Context: an optimization exercise on an open-source flow, tuned for small area. The choices shown serve that exercise and are no tape-out recipe.
RTL that was checked went through simulation tests only; none was proved equivalent to the original.
Some runs may be left out. An edit can pass the tests and still lose a function that they never use.
For runs 3 and 5 to 7, only the layout was checked, not whether the RTL still works.

==> design.v <==
`timescale  1 ns / 1 ns
module debounce (
	input				clk,				 
	input				rst,				 
	input 		[4:0]	pbtn_in,			 
	input 		[7:0]	switch_in,			 
	output reg	[4:0]	pbtn_db, 	 
	output reg	[7:0]	swtch_db		 
);
	parameter simulate = 0;
    localparam debounce_cnt = simulate ? 22'd5           
                                       : 22'd4_000_000;  
	reg [21:0]	db_count;	 
	reg [4:0]	shift_pb0, shift_pb1, shift_pb2, shift_pb3, shift_pb4;
	reg [3:0]	shift_swtch0, shift_swtch1, shift_swtch2, shift_swtch3;	
    reg [3:0]	shift_swtch4, shift_swtch5, shift_swtch6, shift_swtch7;
	always @(posedge clk)
	begin 
		if (rst || db_count == debounce_cnt)
			db_count <= 1'b0;	 
		else
			db_count <= db_count + 1'b1;
	end
	always @(posedge clk) 
	if (rst) begin
		pbtn_db <= 5'h0;
		swtch_db <= 8'h0;
		shift_pb0 <= 5'h0; shift_pb1 <= 5'h0; shift_pb2 <= 5'h0; shift_pb3 <= 5'h0; shift_pb4 <= 5'h0;
		shift_swtch0 <= 4'h0; shift_swtch1 <= 4'h0; shift_swtch2 <= 4'h0; shift_swtch3 <= 4'h0;
		shift_swtch4 <= 4'h0; shift_swtch5 <= 4'h0; shift_swtch6 <= 4'h0; shift_swtch7 <= 4'h0;
	end
	else begin
		if (db_count == debounce_cnt) begin	 
			shift_pb0	<= (shift_pb0 << 1) | pbtn_in[0];		
			shift_pb1	<= (shift_pb1 << 1) | pbtn_in[1];		
			shift_pb2	<= (shift_pb2 << 1) | pbtn_in[2];		
			shift_pb3	<= (shift_pb3 << 1) | pbtn_in[3];
			shift_pb4 	<= (shift_pb4 << 1) | pbtn_in[4]; 
			shift_swtch0 <= (shift_swtch0 << 1) | switch_in[0];
			shift_swtch1 <= (shift_swtch1 << 1) | switch_in[1];
			shift_swtch2 <= (shift_swtch2 << 1) | switch_in[2];
			shift_swtch3 <= (shift_swtch3 << 1) | switch_in[3];
			shift_swtch4 <= (shift_swtch4 << 1) | switch_in[4];
			shift_swtch5 <= (shift_swtch5 << 1) | switch_in[5];
			shift_swtch6 <= (shift_swtch6 << 1) | switch_in[6];
			shift_swtch7 <= (shift_swtch7 << 1) | switch_in[7];
		end
		case(shift_pb0) 4'b0000: pbtn_db[0] <= 0; 4'b1111: pbtn_db[0] <= 1; endcase
		case(shift_pb1) 4'b0000: pbtn_db[1] <= 0; 4'b1111: pbtn_db[1] <= 1; endcase
		case(shift_pb2) 4'b0000: pbtn_db[2] <= 0; 4'b1111: pbtn_db[2] <= 1; endcase
		case(shift_pb3) 4'b0000: pbtn_db[3] <= 0; 4'b1111: pbtn_db[3] <= 1; endcase
		case(shift_pb4) 4'b0000: pbtn_db[4] <= 0; 4'b1111: pbtn_db[4] <= 1; endcase
		case(shift_swtch0) 4'b0000: swtch_db[0] <= 0;  4'b1111: swtch_db[0] <= 1; endcase
		case(shift_swtch1) 4'b0000: swtch_db[1] <= 0;  4'b1111: swtch_db[1] <= 1; endcase
		case(shift_swtch2) 4'b0000: swtch_db[2] <= 0;  4'b1111: swtch_db[2] <= 1; endcase
		case(shift_swtch3) 4'b0000: swtch_db[3] <= 0;  4'b1111: swtch_db[3] <= 1; endcase	
		case(shift_swtch4) 4'b0000: swtch_db[4] <= 0;  4'b1111: swtch_db[4] <= 1; endcase
		case(shift_swtch5) 4'b0000: swtch_db[5] <= 0;  4'b1111: swtch_db[5] <= 1; endcase
		case(shift_swtch6) 4'b0000: swtch_db[6] <= 0;  4'b1111: swtch_db[6] <= 1; endcase
		case(shift_swtch7) 4'b0000: swtch_db[7] <= 0;  4'b1111: swtch_db[7] <= 1; endcase
	end
endmodule
module sevensegment (
	input 				clk,					 
	input 				rst,					 
	input 				reset,					 
	input		[4:0]	d0, d1, d2, d3,			 
	input		[3:0]	dp,						 
	output reg	[7:0]	seg,		 
	output reg	[3:0]	an,			 
	output	    [31:0]	digits_out		 
);
	reg [17:0]		clk_cnt;
	assign digits_out = 32'b0;	
	wire [7:0]		dig0, dig1, dig2, dig3;			 
    parameter simulate = 0;
    localparam clock_cnt = simulate ? 18'd5			 
                                    : 18'd200_000;	 
	localparam digit1 = 4'b1110;
	localparam digit2 = 4'b1101;
	localparam digit3 = 4'b1011;
	localparam digit4 = 4'b0111;
	always @ (posedge clk) begin
		if (rst || reset || (clk_cnt == clock_cnt))
			clk_cnt <= 1'b0;
		else 
			clk_cnt <= clk_cnt + 1'b1 ;
	end
	always @ (posedge clk) begin
		if (rst || reset) 
			an <= digit1;
		else if (clk_cnt == clock_cnt)
			case (an)
				digit1: an <= digit2;
				digit2: an <= digit3;
				digit3: an <= digit4;
				digit4: an <= digit1;
				default: an <= digit1;
			endcase
	end
	always @ (posedge clk) begin
		if (rst)
			seg <= 8'b11111111;
		else
		case (an) 
			digit1: seg <= dig0;
			digit2: seg <= dig1;
			digit3: seg <= dig2;
			digit4: seg <= dig3;
			default: seg <= 8'b0;
		endcase
	end
Digit Digit0 (
	.clk(clk),
	.rst(rst),
	.d(d0),
	.dp(dp[0]),
	.seg(dig0)
);
Digit Digit1 (
	.clk(clk),
	.rst(rst),
	.d(d1),
	.dp(dp[1]),
	.seg(dig1)
);
Digit Digit2 (
	.clk(clk),
	.rst(rst),
	.d(d2),
	.dp(dp[2]),
	.seg(dig2)
);
Digit Digit3 (
	.clk(clk),
	.rst(rst),
	.d(d3),
	.dp(dp[3]),
	.seg(dig3)
);
endmodule
module Digit (
	input 				clk,
	input 				rst,		 
	input 		[4:0]	d,			 
	input				dp,			 
	output reg	[7:0]	seg 		 
);
localparam zero	= 7'b1000000;
localparam one	= 7'b1111001;
localparam two	= 7'b0100100;
localparam three = 7'b0110000;
localparam four = 7'b0011001;
localparam five = 7'b0010010;
localparam six = 7'b0000010;
localparam seven = 7'b1111000;
localparam eight = 7'b0000000;
localparam nine = 7'b0010000;
localparam A = 7'b0001000;
localparam B = 7'b0000011;
localparam C = 7'b1000110;
localparam D = 7'b0100001;
localparam E = 7'b0000110;
localparam F = 7'b0001110;
localparam seg_a = 7'b1111110;
localparam seg_b = 7'b1111101;
localparam seg_c = 7'b1111011;
localparam seg_d = 7'b1110111;
localparam seg_e = 7'b1101111;
localparam seg_f = 7'b1011111;
localparam seg_g = 7'b0111111;
localparam upH = 7'b0001001;
localparam upL = 7'b1000111;
localparam upR = 7'b0001000;
localparam lol = 7'b1001111;
localparam lor = 7'b0101111;
localparam  blank = 7'b1111111;
always @ (posedge clk) begin
	if (rst)
		seg <= 8'b0;
	else
	case (d)
		5'd00: seg <= {~dp,zero};
		5'd01: seg <= {~dp,one};
		5'd02: seg <= {~dp,two};
		5'd03: seg <= {~dp,three};
		5'd04: seg <= {~dp,four};
		5'd05: seg <= {~dp,five};
		5'd06: seg <= {~dp,six};
		5'd07: seg <= {~dp,seven};
		5'd08: seg <= {~dp,eight};
		5'd09: seg <= {~dp,nine};
		5'd10: seg <= {~dp,A};
		5'd11: seg <= {~dp,B};
		5'd12: seg <= {~dp,C};
		5'd13: seg <= {~dp,D};
		5'd14: seg <= {~dp,E};
		5'd15: seg <= {~dp,F};
		5'd16: seg <= {~dp,seg_a};
		5'd17: seg <= {~dp,seg_b};
		5'd18: seg <= {~dp,seg_c};
		5'd19: seg <= {~dp,seg_d};
		5'd20: seg <= {~dp,seg_e};
		5'd21: seg <= {~dp,seg_f};
		5'd22: seg <= {~dp,seg_g};
		5'd24: seg <= {~dp,upH};
		5'd25: seg <= {~dp,upL};
		5'd26: seg <= {~dp,upR};
		5'd27: seg <= {~dp,lol};
		5'd28: seg <= {~dp,lor};		
		default: seg <= {~dp,blank};
	endcase
end
endmodule
`timescale  1 ns / 1 ns
module code_converter(
    input clk, rst, reset, left_fwd, left_rev, right_fwd, right_rev,
    output reg [2:0] motion_mode
    );
  parameter  STOP = 3'b000;
  parameter  R_1X = 3'b001;
  parameter  R_2X = 3'b010;
  parameter  L_1X = 3'b011;
  parameter  L_2X = 3'b100;
  parameter  FWD  = 3'b101;
  parameter  REV  = 3'b110;
  parameter  simulate = 0;
  localparam rojobot_cnt = simulate ? 26'd5			 
                                      : 26'd19_999_999;  
	reg [25:0]	ck_count;	 
	reg 		tick5hz;		 
	always @(posedge clk) begin
		if (rst) begin
		    tick5hz <= 1'b0;
		    ck_count <= 0;
		end
		else if (ck_count == rojobot_cnt) begin
		    tick5hz <= 1'b1;
		    ck_count <= 0;
		end
		else begin
		    ck_count <= ck_count + 1'b1;
		    tick5hz <= 0;
    end
  end    
	always @(posedge clk) begin
		if (rst || reset) begin
			motion_mode <= 3'b000;
		end
		else begin
			if (tick5hz) 
			begin
			  case ({left_fwd, left_rev, right_fwd, right_rev})					
						4'b0000: motion_mode <= STOP; 
						4'b1000: motion_mode <= R_1X;
						4'b0001: motion_mode <= R_1X;
						4'b1001: motion_mode <= R_2X;
						4'b0010: motion_mode <= L_1X;
						4'b0100: motion_mode <= L_1X;
						4'b0110: motion_mode <= L_2X;
						4'b1010: motion_mode <= FWD;
						4'b0101: motion_mode <= REV;
						default: motion_mode <= STOP;
				endcase
			end	 
	  end 
  end  
endmodule
`timescale  1 ns / 1 ns
module compass_indicator(
    input clk, rst, reset, 
    input [2:0] motion_mode , 
    output reg [4:0] d1,d2,d3    
    );
  parameter  STOP = 3'b000;
  parameter  R_1X = 3'b001;
  parameter  R_2X = 3'b010;
  parameter  L_1X = 3'b011;
  parameter  L_2X = 3'b100;
  parameter  FWD  = 3'b101;
  parameter  REV  = 3'b110;
  parameter  simulate = 0;
  localparam rojobot_cnt_5 = simulate ? 26'd5			 
                                      : 26'd19_999_999;  
  localparam rojobot_cnt_10 = simulate ? 26'd10			 
                                      : 26'd9_999_999;  
	reg [25:0]	ck_count;	 
	reg [25:0]	ck_count_2;
	reg 		tick5hz;		 
	reg 		tick10hz;		 
	always @(posedge clk) begin
		if (rst) begin
		    tick5hz <= 1'b0;
		    ck_count <= 0;
		end
		else if (ck_count == rojobot_cnt_5) begin
		    tick5hz <= 1'b1;
		    ck_count <= 0;
		end
		else begin
		    ck_count <= ck_count + 1'b1;
		    tick5hz <= 0;
    end
  end
	always @(posedge clk) begin
		if (rst) begin
		    tick10hz <= 1'b0;
		    ck_count_2 <= 0;
		end
		else if (ck_count_2 == rojobot_cnt_10) begin
		    tick10hz <= 1'b1;
		    ck_count_2 <= 0;
		end
		else begin
		    ck_count_2 <= ck_count_2 + 1'b1;
		    tick10hz <= 0;
    end 
  end
	always @(posedge clk) begin
		if (rst || reset) begin
			d1 <= 3'b000;
			d2 <= 3'b000;
			d3 <= 3'b000;
		end
		else begin			
				case (motion_mode)
					STOP | FWD | REV : begin
					      d1 <= d1;
					      d2 <= d2;
					      d3 <= d3;  
					  end
					R_1X : begin 
					   if (tick5hz) begin  
					     if (d1 == 0 && d2 == 0 && d3 == 0) begin
				           d3 <= 5'd3;
				           d2 <= 5'd5;
				           d1 <= 5'd9;
					       end
					      else begin
					         if (d1 == 0 && d2 == 0) begin
					           d3 <= d3 - 1'b1;
					           d2 <= 5'd9;
					           d1 <= 5'd9;
					         end
					         else begin
					           if(d1 == 0) begin
					             d3 <= d3;
					             d2 <= d2 - 1'b1;
					             d1 <= 5'd9;
					           end
					           else begin
					             d3 <= d3;
					             d2 <= d2;
					             d1<= d1 - 1'b1;
					           end
					          end
					      end
					   end
					end
					L_1X : begin
					  if (tick5hz) begin
					     if (d1 == 9 && d2 == 5 && d3 == 3) begin
				           d3 <= 5'd0;
				           d2 <= 5'd0;
				           d1 <= 5'd0;
					       end
					     else begin
					         if (d1 == 9 && d2 == 9) begin
					           d3 <= d3 + 1'b1;
					           d2 <= 5'd0;
					           d1 <= 5'd0;
					         end
					         else begin
					           if(d1 == 9) begin
					             d3 <= d3;
					             d2 <= d2 + 1'b1;
					             d1 <= 5'd0;
					           end
					           else begin
					             d3 <= d3;
					             d2 <= d2;
					             d1<= d1 + 1'b1;
					           end
					         end
					     end
					  end
					end				  
					R_2X : begin
					   if (tick10hz) begin   
					     if (d1 == 0 && d2 == 0 && d3 == 0) begin
				           d3 <= 5'd3;
				           d2 <= 5'd5;
				           d1 <= 5'd9;
					      end
					      else begin
					         if (d1 == 0 && d2 == 0) begin
					           d3 <= d3 - 1'b1;
					           d2 <= 5'd9;
					           d1 <= 5'd9;
					         end
					         else begin
					           if(d1 == 0) begin
					             d3 <= d3;
					             d2 <= d2 - 1'b1;
					             d1 <= 5'd9;
					           end
					           else begin
					             d3 <= d3;
					             d2 <= d2;
					             d1<= d1 - 1'b1;
					           end
					         end
					      end
					   end
					end
					L_2X : begin
					  if (tick10hz) begin
					     if (d1 == 9 && d2 == 5 && d3 == 3) begin
				           d3 <= 5'd0;
				           d2 <= 5'd0;
				           d1 <= 5'd0;
					       end
					     else begin
					         if (d1 == 9 && d2 == 9) begin
					           d3 <= d3 + 1'b1;
					           d2 <= 5'd0;
					           d1 <= 5'd0;
					         end
					         else begin
					           if(d1 == 9) begin
					             d3 <= d3;
					             d2 <= d2 + 1'b1;
					             d1 <= 5'd0;
					           end
					           else begin
					             d3 <= d3;
					             d2 <= d2;
					             d1<= d1 + 1'b1;
					           end
					         end
					     end
					  end
					end			  
				endcase				  
   	end
	end
	endmodule
`timescale  1 ns / 1 ns
module motion_FSM(
    input [2:0] motion_mode,
    input clk, rst, reset,
	output reg [4:0] LED
    );
  parameter  STOP = 3'b000;
  parameter  RIGHT_1x = 3'b001;
  parameter  RIGHT_2x = 3'b010;
  parameter  LEFT_1x = 3'b011;
  parameter  LEFT_2x = 3'b100;
  parameter  FORWARD  = 3'b101;
  parameter  REVERSE  = 3'b110;
  parameter simulate = 0;
	reg [25:0]	ck_count;	 
	reg [26:0] ck_count_2;
	reg 		tick5hz;		 
	reg 		tick2hz;		 
	reg [7:0] State, NextState;
localparam bot_cnt_5 = simulate ? 26'd5					 
                                  : 26'd19_999_999;		 
localparam bot_cnt_2 = simulate ? 26'd5					
                                  : 26'd49_999_999;		 
parameter 
		A 		= 5'd16,
		B 		= 5'd17,
		C 		= 5'd18,
		D 		= 5'd19,
		E 		= 5'd20,
		F 		= 5'd21,
		G 		= 5'd22,								  
		BLANK 	= 5'd23,
		segment_a 	=	8'b00000001,
		segment_b 	=	8'b00000010,
		segment_c 	=	8'b00000100,
		segment_d 	=	8'b00001000,
		segment_e 	=	8'b00010000,
		segment_f 	=	8'b00100000,
		segment_g 	=	8'b01000000,
		no_segment =	8'b10000000;
always @(posedge clk)
begin
if (rst)
	State <= 8'b0;
else if (reset)
	State <= no_segment;
else
	State <= NextState;
end	
	always @(posedge clk)
		if (rst) begin
		    tick5hz <= 1'b0;
		    ck_count <= 0;
		end
		else if (ck_count == bot_cnt_5) begin
		    tick5hz <= 1'b1;
		    ck_count <= 0;
		end
		else 
		begin
		    ck_count <= ck_count + 1'b1;
		    tick5hz <= 0;
      end
	always @(posedge clk)
		if (rst) begin
		    tick2hz <= 1'b0;
		    ck_count_2 <= 0;
		end
		else if (ck_count_2 == bot_cnt_2) begin
		    tick2hz <= 1'b1;
		    ck_count_2 <= 0;
		end
		else begin
		    ck_count_2 <= ck_count_2 + 1'b1;
		    tick2hz <= 0;
      end
	always @*
	begin
		case (State)
			segment_a: 	LED = A;
			segment_b: 	LED = B;
			segment_c: 	LED = C;
			segment_d: 	LED = D;
			segment_e: 	LED = E;
			segment_f: 	LED = F;
			segment_g: 	LED = G;
			no_segment: LED = BLANK;
			default:    LED = BLANK;
	  endcase
	end
	always @ (posedge clk)
	begin
		if (rst)
			NextState <= 8'b0;
		else
		case (State)
			segment_a:
			begin
				if		(STOP) 					NextState <= segment_g;
				else if (RIGHT_1x && tick5hz) 	NextState <= segment_b;
				else if (RIGHT_2x)				NextState <= segment_b;
				else if (LEFT_1x  && tick5hz) 	NextState <= segment_f;			
				else if (LEFT_2x)				NextState <= segment_f;
				else if (FORWARD) begin
					 if (tick2hz)    	NextState <= no_segment;
                     else                    	NextState <= segment_a;
            end
				else if (REVERSE) begin
                     if (tick2hz)  		NextState <= no_segment;
                     else                  		NextState <= segment_d;
                     end
				else 							NextState <= no_segment;	
			end
			segment_b:
			begin
				if		(STOP) 					NextState <= segment_g;
				else if (RIGHT_1x && tick5hz) 	NextState <= segment_c;
				else if (RIGHT_2x)				NextState <= segment_c;
				else if (LEFT_1x  && tick5hz) 	NextState <= segment_a;			
				else if (LEFT_2x)				NextState <= segment_a;
				else if (FORWARD) begin
					 if (tick2hz)    	NextState <= no_segment;
                     else                    	NextState <= segment_a;
              end
				else if (REVERSE) begin
                     if (tick2hz)  		NextState <= no_segment;
                     else                  		NextState <= segment_d;
                     end
				else 							NextState <= no_segment;	
			end
			segment_c:
			begin
				if		(STOP) 					NextState <= segment_g;
				else if (RIGHT_1x && tick5hz) 	NextState <= segment_d;
				else if (RIGHT_2x)				NextState <= segment_d;
				else if (LEFT_1x  && tick5hz) 	NextState <= segment_b;			
				else if (LEFT_2x)				NextState <= segment_b;
				else if (FORWARD) begin
					 if (tick2hz)    	NextState <= no_segment;
                     else                    	NextState <= segment_a;
              end
				else if (REVERSE) begin
                     if (tick2hz)  		NextState <= no_segment;
                     else                  		NextState <= segment_d;
                       end
				else 							NextState <= no_segment;	
			end
			segment_d:
			begin
				if		(STOP) 					NextState <= segment_g;
				else if (RIGHT_1x && tick5hz) 	NextState <= segment_e;
				else if (RIGHT_2x)				NextState <= segment_e;
				else if (LEFT_1x  && tick5hz) 	NextState <= segment_c;			
				else if (LEFT_2x)				NextState <= segment_c;
				else if (FORWARD) begin
					 if (tick2hz)    	NextState <= no_segment;
                     else                    	NextState <= segment_a;
              end
				else if (REVERSE) begin
                     if (tick2hz)  		NextState <= no_segment;
                     else                  		NextState <= segment_d;
                       end
				else 							NextState <= no_segment;
			end
			segment_e:
			begin
				if		(STOP) 					NextState <= segment_g;
				else if (RIGHT_1x && tick5hz) 	NextState <= segment_f;
				else if (RIGHT_2x)				NextState <= segment_f;
				else if (LEFT_1x  && tick5hz) 	NextState <= segment_d;			
				else if (LEFT_2x)				NextState <= segment_d;
				else if (FORWARD) begin
					 if (tick2hz)    	NextState <= no_segment;
                     else                    	NextState <= segment_a;
              end
				else if (REVERSE) begin
                     if (tick2hz)  		NextState <= no_segment;
                     else                  		NextState <= segment_d;
                       end
				else 							NextState <= no_segment;	
			end
			segment_f:
			begin
				if		(STOP) 					NextState <= segment_g;
				else if (RIGHT_1x && tick5hz) 	NextState <= segment_a;
				else if (RIGHT_2x)				NextState <= segment_a;
				else if (LEFT_1x  && tick5hz) 	NextState <= segment_e;			
				else if (LEFT_2x)				NextState <= segment_e;
				else if (FORWARD) begin
					 if (tick2hz)    	NextState <= no_segment;
                     else                    	NextState <= segment_a;
              end
				else if (REVERSE) begin
                     if (tick2hz)  		NextState <= no_segment;
                     else                  		NextState <= segment_d;
                       end
				else 							NextState <= no_segment;	
			end
			segment_g:
			begin
				if		(STOP) 					NextState <= segment_g;
				else if (RIGHT_1x && tick5hz) 	NextState <= segment_b;
				else if (RIGHT_2x)				NextState <= segment_b;
				else if (LEFT_1x  && tick5hz) 	NextState <= segment_f;			
				else if (LEFT_2x)				NextState <= segment_f;
				else if (FORWARD) begin
					 if (tick2hz)    	NextState <= no_segment;
                     else                    	NextState <= segment_a;
              end
				else if (REVERSE) begin
                     if (tick2hz)  		NextState <= no_segment;
                     else                  		NextState <= segment_d;
                       end
				else 							NextState <= no_segment;	
			end
			no_segment:
			begin
				if		(STOP) 					NextState <= segment_g;
				else if (RIGHT_1x && tick5hz) 	NextState <= segment_a;
				else if (RIGHT_2x)				NextState <= segment_a;
				else if (LEFT_1x  && tick5hz) 	NextState <= segment_f;			
				else if (LEFT_2x)				NextState <= segment_f;
				else if (FORWARD) begin
					 if (tick2hz)    	NextState <= no_segment;
                     else                    	NextState <= segment_a;
            end
				else if (REVERSE) begin
                     if (tick2hz)  		NextState <= no_segment;
                     else                  		NextState <= segment_d;
                     end
				else 							NextState <= no_segment;	
			end
	endcase
	end
endmodule	
module Nexys3fpga (
	input 				clk100,          		 
	input				rst,					 
	input				btnl, btnr,				 
	input				btnu, btnd,				 
	input				btns,					 
	input	[7:0]		sw,						 
	output	[7:0]		led,  					 
	output 	[7:0]		seg,					 
	output	[3:0]		an						 
); 
	wire 	[7:0]		db_sw;					 
	wire 	[4:0]		db_btns;				 
	wire				sysclk;					 
	wire				sysreset;				 
	wire 	[4:0]		dig3, dig2, 
						dig1, dig0;				 
	wire 	[3:0]		decpts;					 
	wire 	[7:0]		chase_segs;				 
  wire [2:0] motion_mode;
	wire 	[31:0]		digits_out;				 
	assign	decpts = 4'b0100;					 
	assign	led = db_sw;					 
	assign	sysclk = clk100;
	assign 	sysreset = db_btns[0];
	debounce 	#(.simulate(1)) DB (
		.clk(sysclk),
		.rst(rst),	
		.pbtn_in({btnl,btnu,btnr,btnd,btns}),
		.switch_in(sw),
		.pbtn_db(db_btns),
		.swtch_db(db_sw)
	);	
	sevensegment #(.simulate(1)) SSB (
		.d0(dig0),
		.d1(dig1),
 		.d2(dig2),
		.d3(dig3),
		.dp(decpts),
		.seg(seg),			
		.an(an),				
		.clk(sysclk),
		.rst(rst),
		.reset(sysreset),
		.digits_out(digits_out)
	);
		code_converter #(.simulate(1)) CC(
      .clk(sysclk),
      .rst(rst),
		  .reset(sysreset),
		  .left_fwd(db_btns[4]),
      .left_rev(db_btns[3]), 
      .right_fwd(db_btns[2]),
      .right_rev(db_btns[1]),
      .motion_mode (motion_mode)  
    );
    compass_indicator #(.simulate(1)) CI(
     .clk(sysclk),
     .rst(rst),
		 .reset(sysreset),
     .motion_mode (motion_mode),
  		 .d1(dig1),
 		 .d2(dig2),
		 .d3(dig3)
    );
    motion_FSM #(.simulate(1)) MS(
    .clk(sysclk),
    .rst(rst),
		 .reset(sysreset),
     .motion_mode (motion_mode),
  		 .LED(dig0)    
    );
endmodule
==> run.sh <==
#!/bin/bash
# synth_recipe.tcl (not shown) runs the flow's synth.tcl, then flattens the netlist and writes it again
# the make line also repeats each setting of config.mk as NAME=value (left out here)
make -C /OpenROAD-flow-scripts/flow DESIGN_CONFIG=/design/flow/config.mk WORK_HOME=/design/flow/orfs CLKGATE_MAP_FILE= SYNTH_SCRIPT=/design/flow/synth_recipe.tcl finish
==> config.mk <==
export PLATFORM = sky130hd
export DESIGN_NAME = Nexys3fpga
export DESIGN_NICKNAME = Nexys3fpga
export VERILOG_FILES = /design/flow/design.v
export SDC_FILE = /design/flow/constraint.sdc
export NUM_CORES = 4
export LEC_CHECK = 0
export CAP_MARGIN = 20
export CORE_MARGIN = 2
export CORE_UTILIZATION = 40
export SLEW_MARGIN = 20
==> constraint.sdc <==
create_clock -name core_clock -period 10.0 [get_ports {clk100}]
set_input_delay 2.0000 -clock core_clock [delete_from_list [all_inputs] [get_ports {clk100}]]
set_output_delay 2.0000 -clock core_clock [all_outputs]
set_load 0.01 [all_outputs]
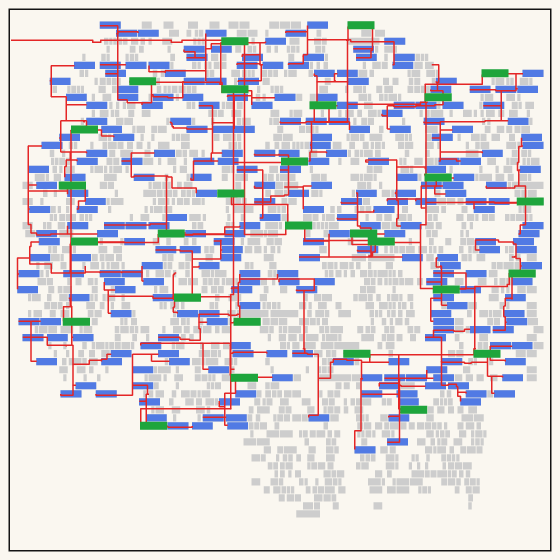
run_1/clock_wires.png
[blue] flip-flops | count: 263
[red] clock wires | length: 3,320 um
[green] clock-net drivers | count: 28
routed clock nets: 29
Setup Skew: 0.0133 ns
clk latency of the worst-skew pair: 0.54 ns

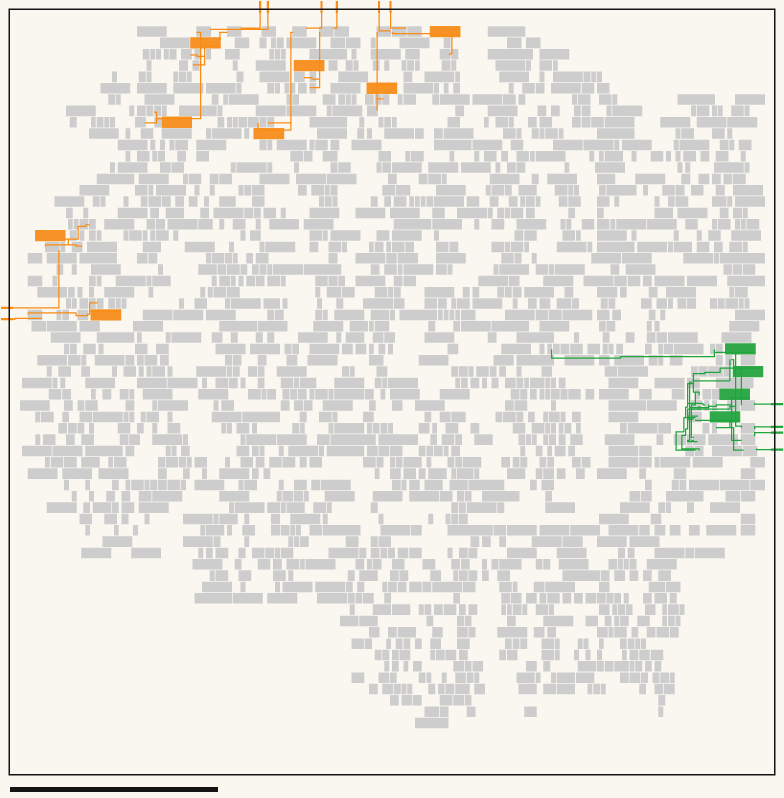
run_1/port_trees.png
The bar under the picture is 50 um long.
[orange] led | direction: output | end cells: 8 | buffers: 8 | wire: 298 um
[green] an | direction: output | end cells: 4 | buffers: 4 | wire: 285 um
IO Pins: 35
IO Port Bufs: 34

==> impl_metrics.env, run 1 <==
export IMPL_synth_simple_area_share_pct=26.1
export IMPL_clockBufferDepth=3
export IMPL_cap_violations=0
export IMPL_drtIter0Drc=768
export IMPL_finalHoldWorstSlack_ns=0.450
export IMPL_tns_ns=0
export IMPL_nets=1582
export IMPL_regToRegSetupSlack_ns=7.12
export IMPL_syn_area_um2=12900
export IMPL_largestClassByArea="multi-input combinational cells"
export IMPL_critPathBufInv=1
export IMPL_max_freq_mhz=274
export IMPL_ys_warn_count=6
export IMPL_critPathRequiredTime_ns=8.00
export IMPL_instances_no_fill=1958
export IMPL_hold_depth=2
export IMPL_synth_compound_area_share_pct=17.0
export IMPL_crit_slowest_cell="clkdlybuf4s50_1"
export IMPL_path_depth=1
export IMPL_synthAdderAreaFrac_pct=3.02
export IMPL_status="complete, no violations"
export IMPL_clk_share_pct=6.75
export IMPL_cts_tree="done"
export IMPL_min_path_type="flop to flop"
export IMPL_synthCells=1555
export IMPL_drive_above_1_share_pct=7.46
export IMPL_gp_congestion=0.836
export IMPL_synth_distinct_cells=78
export IMPL_dp_cells=1908
export IMPL_holdBufCountCts=0
export IMPL_gr_max_usage_layer="met2"
export IMPL_avgViaCountPerCell=5.40
export IMPL_placementRows=65
export IMPL_critical_path_top_delay_family="buffers and inverters"
export IMPL_rsz0062_at_grt="no"
export IMPL_synth_top_family_by_area="simple AND/OR/NAND/NOR gates"
export IMPL_grtUsageTotal_pct=16.0
export IMPL_final_common_cell="dfxtp_1"
export IMPL_n_all_inverters=41
export IMPL_nClkBuffers=42
export IMPL_worst_setup_path_end_kind="output port"
export IMPL_drt_wl_total_um=27300
export IMPL_dr_total_vias=10600
export IMPL_met1Wirelength_um=13500
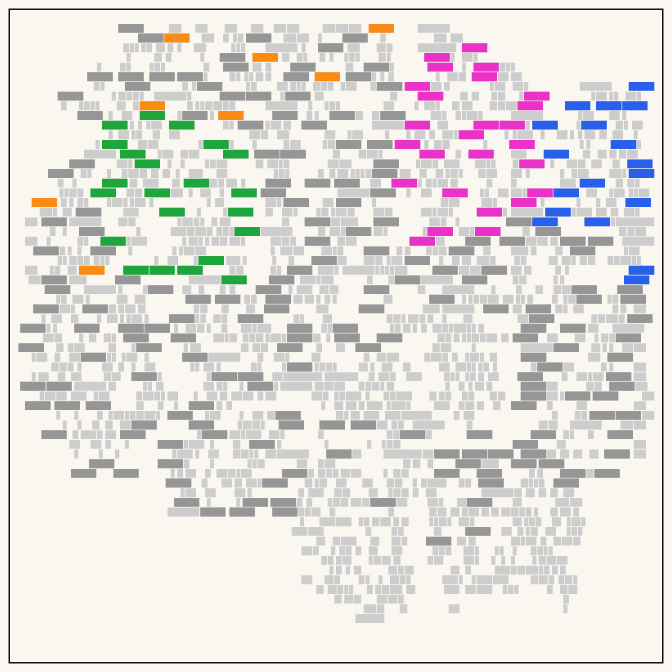
run_1/ff_map.png
[magenta] CI.ck_count | placed flops: 26 | where: top right
[green] DB.db_count | placed flops: 22 | where: top left
[blue] SSB.clk_cnt | placed flops: 18 | where: top right
[orange] DB.swtch_db | placed flops: 8
Seq/total area: 36.7%
fin util: 45.3%
register area: 5270 um2

-- run 1: cell usage after synthesis (20+ instances only) --
cell type  count  area share (%)
a21oi_1       99             3.9
a21oi_2       20             1.4
a31oi_1       26             1.3
and3_1        25             1.2
clkbuf_1      68             2.0
dfxtp_1      263              41
ha_1          31             3.0
inv_1         37             1.1
nand2_1      171             5.0
nand2_2       20            0.97
nand3_1       55             2.1
nand4_1       39             1.9
nor2_1       182             5.3
nor3_1        41             1.6
nor4_1        23             1.1
o21ai_0       62             2.4
xnor2_1       44             3.0
xor2_1        71             4.8
-- run 1: through the flow --
| step | setup WS [ns] |
|---|---|
| final | 6.35 |
| after CTS | 6.34 |
| after floorplan | 6.82 |
| after global routing | 6.28 |
| after global placement | 6.28 |
| after detailed placement | 6.26 |
-- run 1: final timing paths --
path | start | to
setup reg to reg | DB.db_count[8] | DB.db_count[2]
hold / removal | DB.shift_swtch1[3] | DB.shift_swtch1[3]
setup / recovery | SSB.an[2] | an[2]
hold reg to reg | DB.shift_swtch1[3] | DB.shift_swtch1[3]
## Run 2: files that changed since run 1, shown whole
==> design.v <==
module db_cell #(parameter HI = 4, parameter LO = 4) (
	input      clk,
	input      rst,
	input      samp,        
	input      apply,       
	input      in,
	output reg out
);
	reg [2:0] run;
	wire due = out ? (run == LO) : (run == HI);
	always @(posedge clk)
		if (rst) begin
			out <= 1'b0;
			run <= 3'd0;
		end else if (samp)
			run <= (in != out) ? run + 3'd1 : 3'd0;
		else if (apply && due) begin
			out <= ~out;
			run <= 3'd0;
		end
endmodule
module Nexys3fpga (
	input 				clk100,
	input				rst,
	input				btnl, btnr,
	input				btnu, btnd,
	input				btns,
	input	[7:0]		sw,
	output	[7:0]		led,
	output 	[7:0]		seg,
	output	[3:0]		an
);
	localparam X0 = 3'd6, X1 = 3'd7;
	reg [2:0] dc;
	always @(posedge clk100)
		if (rst)            dc <= X0;
		else case (dc)
			3'd5:    dc <= 3'd0;
			X0:      dc <= X1;
			X1:      dc <= 3'd2;
			default: dc <= dc + 3'd1;
		endcase
	wire samp  = (dc == 3'd5);       
	wire c0    = (dc == 3'd0);       
	wire c1    = (dc == 3'd1);       
	wire x0    = (dc == X0);         
	localparam E0 = 4'd14, E1 = 4'd15;
	reg [3:0] ec;
	always @(posedge clk100)
		if (rst)            ec <= E0;
		else case (ec)
			4'd10:   ec <= 4'd0;
			E0:      ec <= E1;
			E1:      ec <= 4'd2;
			default: ec <= ec + 4'd1;
		endcase
	wire t10_1 = (ec == 4'd1);       
	wire [7:0] sw_db;
	wire       b_s;                  
	wire       b_l, b_u, b_r, b_d;
	genvar gi;
	generate for (gi = 0; gi < 8; gi = gi + 1) begin : SWD
		db_cell #(.HI(4), .LO(4)) u (.clk(clk100), .rst(rst), .samp(samp),
			.apply(1'b1), .in(sw[gi]), .out(sw_db[gi]));
	end endgenerate
	db_cell #(.HI(4), .LO(5)) UBS (.clk(clk100), .rst(rst), .samp(samp),
		.apply(1'b1), .in(btns), .out(b_s));
	db_cell #(.HI(4), .LO(5)) UBL (.clk(clk100), .rst(rst), .samp(samp),
		.apply(~c0), .in(btnl), .out(b_l));
	db_cell #(.HI(4), .LO(5)) UBU (.clk(clk100), .rst(rst), .samp(samp),
		.apply(~c0), .in(btnu), .out(b_u));
	db_cell #(.HI(4), .LO(5)) UBR (.clk(clk100), .rst(rst), .samp(samp),
		.apply(~c0), .in(btnr), .out(b_r));
	db_cell #(.HI(4), .LO(5)) UBD (.clk(clk100), .rst(rst), .samp(samp),
		.apply(~c0), .in(btnd), .out(b_d));
	assign led = sw_db;
	reg rd, started;
	always @(posedge clk100)
		if (rst) begin
			rd <= 1'b0;
			started <= 1'b0;
		end else begin
			rd <= b_s;
			started <= started | b_s;
		end
	reg m_dn, m_up, m_fast;
	reg n_dn, n_up, n_fast;
	always @* begin
		{n_dn, n_up, n_fast} = 3'b000;
		case ({b_l, b_u, b_r, b_d})
			4'b1000, 4'b0001: {n_dn, n_up, n_fast} = 3'b100;
			4'b1001:          {n_dn, n_up, n_fast} = 3'b101;
			4'b0010, 4'b0100: {n_dn, n_up, n_fast} = 3'b010;
			4'b0110:          {n_dn, n_up, n_fast} = 3'b011;
			default:          {n_dn, n_up, n_fast} = 3'b000;
		endcase
	end
	always @(posedge clk100)
		if (rst || rd)
			{m_dn, m_up, m_fast} <= 3'b000;
		else if (c1)
			{m_dn, m_up, m_fast} <= {n_dn, n_up, n_fast};
	reg [1:0] h3;
	reg [3:0] h2, h1;
	wire step = (m_fast ? t10_1 : c1) & (m_dn | m_up);
	wire h1z = (h1 == 4'd0), h2z = (h2 == 4'd0), h3z = (h3 == 2'd0);
	wire h1n = h1[3] & h1[0];                    
	wire h2n = h2[3] & h2[0];                    
	wire top = h3[1] & h3[0] & h2[2] & h2[0] & h1n;    
	always @(posedge clk100)
		if (rst || rd) begin
			h3 <= 2'd0; h2 <= 4'd0; h1 <= 4'd0;
		end else if (step) begin
			if (m_dn) begin
				if (h1z & h2z & h3z) begin
					h3 <= 2'd3; h2 <= 4'd5; h1 <= 4'd9;
				end else if (h1z & h2z) begin
					h3 <= h3 - 2'd1; h2 <= 4'd9; h1 <= 4'd9;
				end else if (h1z) begin
					h2 <= h2 - 4'd1; h1 <= 4'd9;
				end else
					h1 <= h1 - 4'd1;
			end else begin
				if (top) begin
					h3 <= 2'd0; h2 <= 4'd0; h1 <= 4'd0;
				end else if (h1n & h2n) begin
					h3 <= h3 + 2'd1; h2 <= 4'd0; h1 <= 4'd0;
				end else if (h1n) begin
					h2 <= h2 + 4'd1; h1 <= 4'd0;
				end else
					h1 <= h1 + 4'd1;
			end
		end
	reg [1:0] di;
	wire adv = started ? c0 : samp;
	always @(posedge clk100)
		if (rst || b_s)
			di <= 2'd0;
		else if (adv)
			di <= di + 2'd1;
	assign an = ~(4'b0001 << di);
	reg [2:0] mg;
	reg [2:0] mg_n;
	always @* begin
		mg_n = 3'd0;
		if (started && !rd)
			case ({di, dc})
				{2'd0, 3'd1}: mg_n = 3'd4;           
				{2'd0, 3'd2}: mg_n = 3'd1;           
				{2'd0, 3'd3}: mg_n = 3'd1;           
				{2'd0, 3'd4}: mg_n = 3'd2;           
				{2'd0, 3'd5}: mg_n = 3'd2;           
				{2'd1, 3'd1}: mg_n = 3'd3;           
				{2'd2, 3'd1}: mg_n = 3'd4;           
				{2'd3, 3'd1}: mg_n = 3'd3;           
				{2'd3, 3'd0}: mg_n = 3'd4;           
				default:      mg_n = 3'd0;
			endcase
	end
	always @(posedge clk100)
		if (rst) mg <= 3'd0;
		else     mg <= mg_n;
	reg [3:0] code;
	always @* begin
		case (di)
			2'd0: code = {1'b1, mg};       
			2'd1: code = h1;
			2'd2: code = h2;
			default: code = {2'b00, h3};
		endcase
	end
	reg [6:0] gl;
	always @* begin
		case (code)
			4'd0:  gl = 7'b1000000;
			4'd1:  gl = 7'b1111001;
			4'd2:  gl = 7'b0100100;
			4'd3:  gl = 7'b0110000;
			4'd4:  gl = 7'b0011001;
			4'd5:  gl = 7'b0010010;
			4'd6:  gl = 7'b0000010;
			4'd7:  gl = 7'b1111000;
			4'd9:  gl = (di == 2'd0) ? 7'b1111110 : 7'b0010000;
			4'd10: gl = 7'b1111101;
			4'd11: gl = 7'b1111011;
			4'd12: gl = 7'b1011111;
			4'd8:  gl = (di == 2'd0) ? 7'b1111111 : 7'b0000000;
			default: gl = 7'b1111111;
		endcase
	end
	reg [7:0] sg;
	always @(posedge clk100)
		if (rst)     sg <= 8'hFF;
		else if (x0) sg <= 8'h00;
		else         sg <= {di != 2'd2, gl};
	assign seg = sg;
endmodule
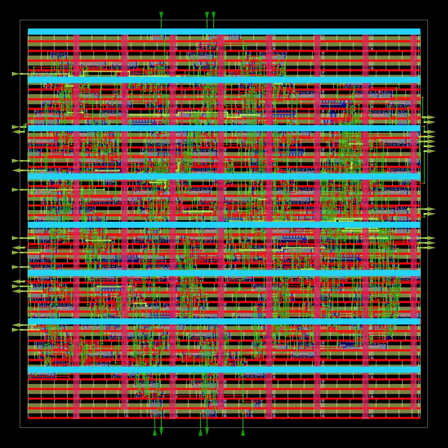
run_2/top_view.png
Chip Height: 115 um
design area: 5620 um2

==> impl_metrics.env, run 2 <==
export IMPL_status="complete, no violations"
export IMPL_drtIter0Drc=262
export IMPL_dr_total_vias=4195
export IMPL_final_common_cell="dfxtp_1"
export IMPL_critical_path_top_delay_family="buffers and inverters"
export IMPL_cap_violations=0
export IMPL_instances_no_fill=767
export IMPL_r2r_start="di[0]"
export IMPL_pre_cts_ws_ns=6.44
export IMPL_ys_warn_count=3
export IMPL_drive_above_1_share_pct=5.16
export IMPL_worst_slack_ns=6.04
export IMPL_holdBufCountCts=0
export IMPL_critPathBufInv=3
export IMPL_clockBufferDepth=2
export IMPL_synthAdderAreaFrac_pct=10.2
export IMPL_synthTopCellsByArea="dfxtp_1 (35%), ha_1 (10%), a21oi_1 (5.7%)"
export IMPL_final_util_pct=46.8
export IMPL_synth_top_area_share_pct=35.5
export IMPL_synth_top_family_by_area="compound AO/OA/AOI/OAI gates"
export IMPL_synthCells=605
export IMPL_critPathRequiredTime_ns=8.00
export IMPL_startpoint="di[0]"
export IMPL_worstHoldStart="SWD[6].u.run[2]"
export IMPL_synth_compound_area_share_pct=21.6
export IMPL_avgSynthCellArea_um2=8.12
export IMPL_final_cell_mix="dfxtp_1 (87), nor2_1 (70), nand2_1 (56), a21oi_1 (56), ha_1 (40)"
export IMPL_nets=670
export IMPL_dominantRegCellSynth="dfxtp_1"
export IMPL_gp_congestion=0.835
export IMPL_largest_reg_flops=24
export IMPL_finalHoldWorstSlack_ns=0.468
export IMPL_largestRegisters="SWD.u.run x24, SWD.u.out x8, sg x8"
export IMPL_avgViaCountPerCell=5.47
export IMPL_clk_latency_ns=0.34
export IMPL_grtUsageTotal_pct=16.1
export IMPL_synth_largest_area_cell="dfxtp_1"
export IMPL_io_pins=35
export IMPL_cts_tree="done"
export IMPL_dr_pass1_iters=5
export IMPL_syn_area_um2=4910
export IMPL_drt_wl_total_um=10200
export IMPL_clk_pin_slew_ns=0.07
export IMPL_synth_distinct_cells=61
export IMPL_portBuffers=34
export IMPL_min_path_type="flop to flop"
export IMPL_placementRows=40
export IMPL_worst_setup_path_end_kind="output port"
export IMPL_cpPeakStageDelay_ns=0.54
export IMPL_max_freq_mhz=253
export IMPL_synth_common_cells="dfxtp_1 (87), nor2_1 (70), a21oi_1 (56), nand2_1 (56), ha_1 (40)"
export IMPL_crit_slowest_cell="clkdlybuf4s50_1"
export IMPL_tns_ns=0
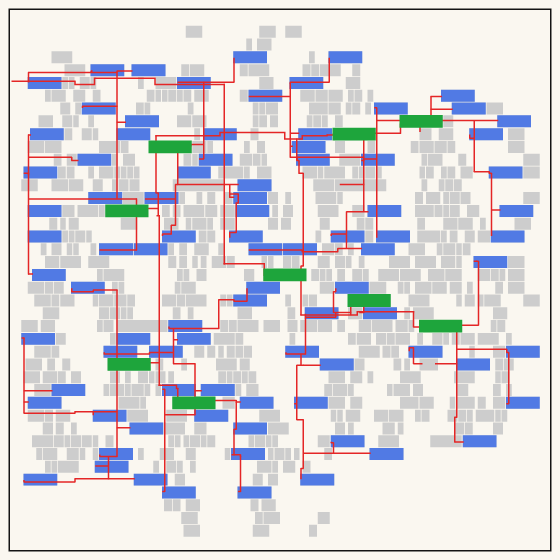
run_2/clock_wires.png
[blue] flip-flops | count: 87
[red] clock wires | length: 1,200 um
[green] clock-net drivers | count: 9
flops lie: spread over the die
Setup Skew: 0.00956 ns

==> run 2: layout make-up <==
class / instances / area, um2 / area share (%)
clock inverter: 6 / 118 / 2.09
multi-input combinational: 442 / 2840 / 50.5
sequential: 87 / 1740 / 31.0
clock buffer: 10 / 229 / 4.08
tap: 147 / 184 / 3.28
timing repair buffer: 37 / 363 / 6.46
inverter: 38 / 143 / 2.54
==> run 2: final timing paths <==
check	endpoint	slack [ns]	cells after the start
max	an[0]	6.04	4
min	SWD[6].u.run[2]	0.47	2
max reg2reg	sg[5]	7.54	8
min reg2reg	SWD[6].u.run[2]	0.47	2
==> run 2: layer usage <==
metal  vias up  share of wire (%)  wire length, um  track usage (%)
met1      1976                 47             4820             19.2
met4         0               0.72               74             5.62
met3         5                3.3              336             4.06
li1       2140                  -                -                -
met5         -                  0                0                0
met2        74                 49             5020             28.3
--- run 3 (changed files replaced; the others as in run 2) ---
==> design.v <==
module db_sw (input clk, input rst, input samp, input in, output reg out);
	reg oe;
	reg [1:0] r;
	wire d = in ^ oe;
	always @(posedge clk) begin
		out <= oe & ~rst;
		if (rst) begin
			oe <= 1'b0; r <= 2'b00;
		end else if (samp) begin
			r <= d ? {r[0], ~r[1]} : 2'b00;
			if (d & r[1] & ~r[0]) oe <= ~oe;
		end
	end
endmodule
module db_btn (input clk, input rst, input samp, input apply, input in, output reg out);
	reg [2:0] j;
	wire S = samp | rst;
	wire d = (in ^ out) & ~rst;
	wire o = out & ~rst;
	wire due = out ? (j == 3'b111) : (j == 3'b110);
	wire flip = due & apply;
	always @(posedge clk) begin
		out <= (out ^ flip) & ~rst;
		if (S) j <= d ? {j[1:0], ~j[2]} : {o, o, 1'b0};
		else if (flip & out) j <= 3'b000;        
	end
endmodule
module Nexys3fpga (
	input 				clk100,
	input				rst,
	input				btnl, btnr,
	input				btnu, btnd,
	input				btns,
	input	[7:0]		sw,
	output	[7:0]		led,
	output 	[7:0]		seg,
	output	[3:0]		an
);
	reg [2:0] q;
	always @(posedge clk100) begin
		q[2] <= rst | q[1];
		q[1] <= ~rst & q[0];
		q[0] <= rst | (~q[2] & (~q[1] | q[0]));
	end
	wire samp = ~q[2] &  q[1] &  q[0];       
	wire c0   =  q[2] &  q[1] &  q[0];       
	wire c1   =  q[2] &  q[1] & ~q[0];       
	wire x0   =  q[2] & ~q[1] &  q[0];       
	wire s2   =  q[2] & ~q[1] & ~q[0];       
	wire s3   = ~q[2] & ~q[1] & ~q[0];       
	wire s4   = ~q[2] & ~q[1] &  q[0];       
	localparam E0 = 4'd14, E1 = 4'd15;
	reg [3:0] ec;
	always @(posedge clk100)
		if (rst)            ec <= E0;
		else case (ec)
			4'd0:  ec <= 4'd1;
			4'd1:  ec <= 4'd2;
			4'd2:  ec <= 4'd3;
			4'd3:  ec <= 4'd4;
			4'd4:  ec <= 4'd5;
			4'd5:  ec <= 4'd6;
			4'd6:  ec <= 4'd7;
			4'd7:  ec <= 4'd8;
			4'd8:  ec <= 4'd9;
			4'd9:  ec <= 4'd10;
			4'd10: ec <= 4'd0;
			E0:    ec <= E1;
			E1:    ec <= 4'd2;
			default: ec <= 4'd0;
		endcase
	wire t10_1 = (ec == 4'd1);       
	wire b_s, b_l, b_u, b_r, b_d;
	genvar gi;
	generate for (gi = 0; gi < 8; gi = gi + 1) begin : SWD
		db_sw u (.clk(clk100), .rst(rst), .samp(samp), .in(sw[gi]), .out(led[gi]));
	end endgenerate
	db_btn UBS (.clk(clk100), .rst(rst), .samp(samp), .apply(1'b1), .in(btns), .out(b_s));
	db_btn UBL (.clk(clk100), .rst(rst), .samp(samp), .apply(~c0), .in(btnl), .out(b_l));
	db_btn UBU (.clk(clk100), .rst(rst), .samp(samp), .apply(~c0), .in(btnu), .out(b_u));
	db_btn UBR (.clk(clk100), .rst(rst), .samp(samp), .apply(~c0), .in(btnr), .out(b_r));
	db_btn UBD (.clk(clk100), .rst(rst), .samp(samp), .apply(~c0), .in(btnd), .out(b_d));
	reg rd, started;
	always @(posedge clk100) begin
		rd      <= ~rst & b_s;
		started <= ~rst & (started | b_s);
	end
	reg m_dn, m_up, m_fast;
	reg n_dn, n_up, n_fast;
	always @* begin
		case ({b_l, b_u, b_r, b_d})
			4'b1000, 4'b0001: {n_dn, n_up, n_fast} = 3'b100;
			4'b1001:          {n_dn, n_up, n_fast} = 3'b101;
			4'b0010, 4'b0100: {n_dn, n_up, n_fast} = 3'b010;
			4'b0110:          {n_dn, n_up, n_fast} = 3'b011;
			default:          {n_dn, n_up, n_fast} = 3'b000;
		endcase
	end
	always @(posedge clk100)
		if (rst || rd)
			{m_dn, m_up, m_fast} <= 3'b000;
		else if (c1)
			{m_dn, m_up, m_fast} <= {n_dn, n_up, n_fast};
	reg [1:0] h3;
	reg [3:0] h2, h1;
	wire step = (m_fast ? t10_1 : c1) & (m_dn | m_up);
	wire h1z = ~|h1, h2z = ~|h2, h3z = ~|h3;
	wire h1n = h1[3] & h1[0];                    
	wire h2n = h2[3] & h2[0];                    
	wire top = h3[1] & h3[0] & h2[2] & h2[0];    
	always @(posedge clk100)
		if (rst || rd) begin
			h3 <= 2'd0; h2 <= 4'd0; h1 <= 4'd0;
		end else if (step) begin
			if (m_dn) begin
				h1 <= h1z ? 4'd9 : h1 - 4'd1;
				if (h1z) begin
					h2 <= h2z ? (h3z ? 4'd5 : 4'd9) : h2 - 4'd1;
					if (h2z) h3 <= h3 - 2'd1;
				end
			end else begin
				h1 <= h1n ? 4'd0 : h1 + 4'd1;
				if (h1n) begin
					h2 <= (h2n | top) ? 4'd0 : h2 + 4'd1;
					if (h2n | top) h3 <= top ? 2'd0 : h3 + 2'd1;
				end
			end
		end
	reg [1:0] di;
	wire adv = started ? c0 : samp;
	always @(posedge clk100)
		if (rst || b_s)
			di <= 2'd0;
		else if (adv)
			di <= di + 2'd1;
	assign an = ~(4'b0001 << di);
	localparam G_BLANK = 3'b010, G_A = 3'b011, G_B = 3'b100, G_C = 3'b101, G_F = 3'b110;
	reg [2:0] mg, mg_n;
	always @* begin
		if (!started || rd)       mg_n = G_BLANK;
		else if (c0)              mg_n = G_F;                  
		else if (c1)              mg_n = di[0] ? G_C : G_F;    
		else if (s2 || s3)        mg_n = G_A;                  
		else                      mg_n = G_B;                  
	end
	always @(posedge clk100)
		mg <= mg_n;
	reg [3:0] cr;
	reg       dpr;
	always @(posedge clk100)
		if (rst) begin
			cr <= 4'b1010; dpr <= 1'b1;          
		end else if (x0) begin
			cr <= 4'd8;    dpr <= 1'b0;          
		end else begin
			case (di)
				2'd0:    cr <= {1'b1, mg};
				2'd1:    cr <= h1;
				2'd2:    cr <= h2;
				default: cr <= {2'b00, h3};
			endcase
			dpr <= ~(di[1] & ~di[0]);
		end
	reg [6:0] gl;
	always @* begin
		case (cr)
			4'd0:  gl = 7'b1000000;
			4'd1:  gl = 7'b1111001;
			4'd2:  gl = 7'b0100100;
			4'd3:  gl = 7'b0110000;
			4'd4:  gl = 7'b0011001;
			4'd5:  gl = 7'b0010010;
			4'd6:  gl = 7'b0000010;
			4'd7:  gl = 7'b1111000;
			4'd8:  gl = 7'b0000000;
			4'd9:  gl = 7'b0010000;
			4'd10: gl = 7'b1111111;      
			4'd11: gl = 7'b1111110;      
			4'd12: gl = 7'b1111101;      
			4'd13: gl = 7'b1111011;      
			4'd14: gl = 7'b1011111;      
			default: gl = 7'b1111111;
		endcase
	end
	assign seg = {dpr, gl};
endmodule
==> config.mk <==
export PLATFORM = sky130hd
export DESIGN_NAME = Nexys3fpga
export DESIGN_NICKNAME = Nexys3fpga
export VERILOG_FILES = /design/flow/design.v
export SDC_FILE = /design/flow/constraint.sdc
export NUM_CORES = 4
export LEC_CHECK = 0
export CAP_MARGIN = 20
export CORE_MARGIN = 2
export CORE_UTILIZATION = 75
export CTS_BUF_LIST = sky130_fd_sc_hd__clkbuf_8
export PLACE_DENSITY = 0.8
export SLEW_MARGIN = 20
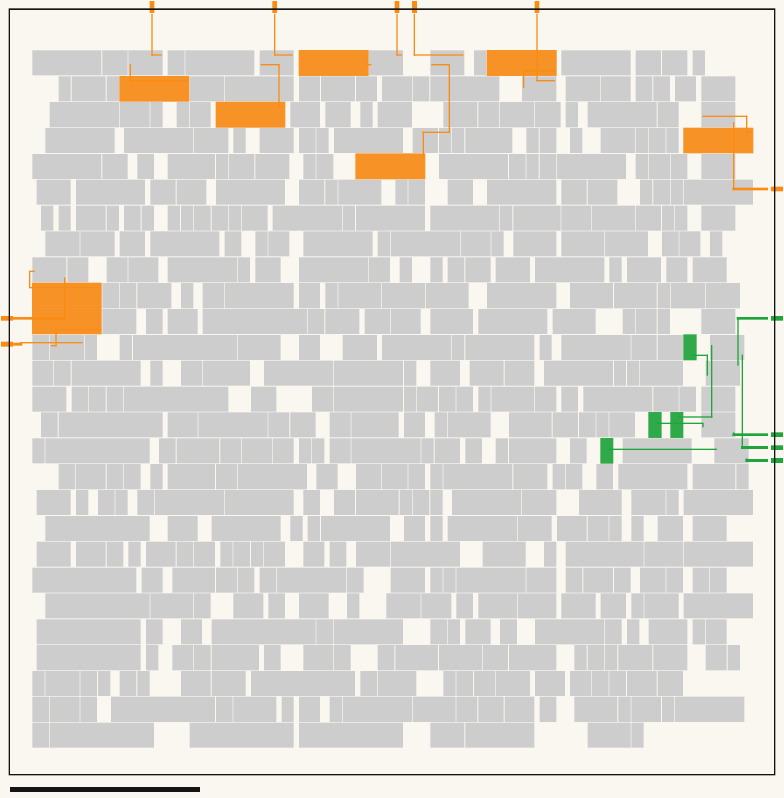
run_3/port_trees.png
The bar under the picture is 20 um long.
[green] an | direction: output | end cells: 4 | buffers: 4 | wire: 57.0 um
[orange] led | direction: output | end cells: 8 | buffers: 8 | wire: 119 um

==> impl_metrics.env, run 3 <==
export IMPL_rsz0062_at_grt="no"
export IMPL_ys_warn_count=3
export IMPL_cap_violations=0
export IMPL_grtUsageTotal_pct=29.3
export IMPL_ff_latch_area_um2=1830
export IMPL_max_freq_mhz=234
export IMPL_drtIter0Drc=225
export IMPL_holdBufCountCts=0
export IMPL_dp_cells=551
export IMPL_n_all_inverters=21
export IMPL_critPathRequiredTime_ns=8.00
export IMPL_clock_skew_ns=0.0120
export IMPL_clockBufferDepth=2
export IMPL_worst_slack_ns=5.72
export IMPL_largestRegisters="SWD.u.r x16, SWD.u.oe x8, SWD.u.out x8"
export IMPL_sh_seq_area_pct=38.2
export IMPL_portBuffers=34
export IMPL_regToRegSetupSlack_ns=7.80
export IMPL_synthCells=483
export IMPL_gr_max_usage_layer="met2"
export IMPL_final_common_cell="dfxtp_1"
export IMPL_pre_cts_ws_ns=6.11
export IMPL_synthTopCellsByArea="dfxtp_1 (32%), edfxtp_1 (10%), ha_1 (8.3%)"
export IMPL_grtUsageMet2_pct=51.3
export IMPL_synth_common_cells="dfxtp_1 (69), nor2_1 (58), a21oi_1 (35)"
export IMPL_drive_above_1_share_pct=6.06
export IMPL_dr_pass1_iters=5
export IMPL_worst_setup_path_end_kind="output port"
export IMPL_met1_usage_pct=35.1
export IMPL_syn_area_um2=4370
export IMPL_dominantRegCellSynth="dfxtp_1"
export IMPL_status="complete, no violations"
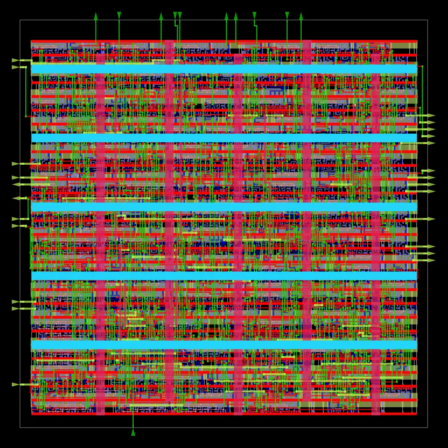
run_3/top_view.png
fin util: 86.0%
Row Count: 27
Chip Height: 80.4 um
design area: 4790 um2
fin cells: 567

[run 3: cell types whose count changed in the layout (fill, tap and decap cells not counted), sizes merged, moves of 11 or more]
| cell | delta |
|---|---|
| nand2 | -29 |
| nor3 | +19 |
| a21oi | -21 |
| nor2 | -12 |
| o21ai | -11 |
| xor2 | -12 |
| nand3 | -12 |
| dfxtp | -18 |
| edfxtp | +15 |
| nor2b | +13 |
| inv | -13 |
| ha | -11 |
[run 3: how the worst max path moves through the flow]
stage | to | slack (ns)
after detailed placement | seg[4] | 6.11
after global placement | seg[4] | 6.24
after floorplan | seg[4] | 6.75
final | seg[4] | 5.72
after global routing | seg[4] | 5.57
after CTS | seg[4] | 5.72
[run 3: logic make-up after synthesis]
kind of cell    Yosys count  share of synthesized area [%]
xor+xnor                 20                           4.00
compound gates          107                           16.0
simple gates            169                           19.6
buf+inv                  60                           6.78
mux                      14                           3.49
flops                    84                           41.9
fa+ha+maj                29                           8.30
## Run 4: files that changed since run 3, shown whole
removed: run.sh
==> design.v <==
`default_nettype none
module db_sw (input wire clk, input wire rst, input wire samp, input wire in, output reg out);
	reg oe;
	reg [1:0] r;
	wire d = in ^ oe;
	always @(posedge clk) begin
		out  <= oe & ~rst;
		oe   <= ~rst & (oe ^ (samp & d & r[1] & ~r[0]));
		r[1] <= ~rst & (samp ? d & r[0] : r[1]);
		r[0] <= ~rst & (samp ? d & ~r[1] : r[0]);
	end
endmodule
module db_btn (input wire clk, input wire rst, input wire samp, input wire apply, input wire in, output reg out);
	reg [2:0] j;
	wire d = in ^ out;
	wire due = j[2] & ~j[0] & (out ? ~j[1] : j[1]);
	wire flip = due & apply;
	always @(posedge clk) begin
		out  <= ~rst & (out ^ flip);
		j[0] <= ~rst & (samp ? d & ~j[2] : j[0]);
		j[1] <= ~rst & (samp ? d & j[0] : j[1] & ~flip);
		j[2] <= ~rst & (samp ? d & j[1] : j[2] & ~flip);
	end
endmodule
`default_nettype none
module glyph (input wire [3:0] c, output wire [6:0] g);
	assign g[0] = ~((c[1] & c[0]) | (~c[1] & ~c[0]) | (~c[3] & ~c[2] & ~c[0]) | (~c[3] & c[2] & c[0]));
	assign g[1] = (c[2] & c[0]) | (c[3] & c[1]);
	assign g[2] = (c[3] & c[1]) | (~c[2] & c[1] & c[0]) | (c[3] & ~c[2] & c[0]);
	assign g[3] = (c[3] & c[0]) | (c[3] & c[1]) | (~c[2] & ~c[1] & c[0]) | (~c[3] & c[2] & ~c[0]);
	assign g[4] = (c[3] & ~c[2]) | (c[2] & c[1]) | (c[3] & c[0]) | (c[1] & ~c[0]) | (~c[2] & ~c[1] & c[0]) | (~c[3] & c[2] & ~c[0]);
	assign g[5] = (c[3] & c[0]) | (~c[2] & c[0]) | (~c[2] & c[1]) | (~c[3] & c[2] & ~c[1] & ~c[0]);
	assign g[6] = ~((~c[3] & c[1]) | (~c[3] & c[2] & c[0]) | (c[3] & ~c[1] & ~c[0]));
endmodule
`default_nettype none
module dstep (input wire [3:0] h, input wire dn, output wire [3:0] t,
              output wire is0, output wire is5, output wire is9);
	assign t[0] = (~dn & ~h[2] & h[1] & h[0]) | (dn & ~h[2] & h[1] & ~h[0]) | (dn & h[2] & h[1] & h[0]) | (dn & ~h[2] & ~h[1] & h[0]) | (~dn & h[2] & ~h[1] & h[0]) | (~dn & h[2] & h[1] & ~h[0]) | (~dn & ~h[3] & ~h[2] & ~h[1] & ~h[0]) | (dn & ~h[3] & h[2] & ~h[1] & ~h[0]);
	assign t[1] = (~dn & ~h[2] & ~h[1] & h[0]) | (dn & h[2] & ~h[1] & h[0]) | (~dn & h[2] & h[1] & h[0]) | (dn & ~h[2] & h[1] & h[0]);
	assign t[2] = (dn & h[3] & ~h[2]) | (~dn & h[3] & h[2]) | (dn & h[2] & h[1] & ~h[0]) | (~dn & ~h[2] & h[1] & ~h[0]);
	assign t[3] = (~dn & h[3] & ~h[2]) | (dn & h[3] & h[2]) | (~dn & ~h[3] & h[2] & ~h[1] & ~h[0]) | (dn & ~h[3] & ~h[2] & ~h[1] & ~h[0]);
	assign is0 = (~h[3] & ~h[2] & ~h[1] & ~h[0]);
	assign is5 = (h[2] & h[1] & h[0]);
	assign is9 = (h[3] & ~h[2]);
endmodule
`default_nettype none
module Nexys3fpga (
	input 				clk100,
	input				rst,
	input				btnl, btnr,
	input				btnu, btnd,
	input				btns,
	input	[7:0]		sw,
	output	[7:0]		led,
	output 	[7:0]		seg,
	output	[3:0]		an
);
	reg [2:0] q;
	always @(posedge clk100) begin
		q[2] <= rst | q[1];
		q[1] <= ~rst & q[0];
		q[0] <= rst | (~q[2] & (~q[1] | q[0]));
	end
	wire samp = ~q[2] &  q[1] &  q[0];       
	wire c0   =  q[2] &  q[1] &  q[0];       
	wire c1   =  q[2] &  q[1] & ~q[0];       
	wire x0   =  q[2] & ~q[1] &  q[0];       
	wire s2   =  q[2] & ~q[1] & ~q[0];       
	wire s3   = ~q[2] & ~q[1] & ~q[0];       
	wire s4   = ~q[2] & ~q[1] &  q[0];       
	reg [3:0] ec;
	always @(posedge clk100) begin
		ec[3] <= rst | ec[2];
		ec[2] <= ~rst & ec[1];
		ec[1] <= rst | ec[0];
		ec[0] <= rst | (~ec[0] & ~ec[1] & ec[3]) | (~ec[2] & ~ec[3]);
	end
	wire t10_1 = ec[3] & ec[2] & ec[1];      
	wire b_s, b_l, b_u, b_r, b_d;
	genvar gi;
	generate for (gi = 0; gi < 8; gi = gi + 1) begin : SWD
		db_sw u (.clk(clk100), .rst(rst), .samp(samp), .in(sw[gi]), .out(led[gi]));
	end endgenerate
	db_btn UBS (.clk(clk100), .rst(rst), .samp(samp), .apply(1'b1), .in(btns), .out(b_s));
	db_btn UBL (.clk(clk100), .rst(rst), .samp(samp), .apply(~c0), .in(btnl), .out(b_l));
	db_btn UBU (.clk(clk100), .rst(rst), .samp(samp), .apply(~c0), .in(btnu), .out(b_u));
	db_btn UBR (.clk(clk100), .rst(rst), .samp(samp), .apply(~c0), .in(btnr), .out(b_r));
	db_btn UBD (.clk(clk100), .rst(rst), .samp(samp), .apply(~c0), .in(btnd), .out(b_d));
	reg rd, started;
	always @(posedge clk100) begin
		rd      <= ~rst & b_s;
		started <= ~rst & (started | b_s);
	end
	reg m_dn, m_up, m_fast;
	reg n_dn, n_up, n_fast;
	always @* begin
		case ({b_l, b_u, b_r, b_d})
			4'b1000, 4'b0001: {n_dn, n_up, n_fast} = 3'b100;
			4'b1001:          {n_dn, n_up, n_fast} = 3'b101;
			4'b0010, 4'b0100: {n_dn, n_up, n_fast} = 3'b010;
			4'b0110:          {n_dn, n_up, n_fast} = 3'b011;
			default:          {n_dn, n_up, n_fast} = 3'b000;
		endcase
	end
	always @(posedge clk100)
		if (rst || rd)
			{m_dn, m_up, m_fast} <= 3'b000;
		else if (c1)
			{m_dn, m_up, m_fast} <= {n_dn, n_up, n_fast};
	reg [1:0] h3;
	reg [3:0] h2, h1;
	wire [3:0] t1, t2;
	wire h1is0, h1is9, h2is0, h2is5, h2is9;
	dstep S1 (.h(h1), .dn(m_dn), .t(t1), .is0(h1is0), .is5(), .is9(h1is9));
	dstep S2 (.h(h2), .dn(m_dn), .t(t2), .is0(h2is0), .is5(h2is5), .is9(h2is9));
	wire h3z = ~h3[1] & ~h3[0];                  
	wire h3t =  h3[1] & ~h3[0];                  
	wire step = (m_fast ? t10_1 : c1) & (m_dn | m_up);
	wire en2  = step & (m_dn ? h1is0 : h1is9);
	wire wrap = m_dn ? (h2is0 & h3z) : (h2is5 & h3t);    
	wire en3  = en2 & (m_dn ? h2is0 : (h2is9 | wrap));
	wire [3:0] m2 = wrap ? 4'b0111 : t2;         
	wire [1:0] m3 = (h3[1] ^ h3[0] ^ m_dn) ? 2'b10 : 2'b01;
	wire hr = rst | rd;
	always @(posedge clk100) begin
		h1 <= {4{~hr}} & (h1 ^ ({4{step}} & t1));
		h2 <= {4{~hr}} & (h2 ^ ({4{en2}} & m2));
		h3 <= {2{~hr}} & (h3 ^ ({2{en3}} & m3));
	end
	reg [1:0] di;
	wire adv = started ? c0 : samp;
	always @(posedge clk100)
		if (rst || b_s)
			di <= 2'd0;
		else if (adv)
			di <= {di[1] ^ di[0], ~di[0]};
	assign an = ~(4'b0001 << di);
	localparam G_BLANK = 3'b010, G_A = 3'b011, G_B = 3'b001, G_C = 3'b101, G_F = 3'b110;
	reg [2:0] mg, mg_n;
	always @* begin
		if (!started || rd)       mg_n = G_BLANK;
		else if (c0)              mg_n = G_F;                  
		else if (c1)              mg_n = di[0] ? G_C : G_F;    
		else if (s2 || s3)        mg_n = G_A;                  
		else                      mg_n = G_B;                  
	end
	always @(posedge clk100)
		mg <= mg_n;
	reg [3:0] cr;
	reg       dpr;
	always @(posedge clk100)
		if (rst) begin
			cr <= 4'b1010; dpr <= 1'b1;          
		end else if (x0) begin
			cr <= 4'b1100; dpr <= 1'b0;          
		end else begin
			case (di)
				2'd0:    cr <= {1'b1, mg};
				2'd1:    cr <= h1;
				2'd2:    cr <= h2;
				default: cr <= {2'b00, h3};
			endcase
			dpr <= ~(di[1] & ~di[0]);
		end
	wire [6:0] gl;
	glyph GL (.c(cr), .g(gl));
	assign seg = {dpr, gl};
endmodule
`default_nettype wire
==> flow/run.sh <==
#!/bin/bash
# The standard layout (standard.sh: the standard flow's config.mk, ORFS's own steps and
# synthesis script) with different arguments for three ORFS steps:
#  - synthesis leaves adders to abc (ADDER_MAP_FILE empty): Yosys's adder
#    extraction otherwise turns 2-input decodes into half-adder cells whose
#    sum output is unused.  Registers are untouched by this.
#  - port buffers use the smallest buffer, sky130_fd_sc_hd__buf_1 (every
#    input and output port still gets its own buffer);
#  - clock tree synthesis adds no dummy loads to balance the tree.
# Each tool's output is in the ORFS logs under orfs/logs/; make's output
# goes to standard.log.
set -euo pipefail
export ADDER_MAP_FILE=
export BUFFER_PORTS_ARGS="-buffer_cell sky130_fd_sc_hd__buf_1"
export CTS_ARGS="-sink_clustering_enable -repair_clock_nets -buf_list sky130_fd_sc_hd__clkbuf_8 -dont_use_dummy_load"
bash standard.sh finish > standard.log 2>&1
==> standard.sh <==
#!/bin/bash
# synth_recipe.tcl (not shown) runs the flow's synth.tcl, then flattens the netlist and writes it again
# the make line also repeats each setting of config.mk as NAME=value (left out here)
make -C /OpenROAD-flow-scripts/flow DESIGN_CONFIG=/design/flow/config.mk WORK_HOME=/design/flow/orfs CLKGATE_MAP_FILE= SYNTH_SCRIPT=/design/flow/synth_recipe.tcl "${@:-finish}"
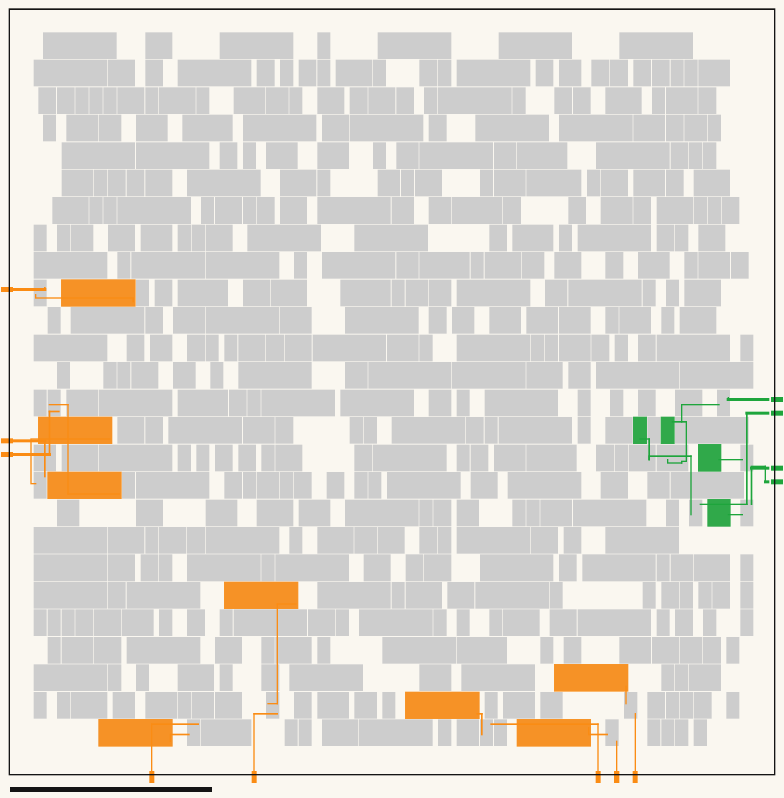
run_4/port_trees.png
The bar under the picture is 20 um long.
[green] an | direction: output | end cells: 4 | buffers: 4 | wire: 58.0 um
[orange] led | direction: output | end cells: 8 | buffers: 8 | wire: 120 um

==> impl_metrics.env, run 4 <==
export IMPL_status="complete, no violations"
export IMPL_grtUsageTotal_pct=23.9
export IMPL_crit_slowest_cell="dfxtp_1"
export IMPL_dr_pass1_iters=4
export IMPL_hold_depth=1
export IMPL_worst_setup_path_end_kind="output port"
export IMPL_r2r_start="q[1]"
export IMPL_avgSynthCellArea_um2=8.49
export IMPL_final_area_um2=4020
export IMPL_drive_above_1_share_pct=5.66
export IMPL_clk_pin_slew_ns=0.07
export IMPL_min_path_type="flop to flop"
export IMPL_finalHoldWorstSlack_ns=0.453
export IMPL_rsz0062_at_grt="no"
export IMPL_holdBufCountCts=0
export IMPL_dominantRegCellSynth="dfxtp_1"
export IMPL_tns_ns=0
export IMPL_grtUsageMet2_pct=39.9
export IMPL_worst_slack_ns=6.48
export IMPL_worstHoldStart="ec[0]"
export IMPL_pre_cts_ws_ns=6.65
export IMPL_synthAdderAreaFrac_pct=0
export IMPL_met3_usage_pct=6.08
export IMPL_r2r_end="di[1]"
export IMPL_synthTopCellsByArea="dfxtp_1 (44%), nor2_1 (7.5%), a21oi_1 (5.3%)"
export IMPL_synth_compound_area_share_pct=14.8
export IMPL_gr_max_usage_layer="met2"
export IMPL_gp_congestion=0.764
export IMPL_die_height_um=75.6
export IMPL_largest_reg_flops=16
export IMPL_clockBufferDepth=2
export IMPL_startpoint="cr[2]"
export IMPL_max_freq_mhz=284
export IMPL_synth_common_cells="dfxtp_1 (84), nor2_1 (77), a21oi_1 (41)"
export IMPL_synth_distinct_cells=47
export IMPL_critPathBufInv=2
export IMPL_drt_wl_total_um=6660
export IMPL_drtIter0Drc=143
export IMPL_placementRows=26
export IMPL_syn_area_um2=3840
export IMPL_synth_xor_xnor_area_share_pct=5.92
export IMPL_synth_most_common_cell="dfxtp_1"
export IMPL_final_common_cell="dfxtp_1"
export IMPL_regToRegSetupSlack_ns=7.54
export IMPL_min_to="ec[1]"
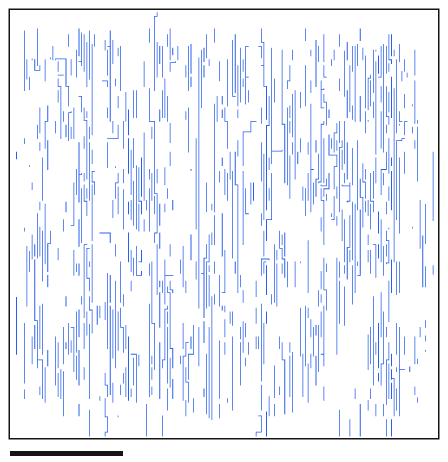
run_4/m2.png
The bar under the picture is 20 um long.
wire length on this layer: 3,200 um
share of all routed wire: 48%
main direction: vertical

run 4: metrics by stage:
step	util (%)
floorplan	-
global placement	77.2
detailed placement	77.2
CTS	79.7
global route	79.7
finish	79.7
run 4: area by class of cell:
class | count | area, um2 | area share, %
multi-input combinational | 321 | 1950 | 48.5
sequential | 84 | 1680 | 41.9
timing repair buffer | 36 | 144 | 3.58
clock buffer | 9 | 124 | 3.08
tap | 70 | 87.6 | 2.18
inverter | 9 | 33.8 | 0.841
run 4: layer usage:
metal,vias up,wire (um)
li1,1563,-
met3,8,226
met1,1389,3150
met4,0,72
met5,-,0
met2,59,3200
run 4: kinds of logic after synthesis:
kind of cell	Yosys count
simple gates	182
compound gates	91
flops	84
buf+inv	48
xor+xnor	26
mux	22
--- run 5 (changed files replaced; the others as in run 4) ---
==> design.v <==
`default_nettype none
module db_sw (input wire clk, input wire rst, input wire samp, input wire in, output reg out);
	reg oe;
	reg [1:0] r;
	wire d = in ^ oe;
	always @(posedge clk) begin
		out  <= oe & ~rst;
		oe   <= ~rst & (oe ^ (samp & d & r[1] & ~r[0]));
		r[1] <= ~rst & (samp ? d & r[0] : r[1]);
		r[0] <= ~rst & (samp ? d & ~r[1] : r[0]);
	end
endmodule
module db_btn (input wire clk, input wire rst, input wire samp, input wire apply, input wire in, output reg out);
	reg [2:0] j;
	wire d = in ^ out;
	wire due = j[2] & ~j[0] & (out ? ~j[1] : j[1]);
	wire flip = due & apply;
	always @(posedge clk) begin
		out  <= ~rst & (out ^ flip);
		j[0] <= ~rst & (samp ? d & ~j[2] : j[0]);
		j[1] <= ~rst & (samp ? d & j[0] : j[1] & ~flip);
		j[2] <= ~rst & (samp ? d & j[1] : j[2] & ~flip);
	end
endmodule
`default_nettype none
module glyph (input wire [3:0] c, output wire [6:0] g);
	assign g[0] = (c[3] & ~c[2]) | (~c[2] & c[1] & c[0]) | (c[3] & c[1] & ~c[0]);
	assign g[1] = (c[3] & ~c[1]) | (c[3] & c[2] & ~c[0]) | (c[2] & ~c[1] & ~c[0]) | (~c[3] & c[2] & c[1] & c[0]);
	assign g[2] = (c[3] & ~c[1]) | (~c[2] & c[1] & ~c[0]);
	assign g[3] = ~((~c[3] & ~c[1]) | (c[2] & c[0]) | (~c[3] & ~c[2] & ~c[0]));
	assign g[4] = (c[3]) | (c[2] & ~c[0]) | (~c[2] & c[0]);
	assign g[5] = (c[1] & ~c[0]) | (c[3] & ~c[0]) | (~c[3] & ~c[2] & c[0]);
	assign g[6] = (c[3] & ~c[0]) | (c[3] & ~c[1]) | (~c[2] & ~c[1] & ~c[0]) | (c[2] & c[1] & ~c[0]) | (~c[3] & ~c[2] & c[1] & c[0]);
endmodule
`default_nettype none
module dstep (input wire [3:0] h, input wire dn, output wire [3:0] t,
              output wire is0, output wire is5, output wire is9);
	assign t[0] = (~h[0]) | (~dn & h[1]) | (dn & ~h[3]);
	assign t[1] = (~h[1]) | (h[3]) | (~dn & ~h[0]) | (dn & h[0]);
	assign t[2] = (~dn & h[3]) | (dn & ~h[1] & ~h[0]);
	assign t[3] = (h[3]) | (dn & ~h[1] & ~h[0]) | (~dn & ~h[1] & h[0]);
	assign is0 = (~h[2] & ~h[1] & ~h[0]);
	assign is5 = (h[2] & ~h[1] & ~h[0]);
	assign is9 = (h[3] & h[2]);
endmodule
module dstep3 (input wire [1:0] h, input wire dn, output wire [1:0] t);
	assign t[0] = 1'b1;
	assign t[1] = (~dn & ~h[0]) | (dn & h[0]);
endmodule
module dcode3 (input wire [1:0] h, output wire is0, output wire is3);
	assign is0 = h == 2'b00;
	assign is3 = h == 2'b01;
endmodule
module dcodes (output wire [3:0] blank, output wire [3:0] seg_a, output wire [3:0] seg_b,
               output wire [3:0] seg_c, output wire [3:0] seg_f, output wire [3:0] eight,
               output wire [3:0] w05);
	assign blank = 4'b1000;
	assign seg_a = 4'b1100;
	assign seg_b = 4'b1010;
	assign seg_c = 4'b1110;
	assign seg_f = 4'b1001;
	assign eight = 4'b0101;
	assign w05 = 4'b0100;
endmodule
`default_nettype none
module Nexys3fpga (
	input 				clk100,
	input				rst,
	input				btnl, btnr,
	input				btnu, btnd,
	input				btns,
	input	[7:0]		sw,
	output	[7:0]		led,
	output 	[7:0]		seg,
	output	[3:0]		an
);
	reg [2:0] q;
	always @(posedge clk100) begin
		q[2] <= rst | q[1];
		q[1] <= ~rst & q[0];
		q[0] <= rst | (~q[2] & (~q[1] | q[0]));
	end
	wire samp = ~q[2] &  q[1] &  q[0];       
	wire c0   =  q[2] &  q[1] &  q[0];       
	wire c1   =  q[2] &  q[1] & ~q[0];       
	wire x0   =  q[2] & ~q[1] &  q[0];       
	wire s2   =  q[2] & ~q[1] & ~q[0];       
	wire s3   = ~q[2] & ~q[1] & ~q[0];       
	wire s4   = ~q[2] & ~q[1] &  q[0];       
	reg [3:0] ec;
	always @(posedge clk100) begin
		ec[3] <= rst | ec[2];
		ec[2] <= ~rst & ec[1];
		ec[1] <= rst | ec[0];
		ec[0] <= rst | (~ec[0] & ~ec[1] & ec[3]) | (~ec[2] & ~ec[3]);
	end
	wire t10_1 = ec[3] & ec[2] & ec[1];      
	wire b_s, b_l, b_u, b_r, b_d;
	genvar gi;
	generate for (gi = 0; gi < 8; gi = gi + 1) begin : SWD
		db_sw u (.clk(clk100), .rst(rst), .samp(samp), .in(sw[gi]), .out(led[gi]));
	end endgenerate
	db_btn UBS (.clk(clk100), .rst(rst), .samp(samp), .apply(1'b1), .in(btns), .out(b_s));
	db_btn UBL (.clk(clk100), .rst(rst), .samp(samp), .apply(~c0), .in(btnl), .out(b_l));
	db_btn UBU (.clk(clk100), .rst(rst), .samp(samp), .apply(~c0), .in(btnu), .out(b_u));
	db_btn UBR (.clk(clk100), .rst(rst), .samp(samp), .apply(~c0), .in(btnr), .out(b_r));
	db_btn UBD (.clk(clk100), .rst(rst), .samp(samp), .apply(~c0), .in(btnd), .out(b_d));
	reg rd, started;
	always @(posedge clk100) begin
		rd      <= ~rst & b_s;
		started <= ~rst & (started | b_s);
	end
	reg m_dn, m_up, m_fast;
	reg n_dn, n_up, n_fast;
	always @* begin
		case ({b_l, b_u, b_r, b_d})
			4'b1000, 4'b0001: {n_dn, n_up, n_fast} = 3'b100;
			4'b1001:          {n_dn, n_up, n_fast} = 3'b101;
			4'b0010, 4'b0100: {n_dn, n_up, n_fast} = 3'b010;
			4'b0110:          {n_dn, n_up, n_fast} = 3'b011;
			default:          {n_dn, n_up, n_fast} = 3'b000;
		endcase
	end
	always @(posedge clk100)
		if (rst || rd)
			{m_dn, m_up, m_fast} <= 3'b000;
		else if (c1)
			{m_dn, m_up, m_fast} <= {n_dn, n_up, n_fast};
	wire [3:0] K_BLANK, K_A, K_B, K_C, K_F, K_EIGHT, K_W05;
	dcodes DC (.blank(K_BLANK), .seg_a(K_A), .seg_b(K_B), .seg_c(K_C), .seg_f(K_F),
	           .eight(K_EIGHT), .w05(K_W05));
	reg [1:0] h3;
	reg [3:0] h2, h1;
	wire [3:0] t1, t2;
	wire h1is0, h1is9, h2is0, h2is5, h2is9;
	dstep S1 (.h(h1), .dn(m_dn), .t(t1), .is0(h1is0), .is5(), .is9(h1is9));
	dstep S2 (.h(h2), .dn(m_dn), .t(t2), .is0(h2is0), .is5(h2is5), .is9(h2is9));
	wire h3z, h3t;                               
	dcode3 D3 (.h(h3), .is0(h3z), .is3(h3t));
	wire step = (m_fast ? t10_1 : c1) & (m_dn | m_up);
	wire en2  = step & (m_dn ? h1is0 : h1is9);
	wire wrap = m_dn ? (h2is0 & h3z) : (h2is5 & h3t);    
	wire en3  = en2 & (m_dn ? h2is0 : (h2is9 | wrap));
	wire [3:0] m2 = wrap ? K_W05 : t2;           
	wire [1:0] m3;
	dstep3 S3 (.h(h3), .dn(m_dn), .t(m3));
	wire hr = rst | rd;
	always @(posedge clk100) begin
		h1 <= {4{~hr}} & (h1 ^ ({4{step}} & t1));
		h2 <= {4{~hr}} & (h2 ^ ({4{en2}} & m2));
		h3 <= {2{~hr}} & (h3 ^ ({2{en3}} & m3));
	end
	reg [1:0] di;
	wire adv = started ? c0 : samp;
	always @(posedge clk100)
		if (rst || b_s)
			di <= 2'd0;
		else if (adv)
			di <= {di[1] ^ di[0], ~di[0]};
	assign an = ~(4'b0001 << di);
	wire [2:0] G_BLANK = K_BLANK[2:0], G_A = K_A[2:0], G_B = K_B[2:0],
	           G_C = K_C[2:0], G_F = K_F[2:0];
	reg [2:0] mg, mg_n;
	always @* begin
		if (!started || rd)       mg_n = G_BLANK;
		else if (c0)              mg_n = G_F;                  
		else if (c1)              mg_n = di[0] ? G_C : G_F;    
		else if (s2 || s3)        mg_n = G_A;                  
		else                      mg_n = G_B;                  
	end
	always @(posedge clk100)
		mg <= mg_n;
	reg [3:0] cr;
	reg       dpr;
	always @(posedge clk100)
		if (rst) begin
			cr <= K_BLANK;  dpr <= 1'b1;         
		end else if (x0) begin
			cr <= K_EIGHT;  dpr <= 1'b0;         
		end else begin
			case (di)
				2'd0:    cr <= {1'b1, mg};
				2'd1:    cr <= h1;
				2'd2:    cr <= h2;
				default: cr <= {2'b00, h3};
			endcase
			dpr <= ~(di[1] & ~di[0]);
		end
	wire [6:0] gl;
	glyph GL (.c(cr), .g(gl));
	assign seg = {dpr, gl};
endmodule
`default_nettype wire
==> flow/run.sh <==
#!/bin/bash
# The standard layout (standard.sh: the standard flow's config.mk, ORFS's own steps and
# synthesis script) with different arguments for three ORFS steps:
#  - synthesis leaves adders to abc (ADDER_MAP_FILE empty): Yosys's adder
#    extraction otherwise turns 2-input decodes into half-adder cells whose
#    sum output is unused.  Registers are untouched by this.
#  - port buffers use the smallest buffer, sky130_fd_sc_hd__buf_1 (every
#    input and output port still gets its own buffer);
#  - clock tree synthesis adds no dummy loads to balance the tree.
# Each tool's output is in the ORFS logs under orfs/logs/; make's output
# goes to standard.log.
set -euo pipefail
export ADDER_MAP_FILE=
export BUFFER_PORTS_ARGS="-buffer_cell sky130_fd_sc_hd__buf_1"
export CTS_ARGS="-sink_clustering_enable -repair_clock_nets -buf_list sky130_fd_sc_hd__clkbuf_8 -dont_use_dummy_load -sink_clustering_size 25 -sink_clustering_max_diameter 100"
bash standard.sh finish > standard.log 2>&1
==> config.mk <==
export PLATFORM = sky130hd
export DESIGN_NAME = Nexys3fpga
export DESIGN_NICKNAME = Nexys3fpga
export VERILOG_FILES = /design/flow/design.v
export SDC_FILE = /design/flow/constraint.sdc
export NUM_CORES = 4
export LEC_CHECK = 0
export CAP_MARGIN = 20
export CORE_MARGIN = 2
export CORE_UTILIZATION = 85
export PLACE_DENSITY = 0.88
export SLEW_MARGIN = 20
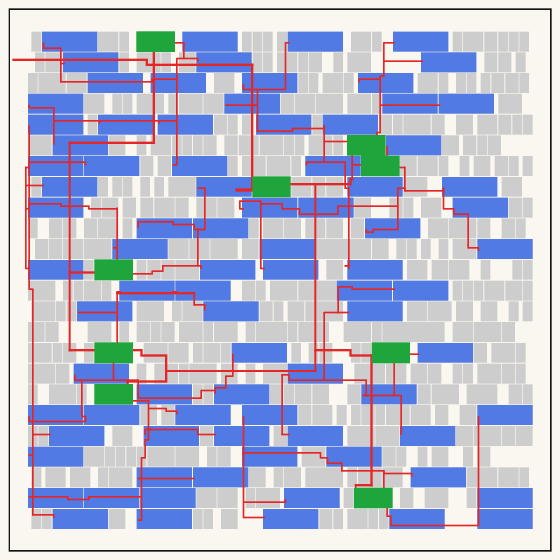
run_5/clock_wires.png
[green] clock-net drivers | count: 9
[red] clock wires | length: 894 um
[blue] flip-flops | count: 84
flops lie: spread over the die
routed clock nets: 10

==> impl_metrics.env, run 5 <==
export IMPL_muxShareOfSynthArea_pct=5.65
export IMPL_ys_warn_count=3
export IMPL_synth_top_area_share_pct=44.4
export IMPL_syn_area_um2=3790
export IMPL_synth_top_family_by_area="simple AND/OR/NAND/NOR gates"
export IMPL_drtIter0Drc=425
export IMPL_drt_wl_total_um=9060
export IMPL_avgSynthCellArea_um2=8.57
export IMPL_clockBufferDepth=2
export IMPL_avgViaCountPerCell=6.50
export IMPL_synth_xor_xnor_area_share_pct=5.08
export IMPL_clk_pin_slew_ns=0.08
export IMPL_pre_cts_ws_ns=6.54
export IMPL_die_height_um=70.8
export IMPL_largestRegisters="SWD.u.r x16, SWD.u.oe x8, SWD.u.out x8"
export IMPL_largest_reg_flops=16
export IMPL_multiInputGateArea_um2=1870
export IMPL_status="complete, no violations"
export IMPL_synthTopCellsByArea="dfxtp_1 (44%), nor2_1 (7.8%), mux2i_1 (4.8%)"
export IMPL_synth_distinct_cells=51
export IMPL_cts_tree="done"
export IMPL_cap_violations=0
export IMPL_dp_cells=490
export IMPL_final_area_um2=3920
export IMPL_final_util_pct=90.6
export IMPL_clock_skew_ns=0.0208
export IMPL_critPathBufInv=2
export IMPL_synth_most_common_cell="dfxtp_1"
export IMPL_io_pins=35
export IMPL_min_path_type="flop to flop"
export IMPL_synthAdderAreaFrac_pct=0
export IMPL_synthCells=442
export IMPL_synth_largest_area_cell="dfxtp_1"
export IMPL_final_common_cell="dfxtp_1"
export IMPL_dr_pass1_iters=5
export IMPL_grtUsageTotal_pct=37.0
export IMPL_ff_latch_area_um2=1680
export IMPL_synth_common_cells="dfxtp_1 (84), nor2_1 (79), a21oi_1 (30)"
export IMPL_finalHoldWorstSlack_ns=0.468
export IMPL_gp_congestion=0.794
export IMPL_worst_setup_path_end_kind="output port"
export IMPL_worst_slack_ns=6.34
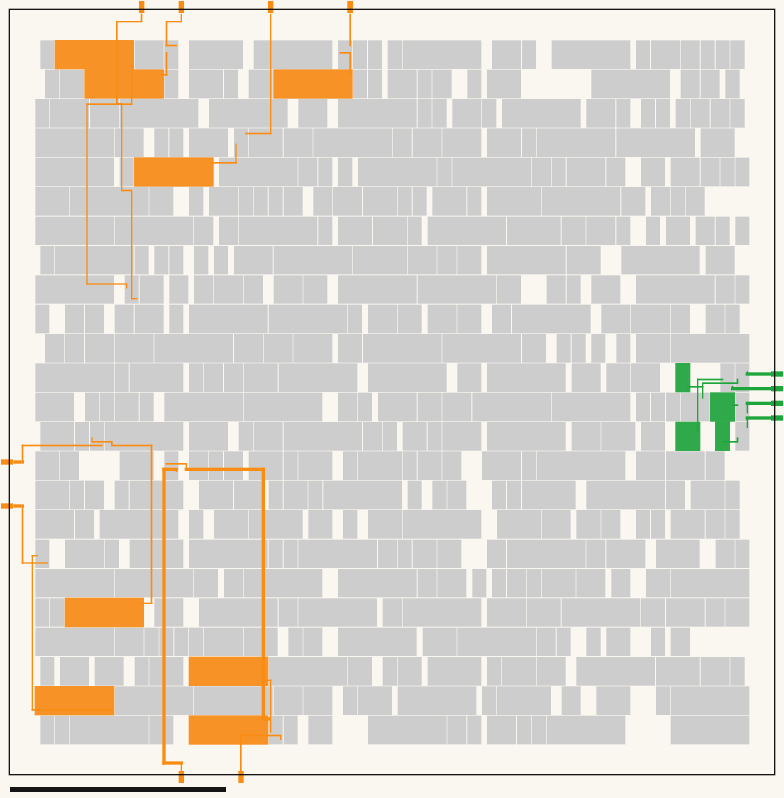
run_5/port_trees.png
The bar under the picture is 20 um long.

run 5: layer usage:
metal | wire [um] | global-route usage [%] | part of all wire (%) | up-vias
li1 | - | - | - | 1510
met1 | 3320 | 38.4 | 37 | 1493
met2 | 4610 | 68.4 | 51 | 178
met3 | 566 | 6.13 | 6.2 | 63
met4 | 565 | 23.3 | 6.2 | 0
met5 | 0 | 0 | 0 | -
run 5: cell families after synthesis:
group / count (synthesis)
AO/OA/AOI/OAI: 93
multiplexers: 20
XOR/XNOR: 22
flip-flops: 84
AND/OR/NAND/NOR: 175
buffers and inverters: 48
run 5: path summary, 6_finish.rpt:
kind | start | end | slack, ns | cells after the start
max | cr[0] | seg[6] | 6.34 | 6
min | ec[2] | ec[3] | 0.47 | 1
max reg2reg | m_dn | h3[1] | 7.64 | 5
min reg2reg | ec[2] | ec[3] | 0.47 | 1
run 5: cell type report:
cell class	count	area share, %
Tap cell	52	1.66
Timing Repair Buffer	36	3.67
Sequential cell	84	42.9
Inverter	8	0.766
Multi-Input combinational cell	310	47.8
Clock buffer	9	3.16
## Run 6: what changed since run 5
--- a/flow/run.sh
+++ b/flow/run.sh
@@ -13,4 +13,4 @@
 export ADDER_MAP_FILE=
 export BUFFER_PORTS_ARGS="-buffer_cell sky130_fd_sc_hd__buf_1"
-export CTS_ARGS="-sink_clustering_enable -repair_clock_nets -buf_list sky130_fd_sc_hd__clkbuf_8 -dont_use_dummy_load -sink_clustering_size 25 -sink_clustering_max_diameter 100"
+export CTS_ARGS="-repair_clock_nets -buf_list sky130_fd_sc_hd__clkbuf_16 -dont_use_dummy_load"
 bash standard.sh finish > standard.log 2>&1
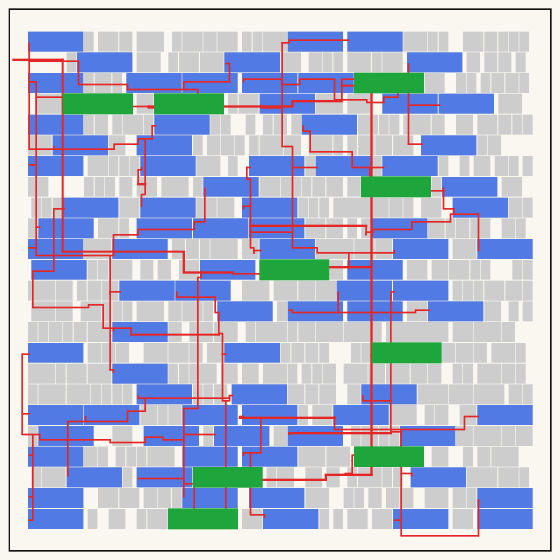
run_6/clock_wires.png
[red] clock wires | length: 940 um
[green] clock-net drivers | count: 9
[blue] flip-flops | count: 84
flops lie: spread over the die

==> impl_metrics.env, run 6 <==
export IMPL_status="complete, no violations"
export IMPL_crit_slowest_cell="dfxtp_1"
export IMPL_synth_top_area_share_pct=44.4
export IMPL_instances_no_fill=499
export IMPL_largest_reg_flops=16
export IMPL_gp_congestion=0.794
export IMPL_critical_path_top_delay_family="simple AND/OR/NAND/NOR gates"
export IMPL_dr_total_vias=3499
export IMPL_hold_depth=1
export IMPL_final_common_cell="dfxtp_1"
export IMPL_regToRegSetupSlack_ns=7.60
export IMPL_met1_usage_pct=48.2
export IMPL_synth_common_cells="dfxtp_1 (84), nor2_1 (79), a21oi_1 (30)"
export IMPL_worst_slack_ns=6.38
export IMPL_met3_usage_pct=9.97
export IMPL_r2r_end="h3[1]"
export IMPL_synth_top_family_by_area="simple AND/OR/NAND/NOR gates"
export IMPL_worst_setup_path_end_kind="output port"
export IMPL_final_area_um2=4020
export IMPL_synth_compound_area_share_pct=15.8
export IMPL_muxShareOfSynthArea_pct=5.65
export IMPL_nets=464
export IMPL_clock_skew_ns=0.0138
export IMPL_final_cell_mix="dfxtp_1 (84), nor2_1 (79), buf_1 (33), a21oi_1 (30), nand2_1 (25)"
export IMPL_worstHoldStart="ec[0]"
export IMPL_synth_distinct_cells=51
export IMPL_rr_worst_depth=5
export IMPL_synthTopCellsByArea="dfxtp_1 (44%), nor2_1 (7.8%), mux2i_1 (4.8%)"
export IMPL_placementRows=24
export IMPL_critPathRequiredTime_ns=8.00
export IMPL_ys_warn_count=3
export IMPL_dr_wl_met3_um=912
export IMPL_drtIter0Drc=489
export IMPL_syn_area_um2=3790
export IMPL_rsz0062_at_grt="no"
export IMPL_cpPeakStageDelay_ns=0.43
export IMPL_drt_wl_total_um=10700
export IMPL_min_path_type="flop to flop"
export IMPL_top_layer="met4"
export IMPL_critPathBufInv=2
export IMPL_tns_ns=0
export IMPL_met1Wirelength_um=3810
export IMPL_die_height_um=70.8
export IMPL_synth_simple_area_share_pct=22.9
export IMPL_clk_latency_ns=0.33
export IMPL_cts_tree="done"
export IMPL_dominantRegCellSynth="dfxtp_1"
export IMPL_wl_met2_um=5210
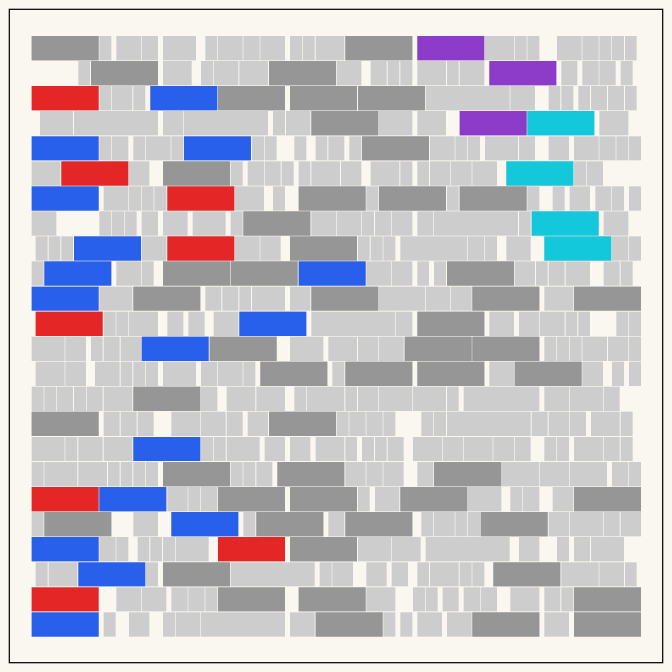
run_6/ff_map.png
[blue] SWD.u.r | placed flops: 16
[purple] UBR.j | placed flops: 3
[cyan] cr | placed flops: 4
[red] SWD.u.oe | placed flops: 8

[run 6: cell counts after synthesis]
Identical to the previous run, type by type.
[run 6: layout make-up]
cell class / count / area (um2) / share of cell area, %
tap: 52 / 65.1 / 1.62
clock buffer: 9 / 225 / 5.60
timing repair buffer: 36 / 144 / 3.58
multi-input combinational: 310 / 1870 / 46.6
inverter: 8 / 30.0 / 0.747
sequential: 84 / 1680 / 41.8
[run 6: cells by family after synthesis]
kind of cell           after synthesis
AND/OR/NAND/NOR                    175
AO/OA/AOI/OAI                       93
flip-flops                          84
buffers and inverters               48
XOR/XNOR                            22
multiplexers                        20
[run 6: worst max-delay path by stage]
stage             end  slack (ns)  cells past startpoint
2_1_floorplan   h2[3]        6.91                      5
3_3_place_gp    h2[3]        6.62                      5
3_5_place_dp    h2[3]        6.54                      5
4_1_cts        seg[6]        6.40                      6
5_1_grt        seg[6]        6.24                      6
6_report       seg[6]        6.38                      6
[run 6: worst reg2reg max path, stage by stage (launching register included)]
cell	delay, ns
dfxtp_1	0.73
or4b_1	0.51
o21ai_1	0.17
nand3_1	0.22
or4_1	0.52
a21oi_1	0.18
## Run 7: what changed since run 6
--- a/flow/run.sh
+++ b/flow/run.sh
@@ -13,4 +13,4 @@
 export ADDER_MAP_FILE=
 export BUFFER_PORTS_ARGS="-buffer_cell sky130_fd_sc_hd__buf_1"
-export CTS_ARGS="-repair_clock_nets -buf_list sky130_fd_sc_hd__clkbuf_16 -dont_use_dummy_load"
+export CTS_ARGS="-sink_clustering_enable -repair_clock_nets -buf_list sky130_fd_sc_hd__clkbuf_16 -dont_use_dummy_load -sink_clustering_size 50 -sink_clustering_max_diameter 300"
 bash standard.sh finish > standard.log 2>&1
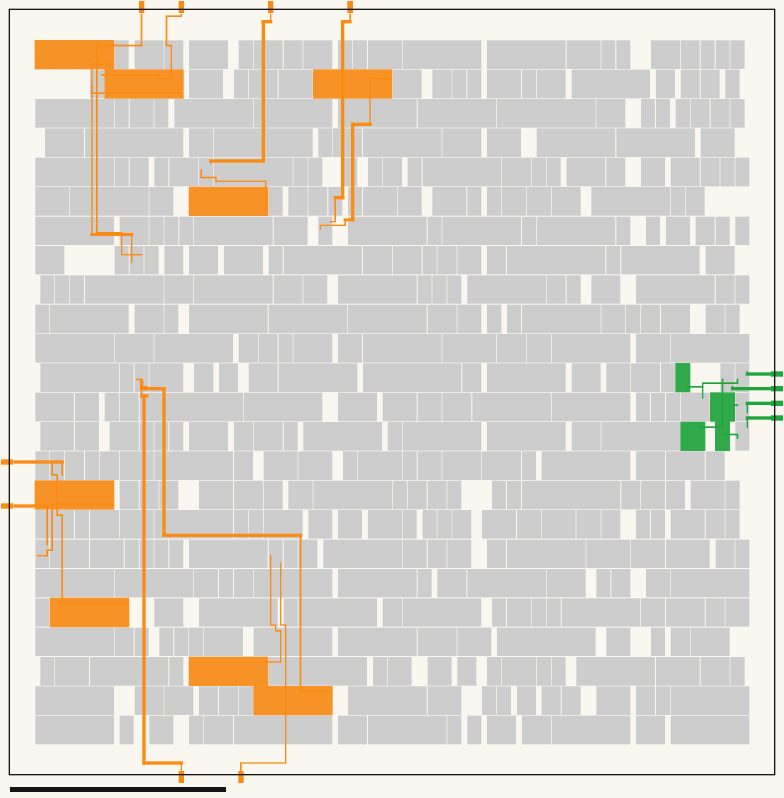
run_7/port_trees.png
The bar under the picture is 20 um long.
[orange] led | direction: output | end cells: 8 | buffers: 8 | wire: 315 um
[green] an | direction: output | end cells: 4 | buffers: 4 | wire: 26.9 um

==> impl_metrics.env, run 7 <==
export IMPL_status="complete, no violations"
export IMPL_worst_setup_path_end_kind="output port"
export IMPL_synth_common_cells="dfxtp_1 (84), nor2_1 (79), a21oi_1 (30)"
export IMPL_min_path_type="flop to flop"
export IMPL_ys_warn_count=3
export IMPL_synth_compound_area_share_pct=15.8
export IMPL_grtUsageMet2_pct=75.6
export IMPL_dr_total_vias=3499
export IMPL_placementRows=24
export IMPL_clk_pin_slew_ns=0.06
export IMPL_critPathRequiredTime_ns=8.00
export IMPL_cap_violations=0
export IMPL_hold_depth=1
export IMPL_largest_reg_flops=16
export IMPL_io_pins=35
export IMPL_synthCells=442
export IMPL_worst_slack_ns=6.38
export IMPL_clk_latency_ns=0.33
export IMPL_synth_largest_area_cell="dfxtp_1"
export IMPL_gr_max_usage_layer="met2"
export IMPL_holdBufCountCts=0
export IMPL_final_cell_mix="dfxtp_1 (84), nor2_1 (79), buf_1 (33), a21oi_1 (30), nand2_1 (25)"
export IMPL_nets=464
export IMPL_synth_most_common_cell="dfxtp_1"
export IMPL_final_common_cell="dfxtp_1"
export IMPL_synth_xor_xnor_area_share_pct=5.08
export IMPL_max_freq_mhz=277
export IMPL_synthAdderAreaFrac_pct=0
export IMPL_drtIter0Drc=489
export IMPL_syn_area_um2=3790
export IMPL_met3_usage_pct=9.97
export IMPL_synth_simple_area_share_pct=22.9
export IMPL_drive_above_1_share_pct=6.26
export IMPL_cts_tree="done"
export IMPL_portBuffers=34
export IMPL_avgSynthCellArea_um2=8.57
export IMPL_gp_congestion=0.794
export IMPL_dr_pass1_iters=7
export IMPL_rsz0062_at_grt="no"
export IMPL_rr_worst_depth=5
export IMPL_clock_skew_ns=0.0138
export IMPL_synth_distinct_cells=51
export IMPL_muxShareOfSynthArea_pct=5.65
export IMPL_met1_usage_pct=48.2
export IMPL_drt_wl_total_um=10700
export IMPL_pre_cts_ws_ns=6.54
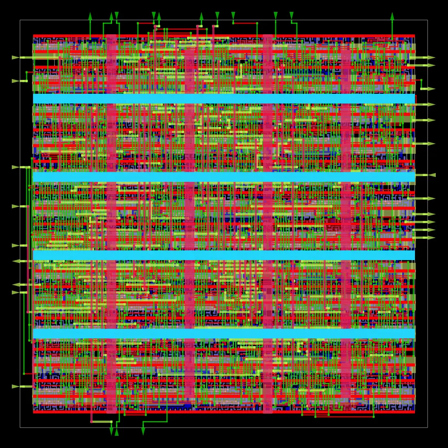
run_7/top_view.png
Chip Height: 70.8 um
fin util: 93.0%
fin cells: 499
die area: 5010 um2
design area: 4020 um2

[run 7: cell counts after synthesis]
No cell type changed its count.
[run 7: layout make-up]
type | instances | area [um2]
Timing Repair Buffer | 36 | 144
Multi-Input combinational cell | 310 | 1870
Tap cell | 52 | 65.1
Inverter | 8 | 30.0
Sequential cell | 84 | 1680
Fill cell | 153 | 304
Clock buffer | 9 | 225
[run 7: per-layer routing]
| metal | part of all wire, % | up-vias | routed length, um |
|---|---|---|---|
| met1 | 36 | 1597 | 3810 |
| met2 | 49 | 291 | 5210 |
| li1 | - | 1518 | - |
| met3 | 8.5 | 93 | 912 |
| met5 | 0 | - | 0 |
| met4 | 7.3 | 0 | 785 |
[run 7: worst paths after layout]
check | endpoint | slack, ns | start
max | seg[6] | 6.38 | cr[0]
min | ec[1] | 0.49 | ec[0]
max reg2reg | h3[1] | 7.60 | m_dn
min reg2reg | ec[1] | 0.49 | ec[0]
[run 7: worst max-delay path, stage by stage, from the launching register on]
cell and delay (ns):
dfxtp_1 0.43, inv_1 0.13, or3_1 0.34, nand3_1 0.09, o31ai_1 0.06, o21ai_0 0.07
buf_1 0.16
## Run 8: what changed since run 7
--- a/design.v
+++ b/design.v
@@ -25,11 +25,11 @@
 `default_nettype none
 module glyph (input wire [3:0] c, output wire [6:0] g);
-	assign g[0] = (c[3] & ~c[2]) | (~c[2] & c[1] & c[0]) | (c[3] & c[1] & ~c[0]);
-	assign g[1] = (c[3] & ~c[1]) | (c[3] & c[2] & ~c[0]) | (c[2] & ~c[1] & ~c[0]) | (~c[3] & c[2] & c[1] & c[0]);
-	assign g[2] = (c[3] & ~c[1]) | (~c[2] & c[1] & ~c[0]);
-	assign g[3] = ~((~c[3] & ~c[1]) | (c[2] & c[0]) | (~c[3] & ~c[2] & ~c[0]));
-	assign g[4] = (c[3]) | (c[2] & ~c[0]) | (~c[2] & c[0]);
-	assign g[5] = (c[1] & ~c[0]) | (c[3] & ~c[0]) | (~c[3] & ~c[2] & c[0]);
-	assign g[6] = (c[3] & ~c[0]) | (c[3] & ~c[1]) | (~c[2] & ~c[1] & ~c[0]) | (c[2] & c[1] & ~c[0]) | (~c[3] & ~c[2] & c[1] & c[0]);
+	assign g[0] = ~((~c[3] & ~c[0]) | (~c[3] & ~c[1]) | (c[2] & ~c[1] & ~c[0]) | (c[2] & c[1] & c[0]));
+	assign g[1] = (c[3] & ~c[1]) | (c[2] & ~c[1] & ~c[0]) | (~c[3] & c[2] & c[1] & c[0]);
+	assign g[2] = (c[3] & ~c[0]) | (c[3] & c[2] & ~c[1]) | (~c[2] & c[1] & ~c[0]);
+	assign g[3] = (c[3] & ~c[1]) | (~c[2] & c[1] & c[0]) | (c[2] & c[1] & ~c[0]);
+	assign g[4] = (c[3]) | (~c[2] & c[0]) | (c[2] & ~c[0]);
+	assign g[5] = ~((c[2] & c[0]) | (c[3] & c[1] & c[0]) | (~c[3] & ~c[1] & ~c[0]));
+	assign g[6] = (c[3] & ~c[1]) | (~c[2] & ~c[1] & ~c[0]) | (c[2] & c[1] & ~c[0]) | (~c[3] & ~c[2] & c[1] & c[0]);
 endmodule
 `default_nettype none
@@ -39,5 +39,5 @@
 	assign t[1] = (~h[1]) | (h[3]) | (~dn & ~h[0]) | (dn & h[0]);
 	assign t[2] = (~dn & h[3]) | (dn & ~h[1] & ~h[0]);
-	assign t[3] = (h[3]) | (dn & ~h[1] & ~h[0]) | (~dn & ~h[1] & h[0]);
+	assign t[3] = (h[3]) | (~dn & ~h[1] & h[0]) | (dn & ~h[1] & ~h[0]);
 	assign is0 = (~h[2] & ~h[1] & ~h[0]);
 	assign is5 = (h[2] & ~h[1] & ~h[0]);
@@ -57,7 +57,7 @@
 	assign blank = 4'b1000;
 	assign seg_a = 4'b1100;
-	assign seg_b = 4'b1010;
-	assign seg_c = 4'b1110;
-	assign seg_f = 4'b1001;
+	assign seg_b = 4'b1110;
+	assign seg_c = 4'b1001;
+	assign seg_f = 4'b1101;
 	assign eight = 4'b0101;
 	assign w05 = 4'b0100;
@@ -109,5 +109,5 @@
 	always @(posedge clk100) begin
 		rd      <= ~rst & b_s;
-		started <= ~rst & (started | b_s);
+		started <= ~rst & (started | rd);
 	end
 	reg m_dn, m_up, m_fast;
@@ -154,21 +154,23 @@
 	wire adv = started ? c0 : samp;
 	always @(posedge clk100)
-		if (rst || b_s)
+		if (rst || rd)
 			di <= 2'd0;
 		else if (adv)
 			di <= {di[1] ^ di[0], ~di[0]};
-	assign an = ~(4'b0001 << di);
+	assign an = rd ? 4'b1110 : ~(4'b0001 << di);
+	wire [1:0] sel = rd ? 2'd0 : di;             
+	reg rd2;
+	always @(posedge clk100)
+		rd2 <= ~rst & rd;
 	wire [2:0] G_BLANK = K_BLANK[2:0], G_A = K_A[2:0], G_B = K_B[2:0],
 	           G_C = K_C[2:0], G_F = K_F[2:0];
-	reg [2:0] mg, mg_n;
+	reg [2:0] mg;
 	always @* begin
-		if (!started || rd)       mg_n = G_BLANK;
-		else if (c0)              mg_n = G_F;                  
-		else if (c1)              mg_n = di[0] ? G_C : G_F;    
-		else if (s2 || s3)        mg_n = G_A;                  
-		else                      mg_n = G_B;                  
+		if (rd && !rd2)               mg = !started ? G_BLANK : di[0] ? G_C : G_F;
+		else if (!started || rd || rd2) mg = G_BLANK;
+		else if (c1 || s2)            mg = G_F;
+		else if (s3 || s4)            mg = G_A;
+		else                          mg = G_B;
 	end
-	always @(posedge clk100)
-		mg <= mg_n;
 	reg [3:0] cr;
 	reg       dpr;
@@ -179,5 +181,5 @@
 			cr <= K_EIGHT;  dpr <= 1'b0;         
 		end else begin
-			case (di)
+			case (sel)
 				2'd0:    cr <= {1'b1, mg};
 				2'd1:    cr <= h1;
@@ -185,5 +187,5 @@
 				default: cr <= {2'b00, h3};
 			endcase
-			dpr <= ~(di[1] & ~di[0]);
+			dpr <= ~(sel[1] & ~sel[0]);
 		end
 	wire [6:0] gl;
--- a/flow/run.sh
+++ b/flow/run.sh
@@ -13,4 +13,4 @@
 export ADDER_MAP_FILE=
 export BUFFER_PORTS_ARGS="-buffer_cell sky130_fd_sc_hd__buf_1"
-export CTS_ARGS="-sink_clustering_enable -repair_clock_nets -buf_list sky130_fd_sc_hd__clkbuf_16 -dont_use_dummy_load -sink_clustering_size 50 -sink_clustering_max_diameter 300"
+export CTS_ARGS="-sink_clustering_enable -repair_clock_nets -buf_list sky130_fd_sc_hd__clkbuf_8 -dont_use_dummy_load -sink_clustering_size 30 -sink_clustering_max_diameter 200 -sink_buffer_max_cap_derate 1.0"
 bash standard.sh finish > standard.log 2>&1
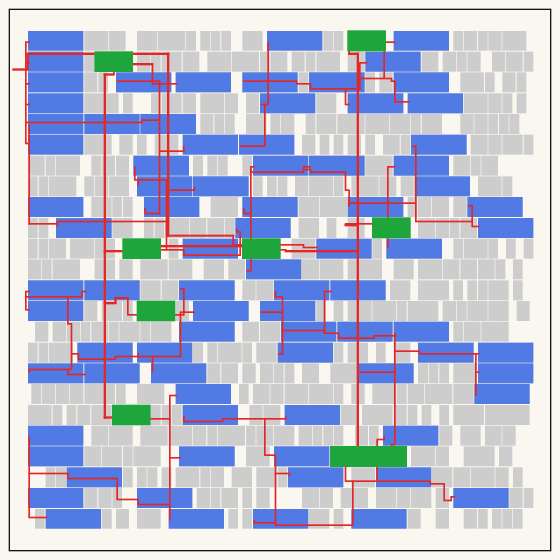
run_8/clock_wires.png
[green] clock-net drivers | count: 9
[blue] flip-flops | count: 82
[red] clock wires | length: 787 um
flops lie: spread over the die
routed clock nets: 10

==> impl_metrics.env, run 8 <==
export IMPL_r2r_start="q[0]"
export IMPL_hold_depth=2
export IMPL_avgSynthCellArea_um2=8.34
export IMPL_min_to="UBU.j[1]"
export IMPL_synth_most_common_cell="dfxtp_1"
export IMPL_synth_common_cells="dfxtp_1 (82), nor2_1 (74), a21oi_1 (38)"
export IMPL_drtIter0Drc=289
export IMPL_gr_max_usage_layer="met2"
export IMPL_dr_pass1_iters=5
export IMPL_synthAdderAreaFrac_pct=0
export IMPL_clockBufferDepth=2
export IMPL_rr_worst_depth=4
export IMPL_portBuffers=34
export IMPL_grtUsageMet2_pct=59.3
export IMPL_synth_top_family_by_area="simple AND/OR/NAND/NOR gates"
export IMPL_io_pins=35
export IMPL_met1_usage_pct=38.8
export IMPL_critical_path_top_delay_family="flip-flops"
export IMPL_status="complete, no violations"
export IMPL_final_cell_mix="dfxtp_1 (82), nor2_1 (74), a21oi_1 (38), nand2_1 (34), buf_1 (33)"
export IMPL_gp_congestion=0.852
export IMPL_nets=473
export IMPL_ys_warn_count=3
export IMPL_rsz0062_at_grt="no"
export IMPL_dominantRegCellSynth="dfxtp_1"
export IMPL_drt_wl_total_um=8130
export IMPL_synth_distinct_cells=52
export IMPL_die_area_um2=4990
export IMPL_avgViaCountPerCell=6.25
export IMPL_placementRows=24
export IMPL_synth_compound_area_share_pct=16.3
export IMPL_synth_simple_area_share_pct=23.5
export IMPL_grtUsageTotal_pct=33.6
export IMPL_r2r_end="UBS.j[1]"
export IMPL_path_depth=3
export IMPL_tns_ns=0
export IMPL_synth_top_area_share_pct=43.4
export IMPL_clk_pin_slew_ns=0.07
export IMPL_synth_largest_area_cell="dfxtp_1"
export IMPL_crit_slowest_cell="dfxtp_1"
export IMPL_largestRegisters="SWD.u.r x16, SWD.u.oe x8, SWD.u.out x8"
export IMPL_synth_xor_xnor_area_share_pct=6.26
export IMPL_largest_reg_flops=16
export IMPL_clock_skew_ns=0.0149
export IMPL_critPathRequiredTime_ns=8.00
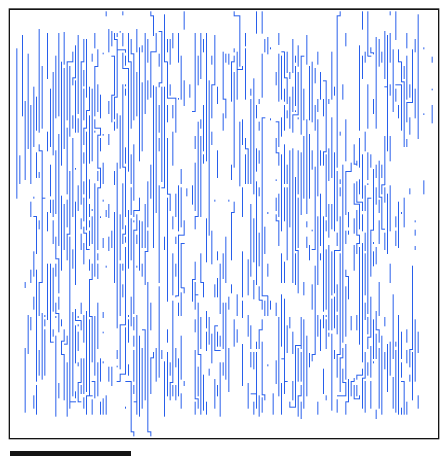
run_8/m2.png
The bar under the picture is 20 um long.
main direction: vertical
longest straight run: 29.4 um
wire length on this layer: 4,130 um
nets with wire on the layer: 416

run 8: through the flow:
step | area [um2] | hold WS [ns] | cells | setup slack (ns) | utilization [%]
5_1_grt | 3910 | 0.496 | 508 | 6.27 | 90.4
3_5_place_dp | 3780 | 0.456 | 499 | 6.57 | 87.5
4_1_cts | 3910 | 0.473 | 508 | 6.42 | 90.4
6_report | 3910 | 0.472 | 508 | 6.39 | 90.4
3_3_place_gp | 3780 | 0.425 | 499 | 6.59 | 87.5
2_1_floorplan | 3780 | 0.415 | 453 | 6.91 | -
run 8: layout make-up:
| cell class | instances | area (um2) |
|---|---|---|
| Clock buffer | 9 | 124 |
| Sequential cell | 82 | 1640 |
| Fill cell | 204 | 417 |
| Multi-Input combinational cell | 325 | 1920 |
| Inverter | 5 | 18.8 |
| Tap cell | 52 | 65.1 |
| Timing Repair Buffer | 35 | 136 |
run 8: kinds of logic after synthesis:
kind of cell,after synthesis
AND/OR/NAND/NOR,184
XOR/XNOR,27
AO/OA/AOI/OAI,96
multiplexers,18
flip-flops,82
buffers and inverters,46
run 8: metal layers:
metal / part of all wire [%] / vias to the layer above
li1: - / 1542
met1: 41 / 1487
met2: 51 / 112
met3: 4.3 / 32
met4: 4.3 / 0
met5: 0 / -
## Run 9: what changed since run 8
--- a/flow/run.sh
+++ b/flow/run.sh
@@ -13,4 +13,4 @@
 export ADDER_MAP_FILE=
 export BUFFER_PORTS_ARGS="-buffer_cell sky130_fd_sc_hd__buf_1"
-export CTS_ARGS="-sink_clustering_enable -repair_clock_nets -buf_list sky130_fd_sc_hd__clkbuf_8 -dont_use_dummy_load -sink_clustering_size 30 -sink_clustering_max_diameter 200 -sink_buffer_max_cap_derate 1.0"
+export CTS_ARGS="-sink_clustering_enable -repair_clock_nets -buf_list sky130_fd_sc_hd__clkbuf_8 -dont_use_dummy_load"
 bash standard.sh finish > standard.log 2>&1
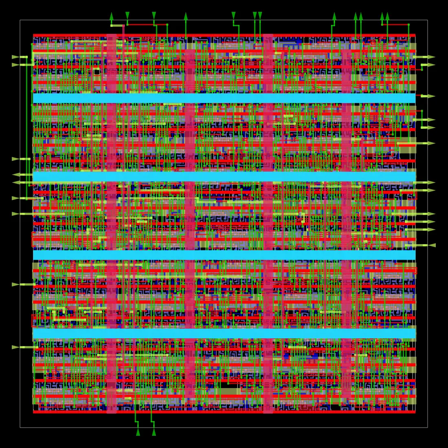
run_9/top_view.png
die width: 70.7 um
Chip Height: 70.7 um

==> impl_metrics.env, run 9 <==
export IMPL_rr_worst_depth=4
export IMPL_r2r_start="q[0]"
export IMPL_largestRegisters="SWD.u.r x16, SWD.u.oe x8, SWD.u.out x8"
export IMPL_synth_xor_xnor_area_share_pct=6.26
export IMPL_muxShareOfSynthArea_pct=4.80
export IMPL_worst_slack_ns=6.39
export IMPL_fillers=204
export IMPL_hold_depth=2
export IMPL_gp_congestion=0.852
export IMPL_holdBufCountCts=0
export IMPL_largest_reg_flops=16
export IMPL_placed_area_um2=3780
export IMPL_synthCells=453
export IMPL_final_util_pct=90.4
export IMPL_crit_slowest_cell="dfxtp_1"
export IMPL_io_pins=35
export IMPL_tns_ns=0
export IMPL_final_area_um2=3910
export IMPL_final_common_cell="dfxtp_1"
export IMPL_regToRegSetupSlack_ns=7.70
export IMPL_dp_cells=499
export IMPL_dr_pass1_iters=5
export IMPL_clk_latency_ns=0.35
export IMPL_synth_largest_area_cell="dfxtp_1"
export IMPL_nets=473
export IMPL_clock_skew_ns=0.0149
export IMPL_instances_no_fill=508
export IMPL_pre_cts_ws_ns=6.57
export IMPL_drt_wl_total_um=8130
export IMPL_max_freq_mhz=277
export IMPL_cpPeakStageDelay_ns=0.60
export IMPL_dr_total_vias=3173
export IMPL_status="complete, no violations"
export IMPL_drive_above_1_share_pct=4.39
export IMPL_critical_path_top_delay_family="flip-flops"
export IMPL_final_cell_mix="dfxtp_1 (82), nor2_1 (74), a21oi_1 (38), nand2_1 (34), buf_1 (33)"
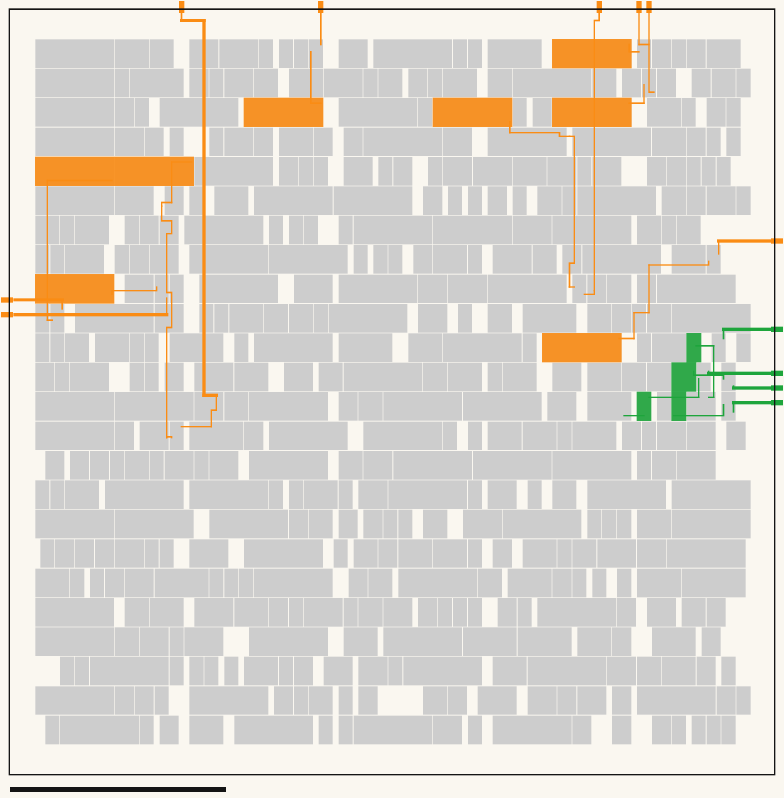
run_9/port_trees.png
The bar under the picture is 20 um long.

-- run 9: cell counts after synthesis --
No cell type changed its count.
-- run 9: worst max-delay path by stage --
stage	from	to	slack, ns	depth (start not counted)
final	di[0]	an[1]	6.39	3
after floorplan	cr[1]	seg[6]	6.91	5
after detailed placement	rst	h2[3]	6.57	5
after global placement	rst	h2[3]	6.59	5
after CTS	di[0]	an[1]	6.42	3
after global routing	cr[0]	seg[6]	6.27	5
-- run 9: layer usage --
metal,routed length [um],global-route usage [%],up-vias
li1,-,-,1542
met1,3300,38.8,1487
met2,4130,59.3,112
met3,346,4.84,32
met4,351,19.5,0
met5,0,0,-
-- run 9: cell type report --
| type | count | area, um2 | area share [%] |
|---|---|---|---|
| multi-input cells | 325 | 1920 | 49.2 |
| repair buffers | 35 | 136 | 3.49 |
| clock buffers | 9 | 124 | 3.17 |
| flip-flops and latches | 82 | 1640 | 42.0 |
| inverters | 5 | 18.8 | 0.480 |
| well taps | 52 | 65.1 | 1.67 |

## Gallery

Register map, names as in the netlist.
shot_01.png
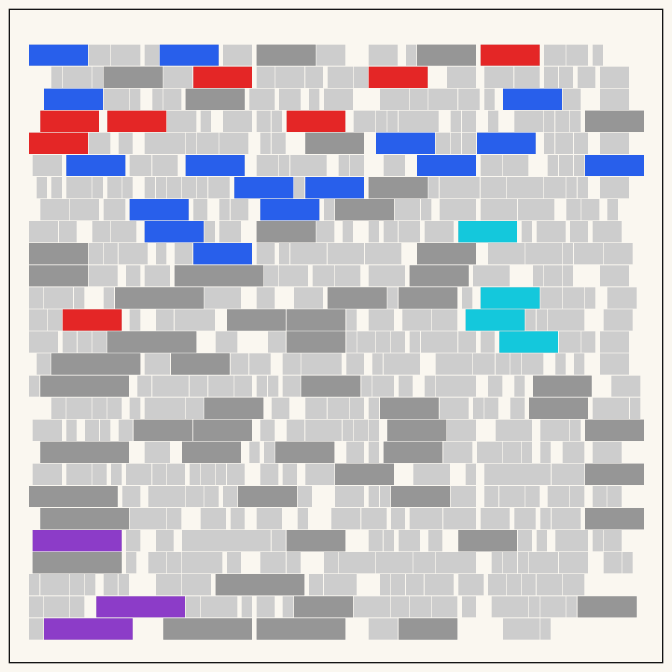
shot_02.png
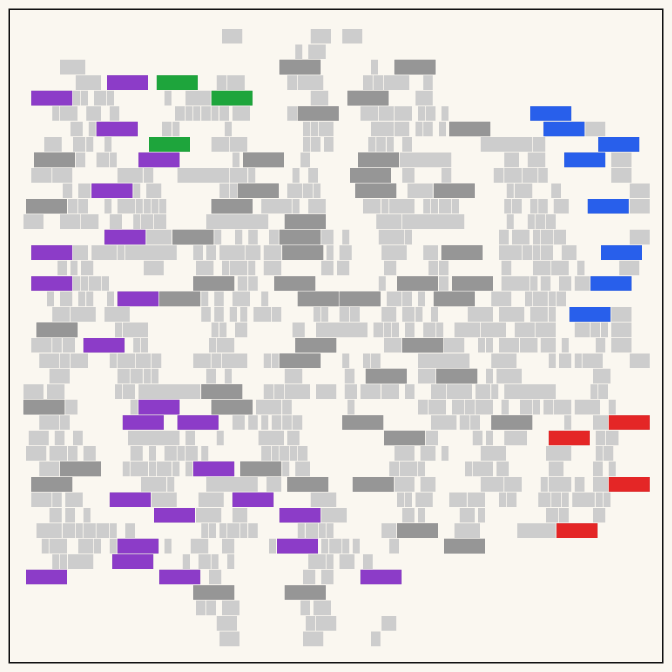
shot_03.png
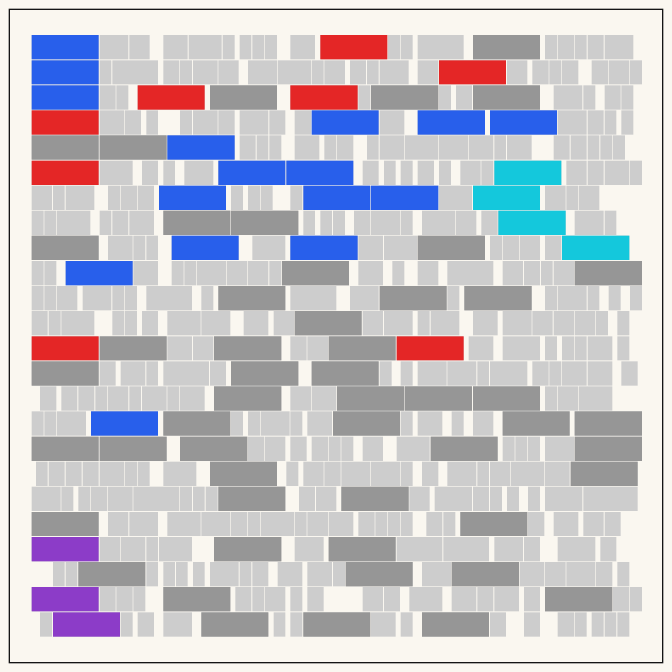
shot_04.png
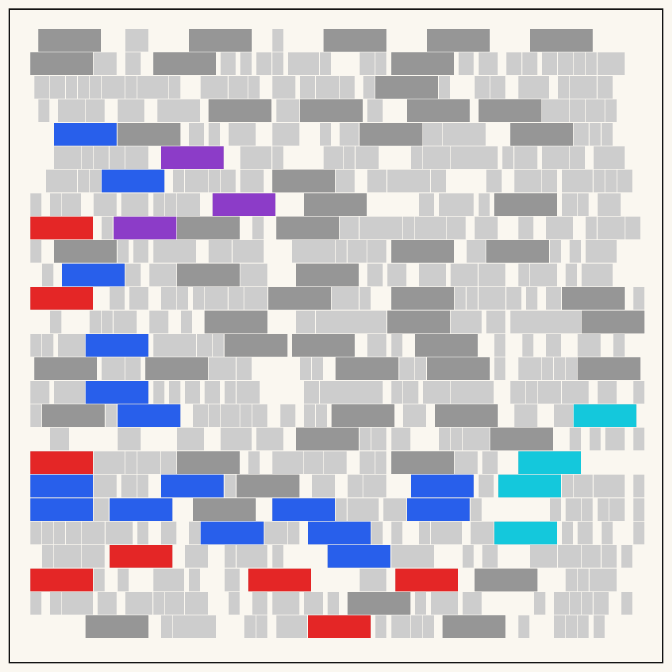
shot_05.png
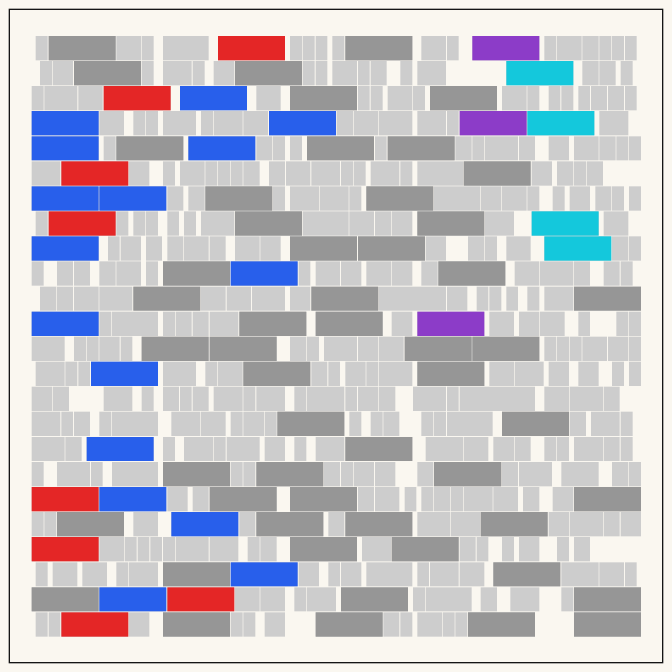
shot_03.png comes from run 8.
shot_01.png comes from run 3.
shot_04.png comes from run 4.
shot_05.png comes from run 5.
shot_02.png comes from run 2.
Of these, most cells: shot_02.png


## Gallery

Signal wires on met2.
picture 1
The bar under the picture is 20 um long.
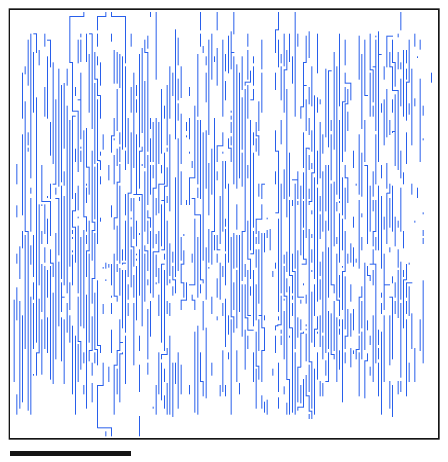
picture 2
The bar under the picture is 50 um long.
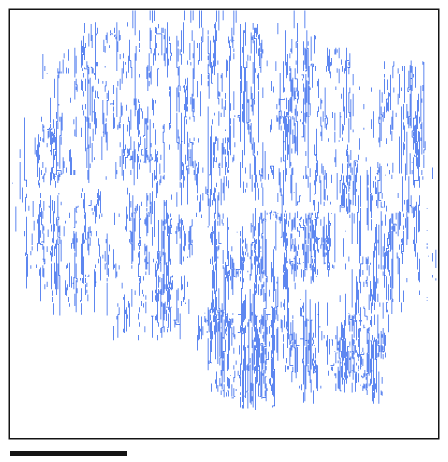
picture 3
The bar under the picture is 20 um long.
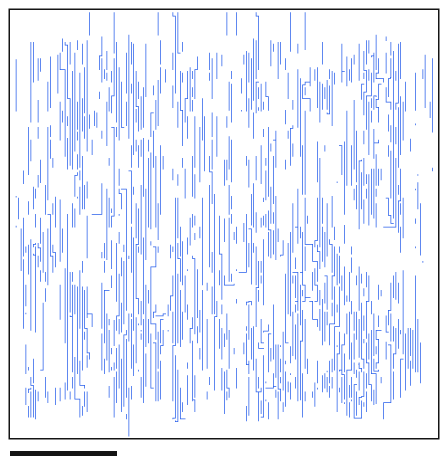
picture 4
The bar under the picture is 20 um long.
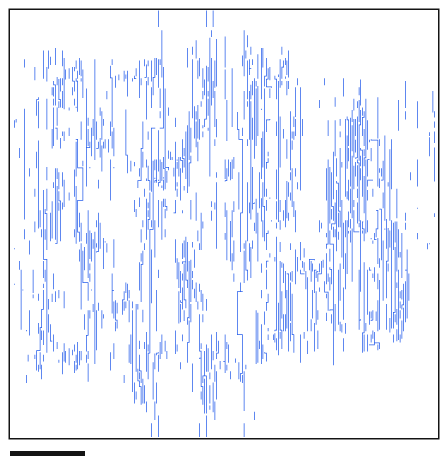
| from | picture |
|---|---|
| run 1 | picture 2 |
| run 2 | picture 4 |
| run 3 | picture 3 |
| run 5 | picture 1 |
Of these, largest die: picture 2
Of these, smallest die: picture 1

port drivers added, routing unchanged:
In the flow no input, the clock included, has a driving cell. The finished layouts below were timed again as built, in two steps. Step 1, drivers: a clkbuf_16 drives clk100 and a buf_2 each remaining input, both assumed. Step 2 moves the port delays by t, midway between the first and last clock arrival at a register: inputs arrive t later, outputs are due t later. That takes back most of the time a late clock gives input paths. a / b / c = ideal ports / drivers / drivers and shift; a / b = the first two.
run	t (ns)	setup slack, ns	worst setup path after step 2	worst register clock-pin slew, ns	worst data-port slew with drivers (ns)
run 1	0.577	6.347 / 6.299 / 6.233	input to register	0.07 / 0.07	0.07
run 2	0.373	6.045 / 6.005 / 6.379	register to output	0.07 / 0.07	0.04
run 3	0.387	5.719 / 5.689 / 6.076	register to output	0.09 / 0.09	0.04
run 4	0.360	6.480 / 6.453 / 6.645	input to register	0.08 / 0.08	0.04
run 5	0.379	6.342 / 6.315 / 6.517	input to register	0.09 / 0.09	0.05
run 6	0.361	6.384 / 6.350 / 6.449	input to register	0.06 / 0.06	0.06
run 7	0.361	6.384 / 6.350 / 6.449	input to register	0.06 / 0.06	0.06
run 8	0.374	6.395 / 6.366 / 6.538	input to register	0.08 / 0.08	0.04
run 9	0.374	6.395 / 6.366 / 6.538	input to register	0.08 / 0.08	0.04
After both steps every run listed still meets setup and hold. For run 1, which loses most, drivers alone change the setup slack by -0.048 ns; drivers and shift together by -0.114 ns.
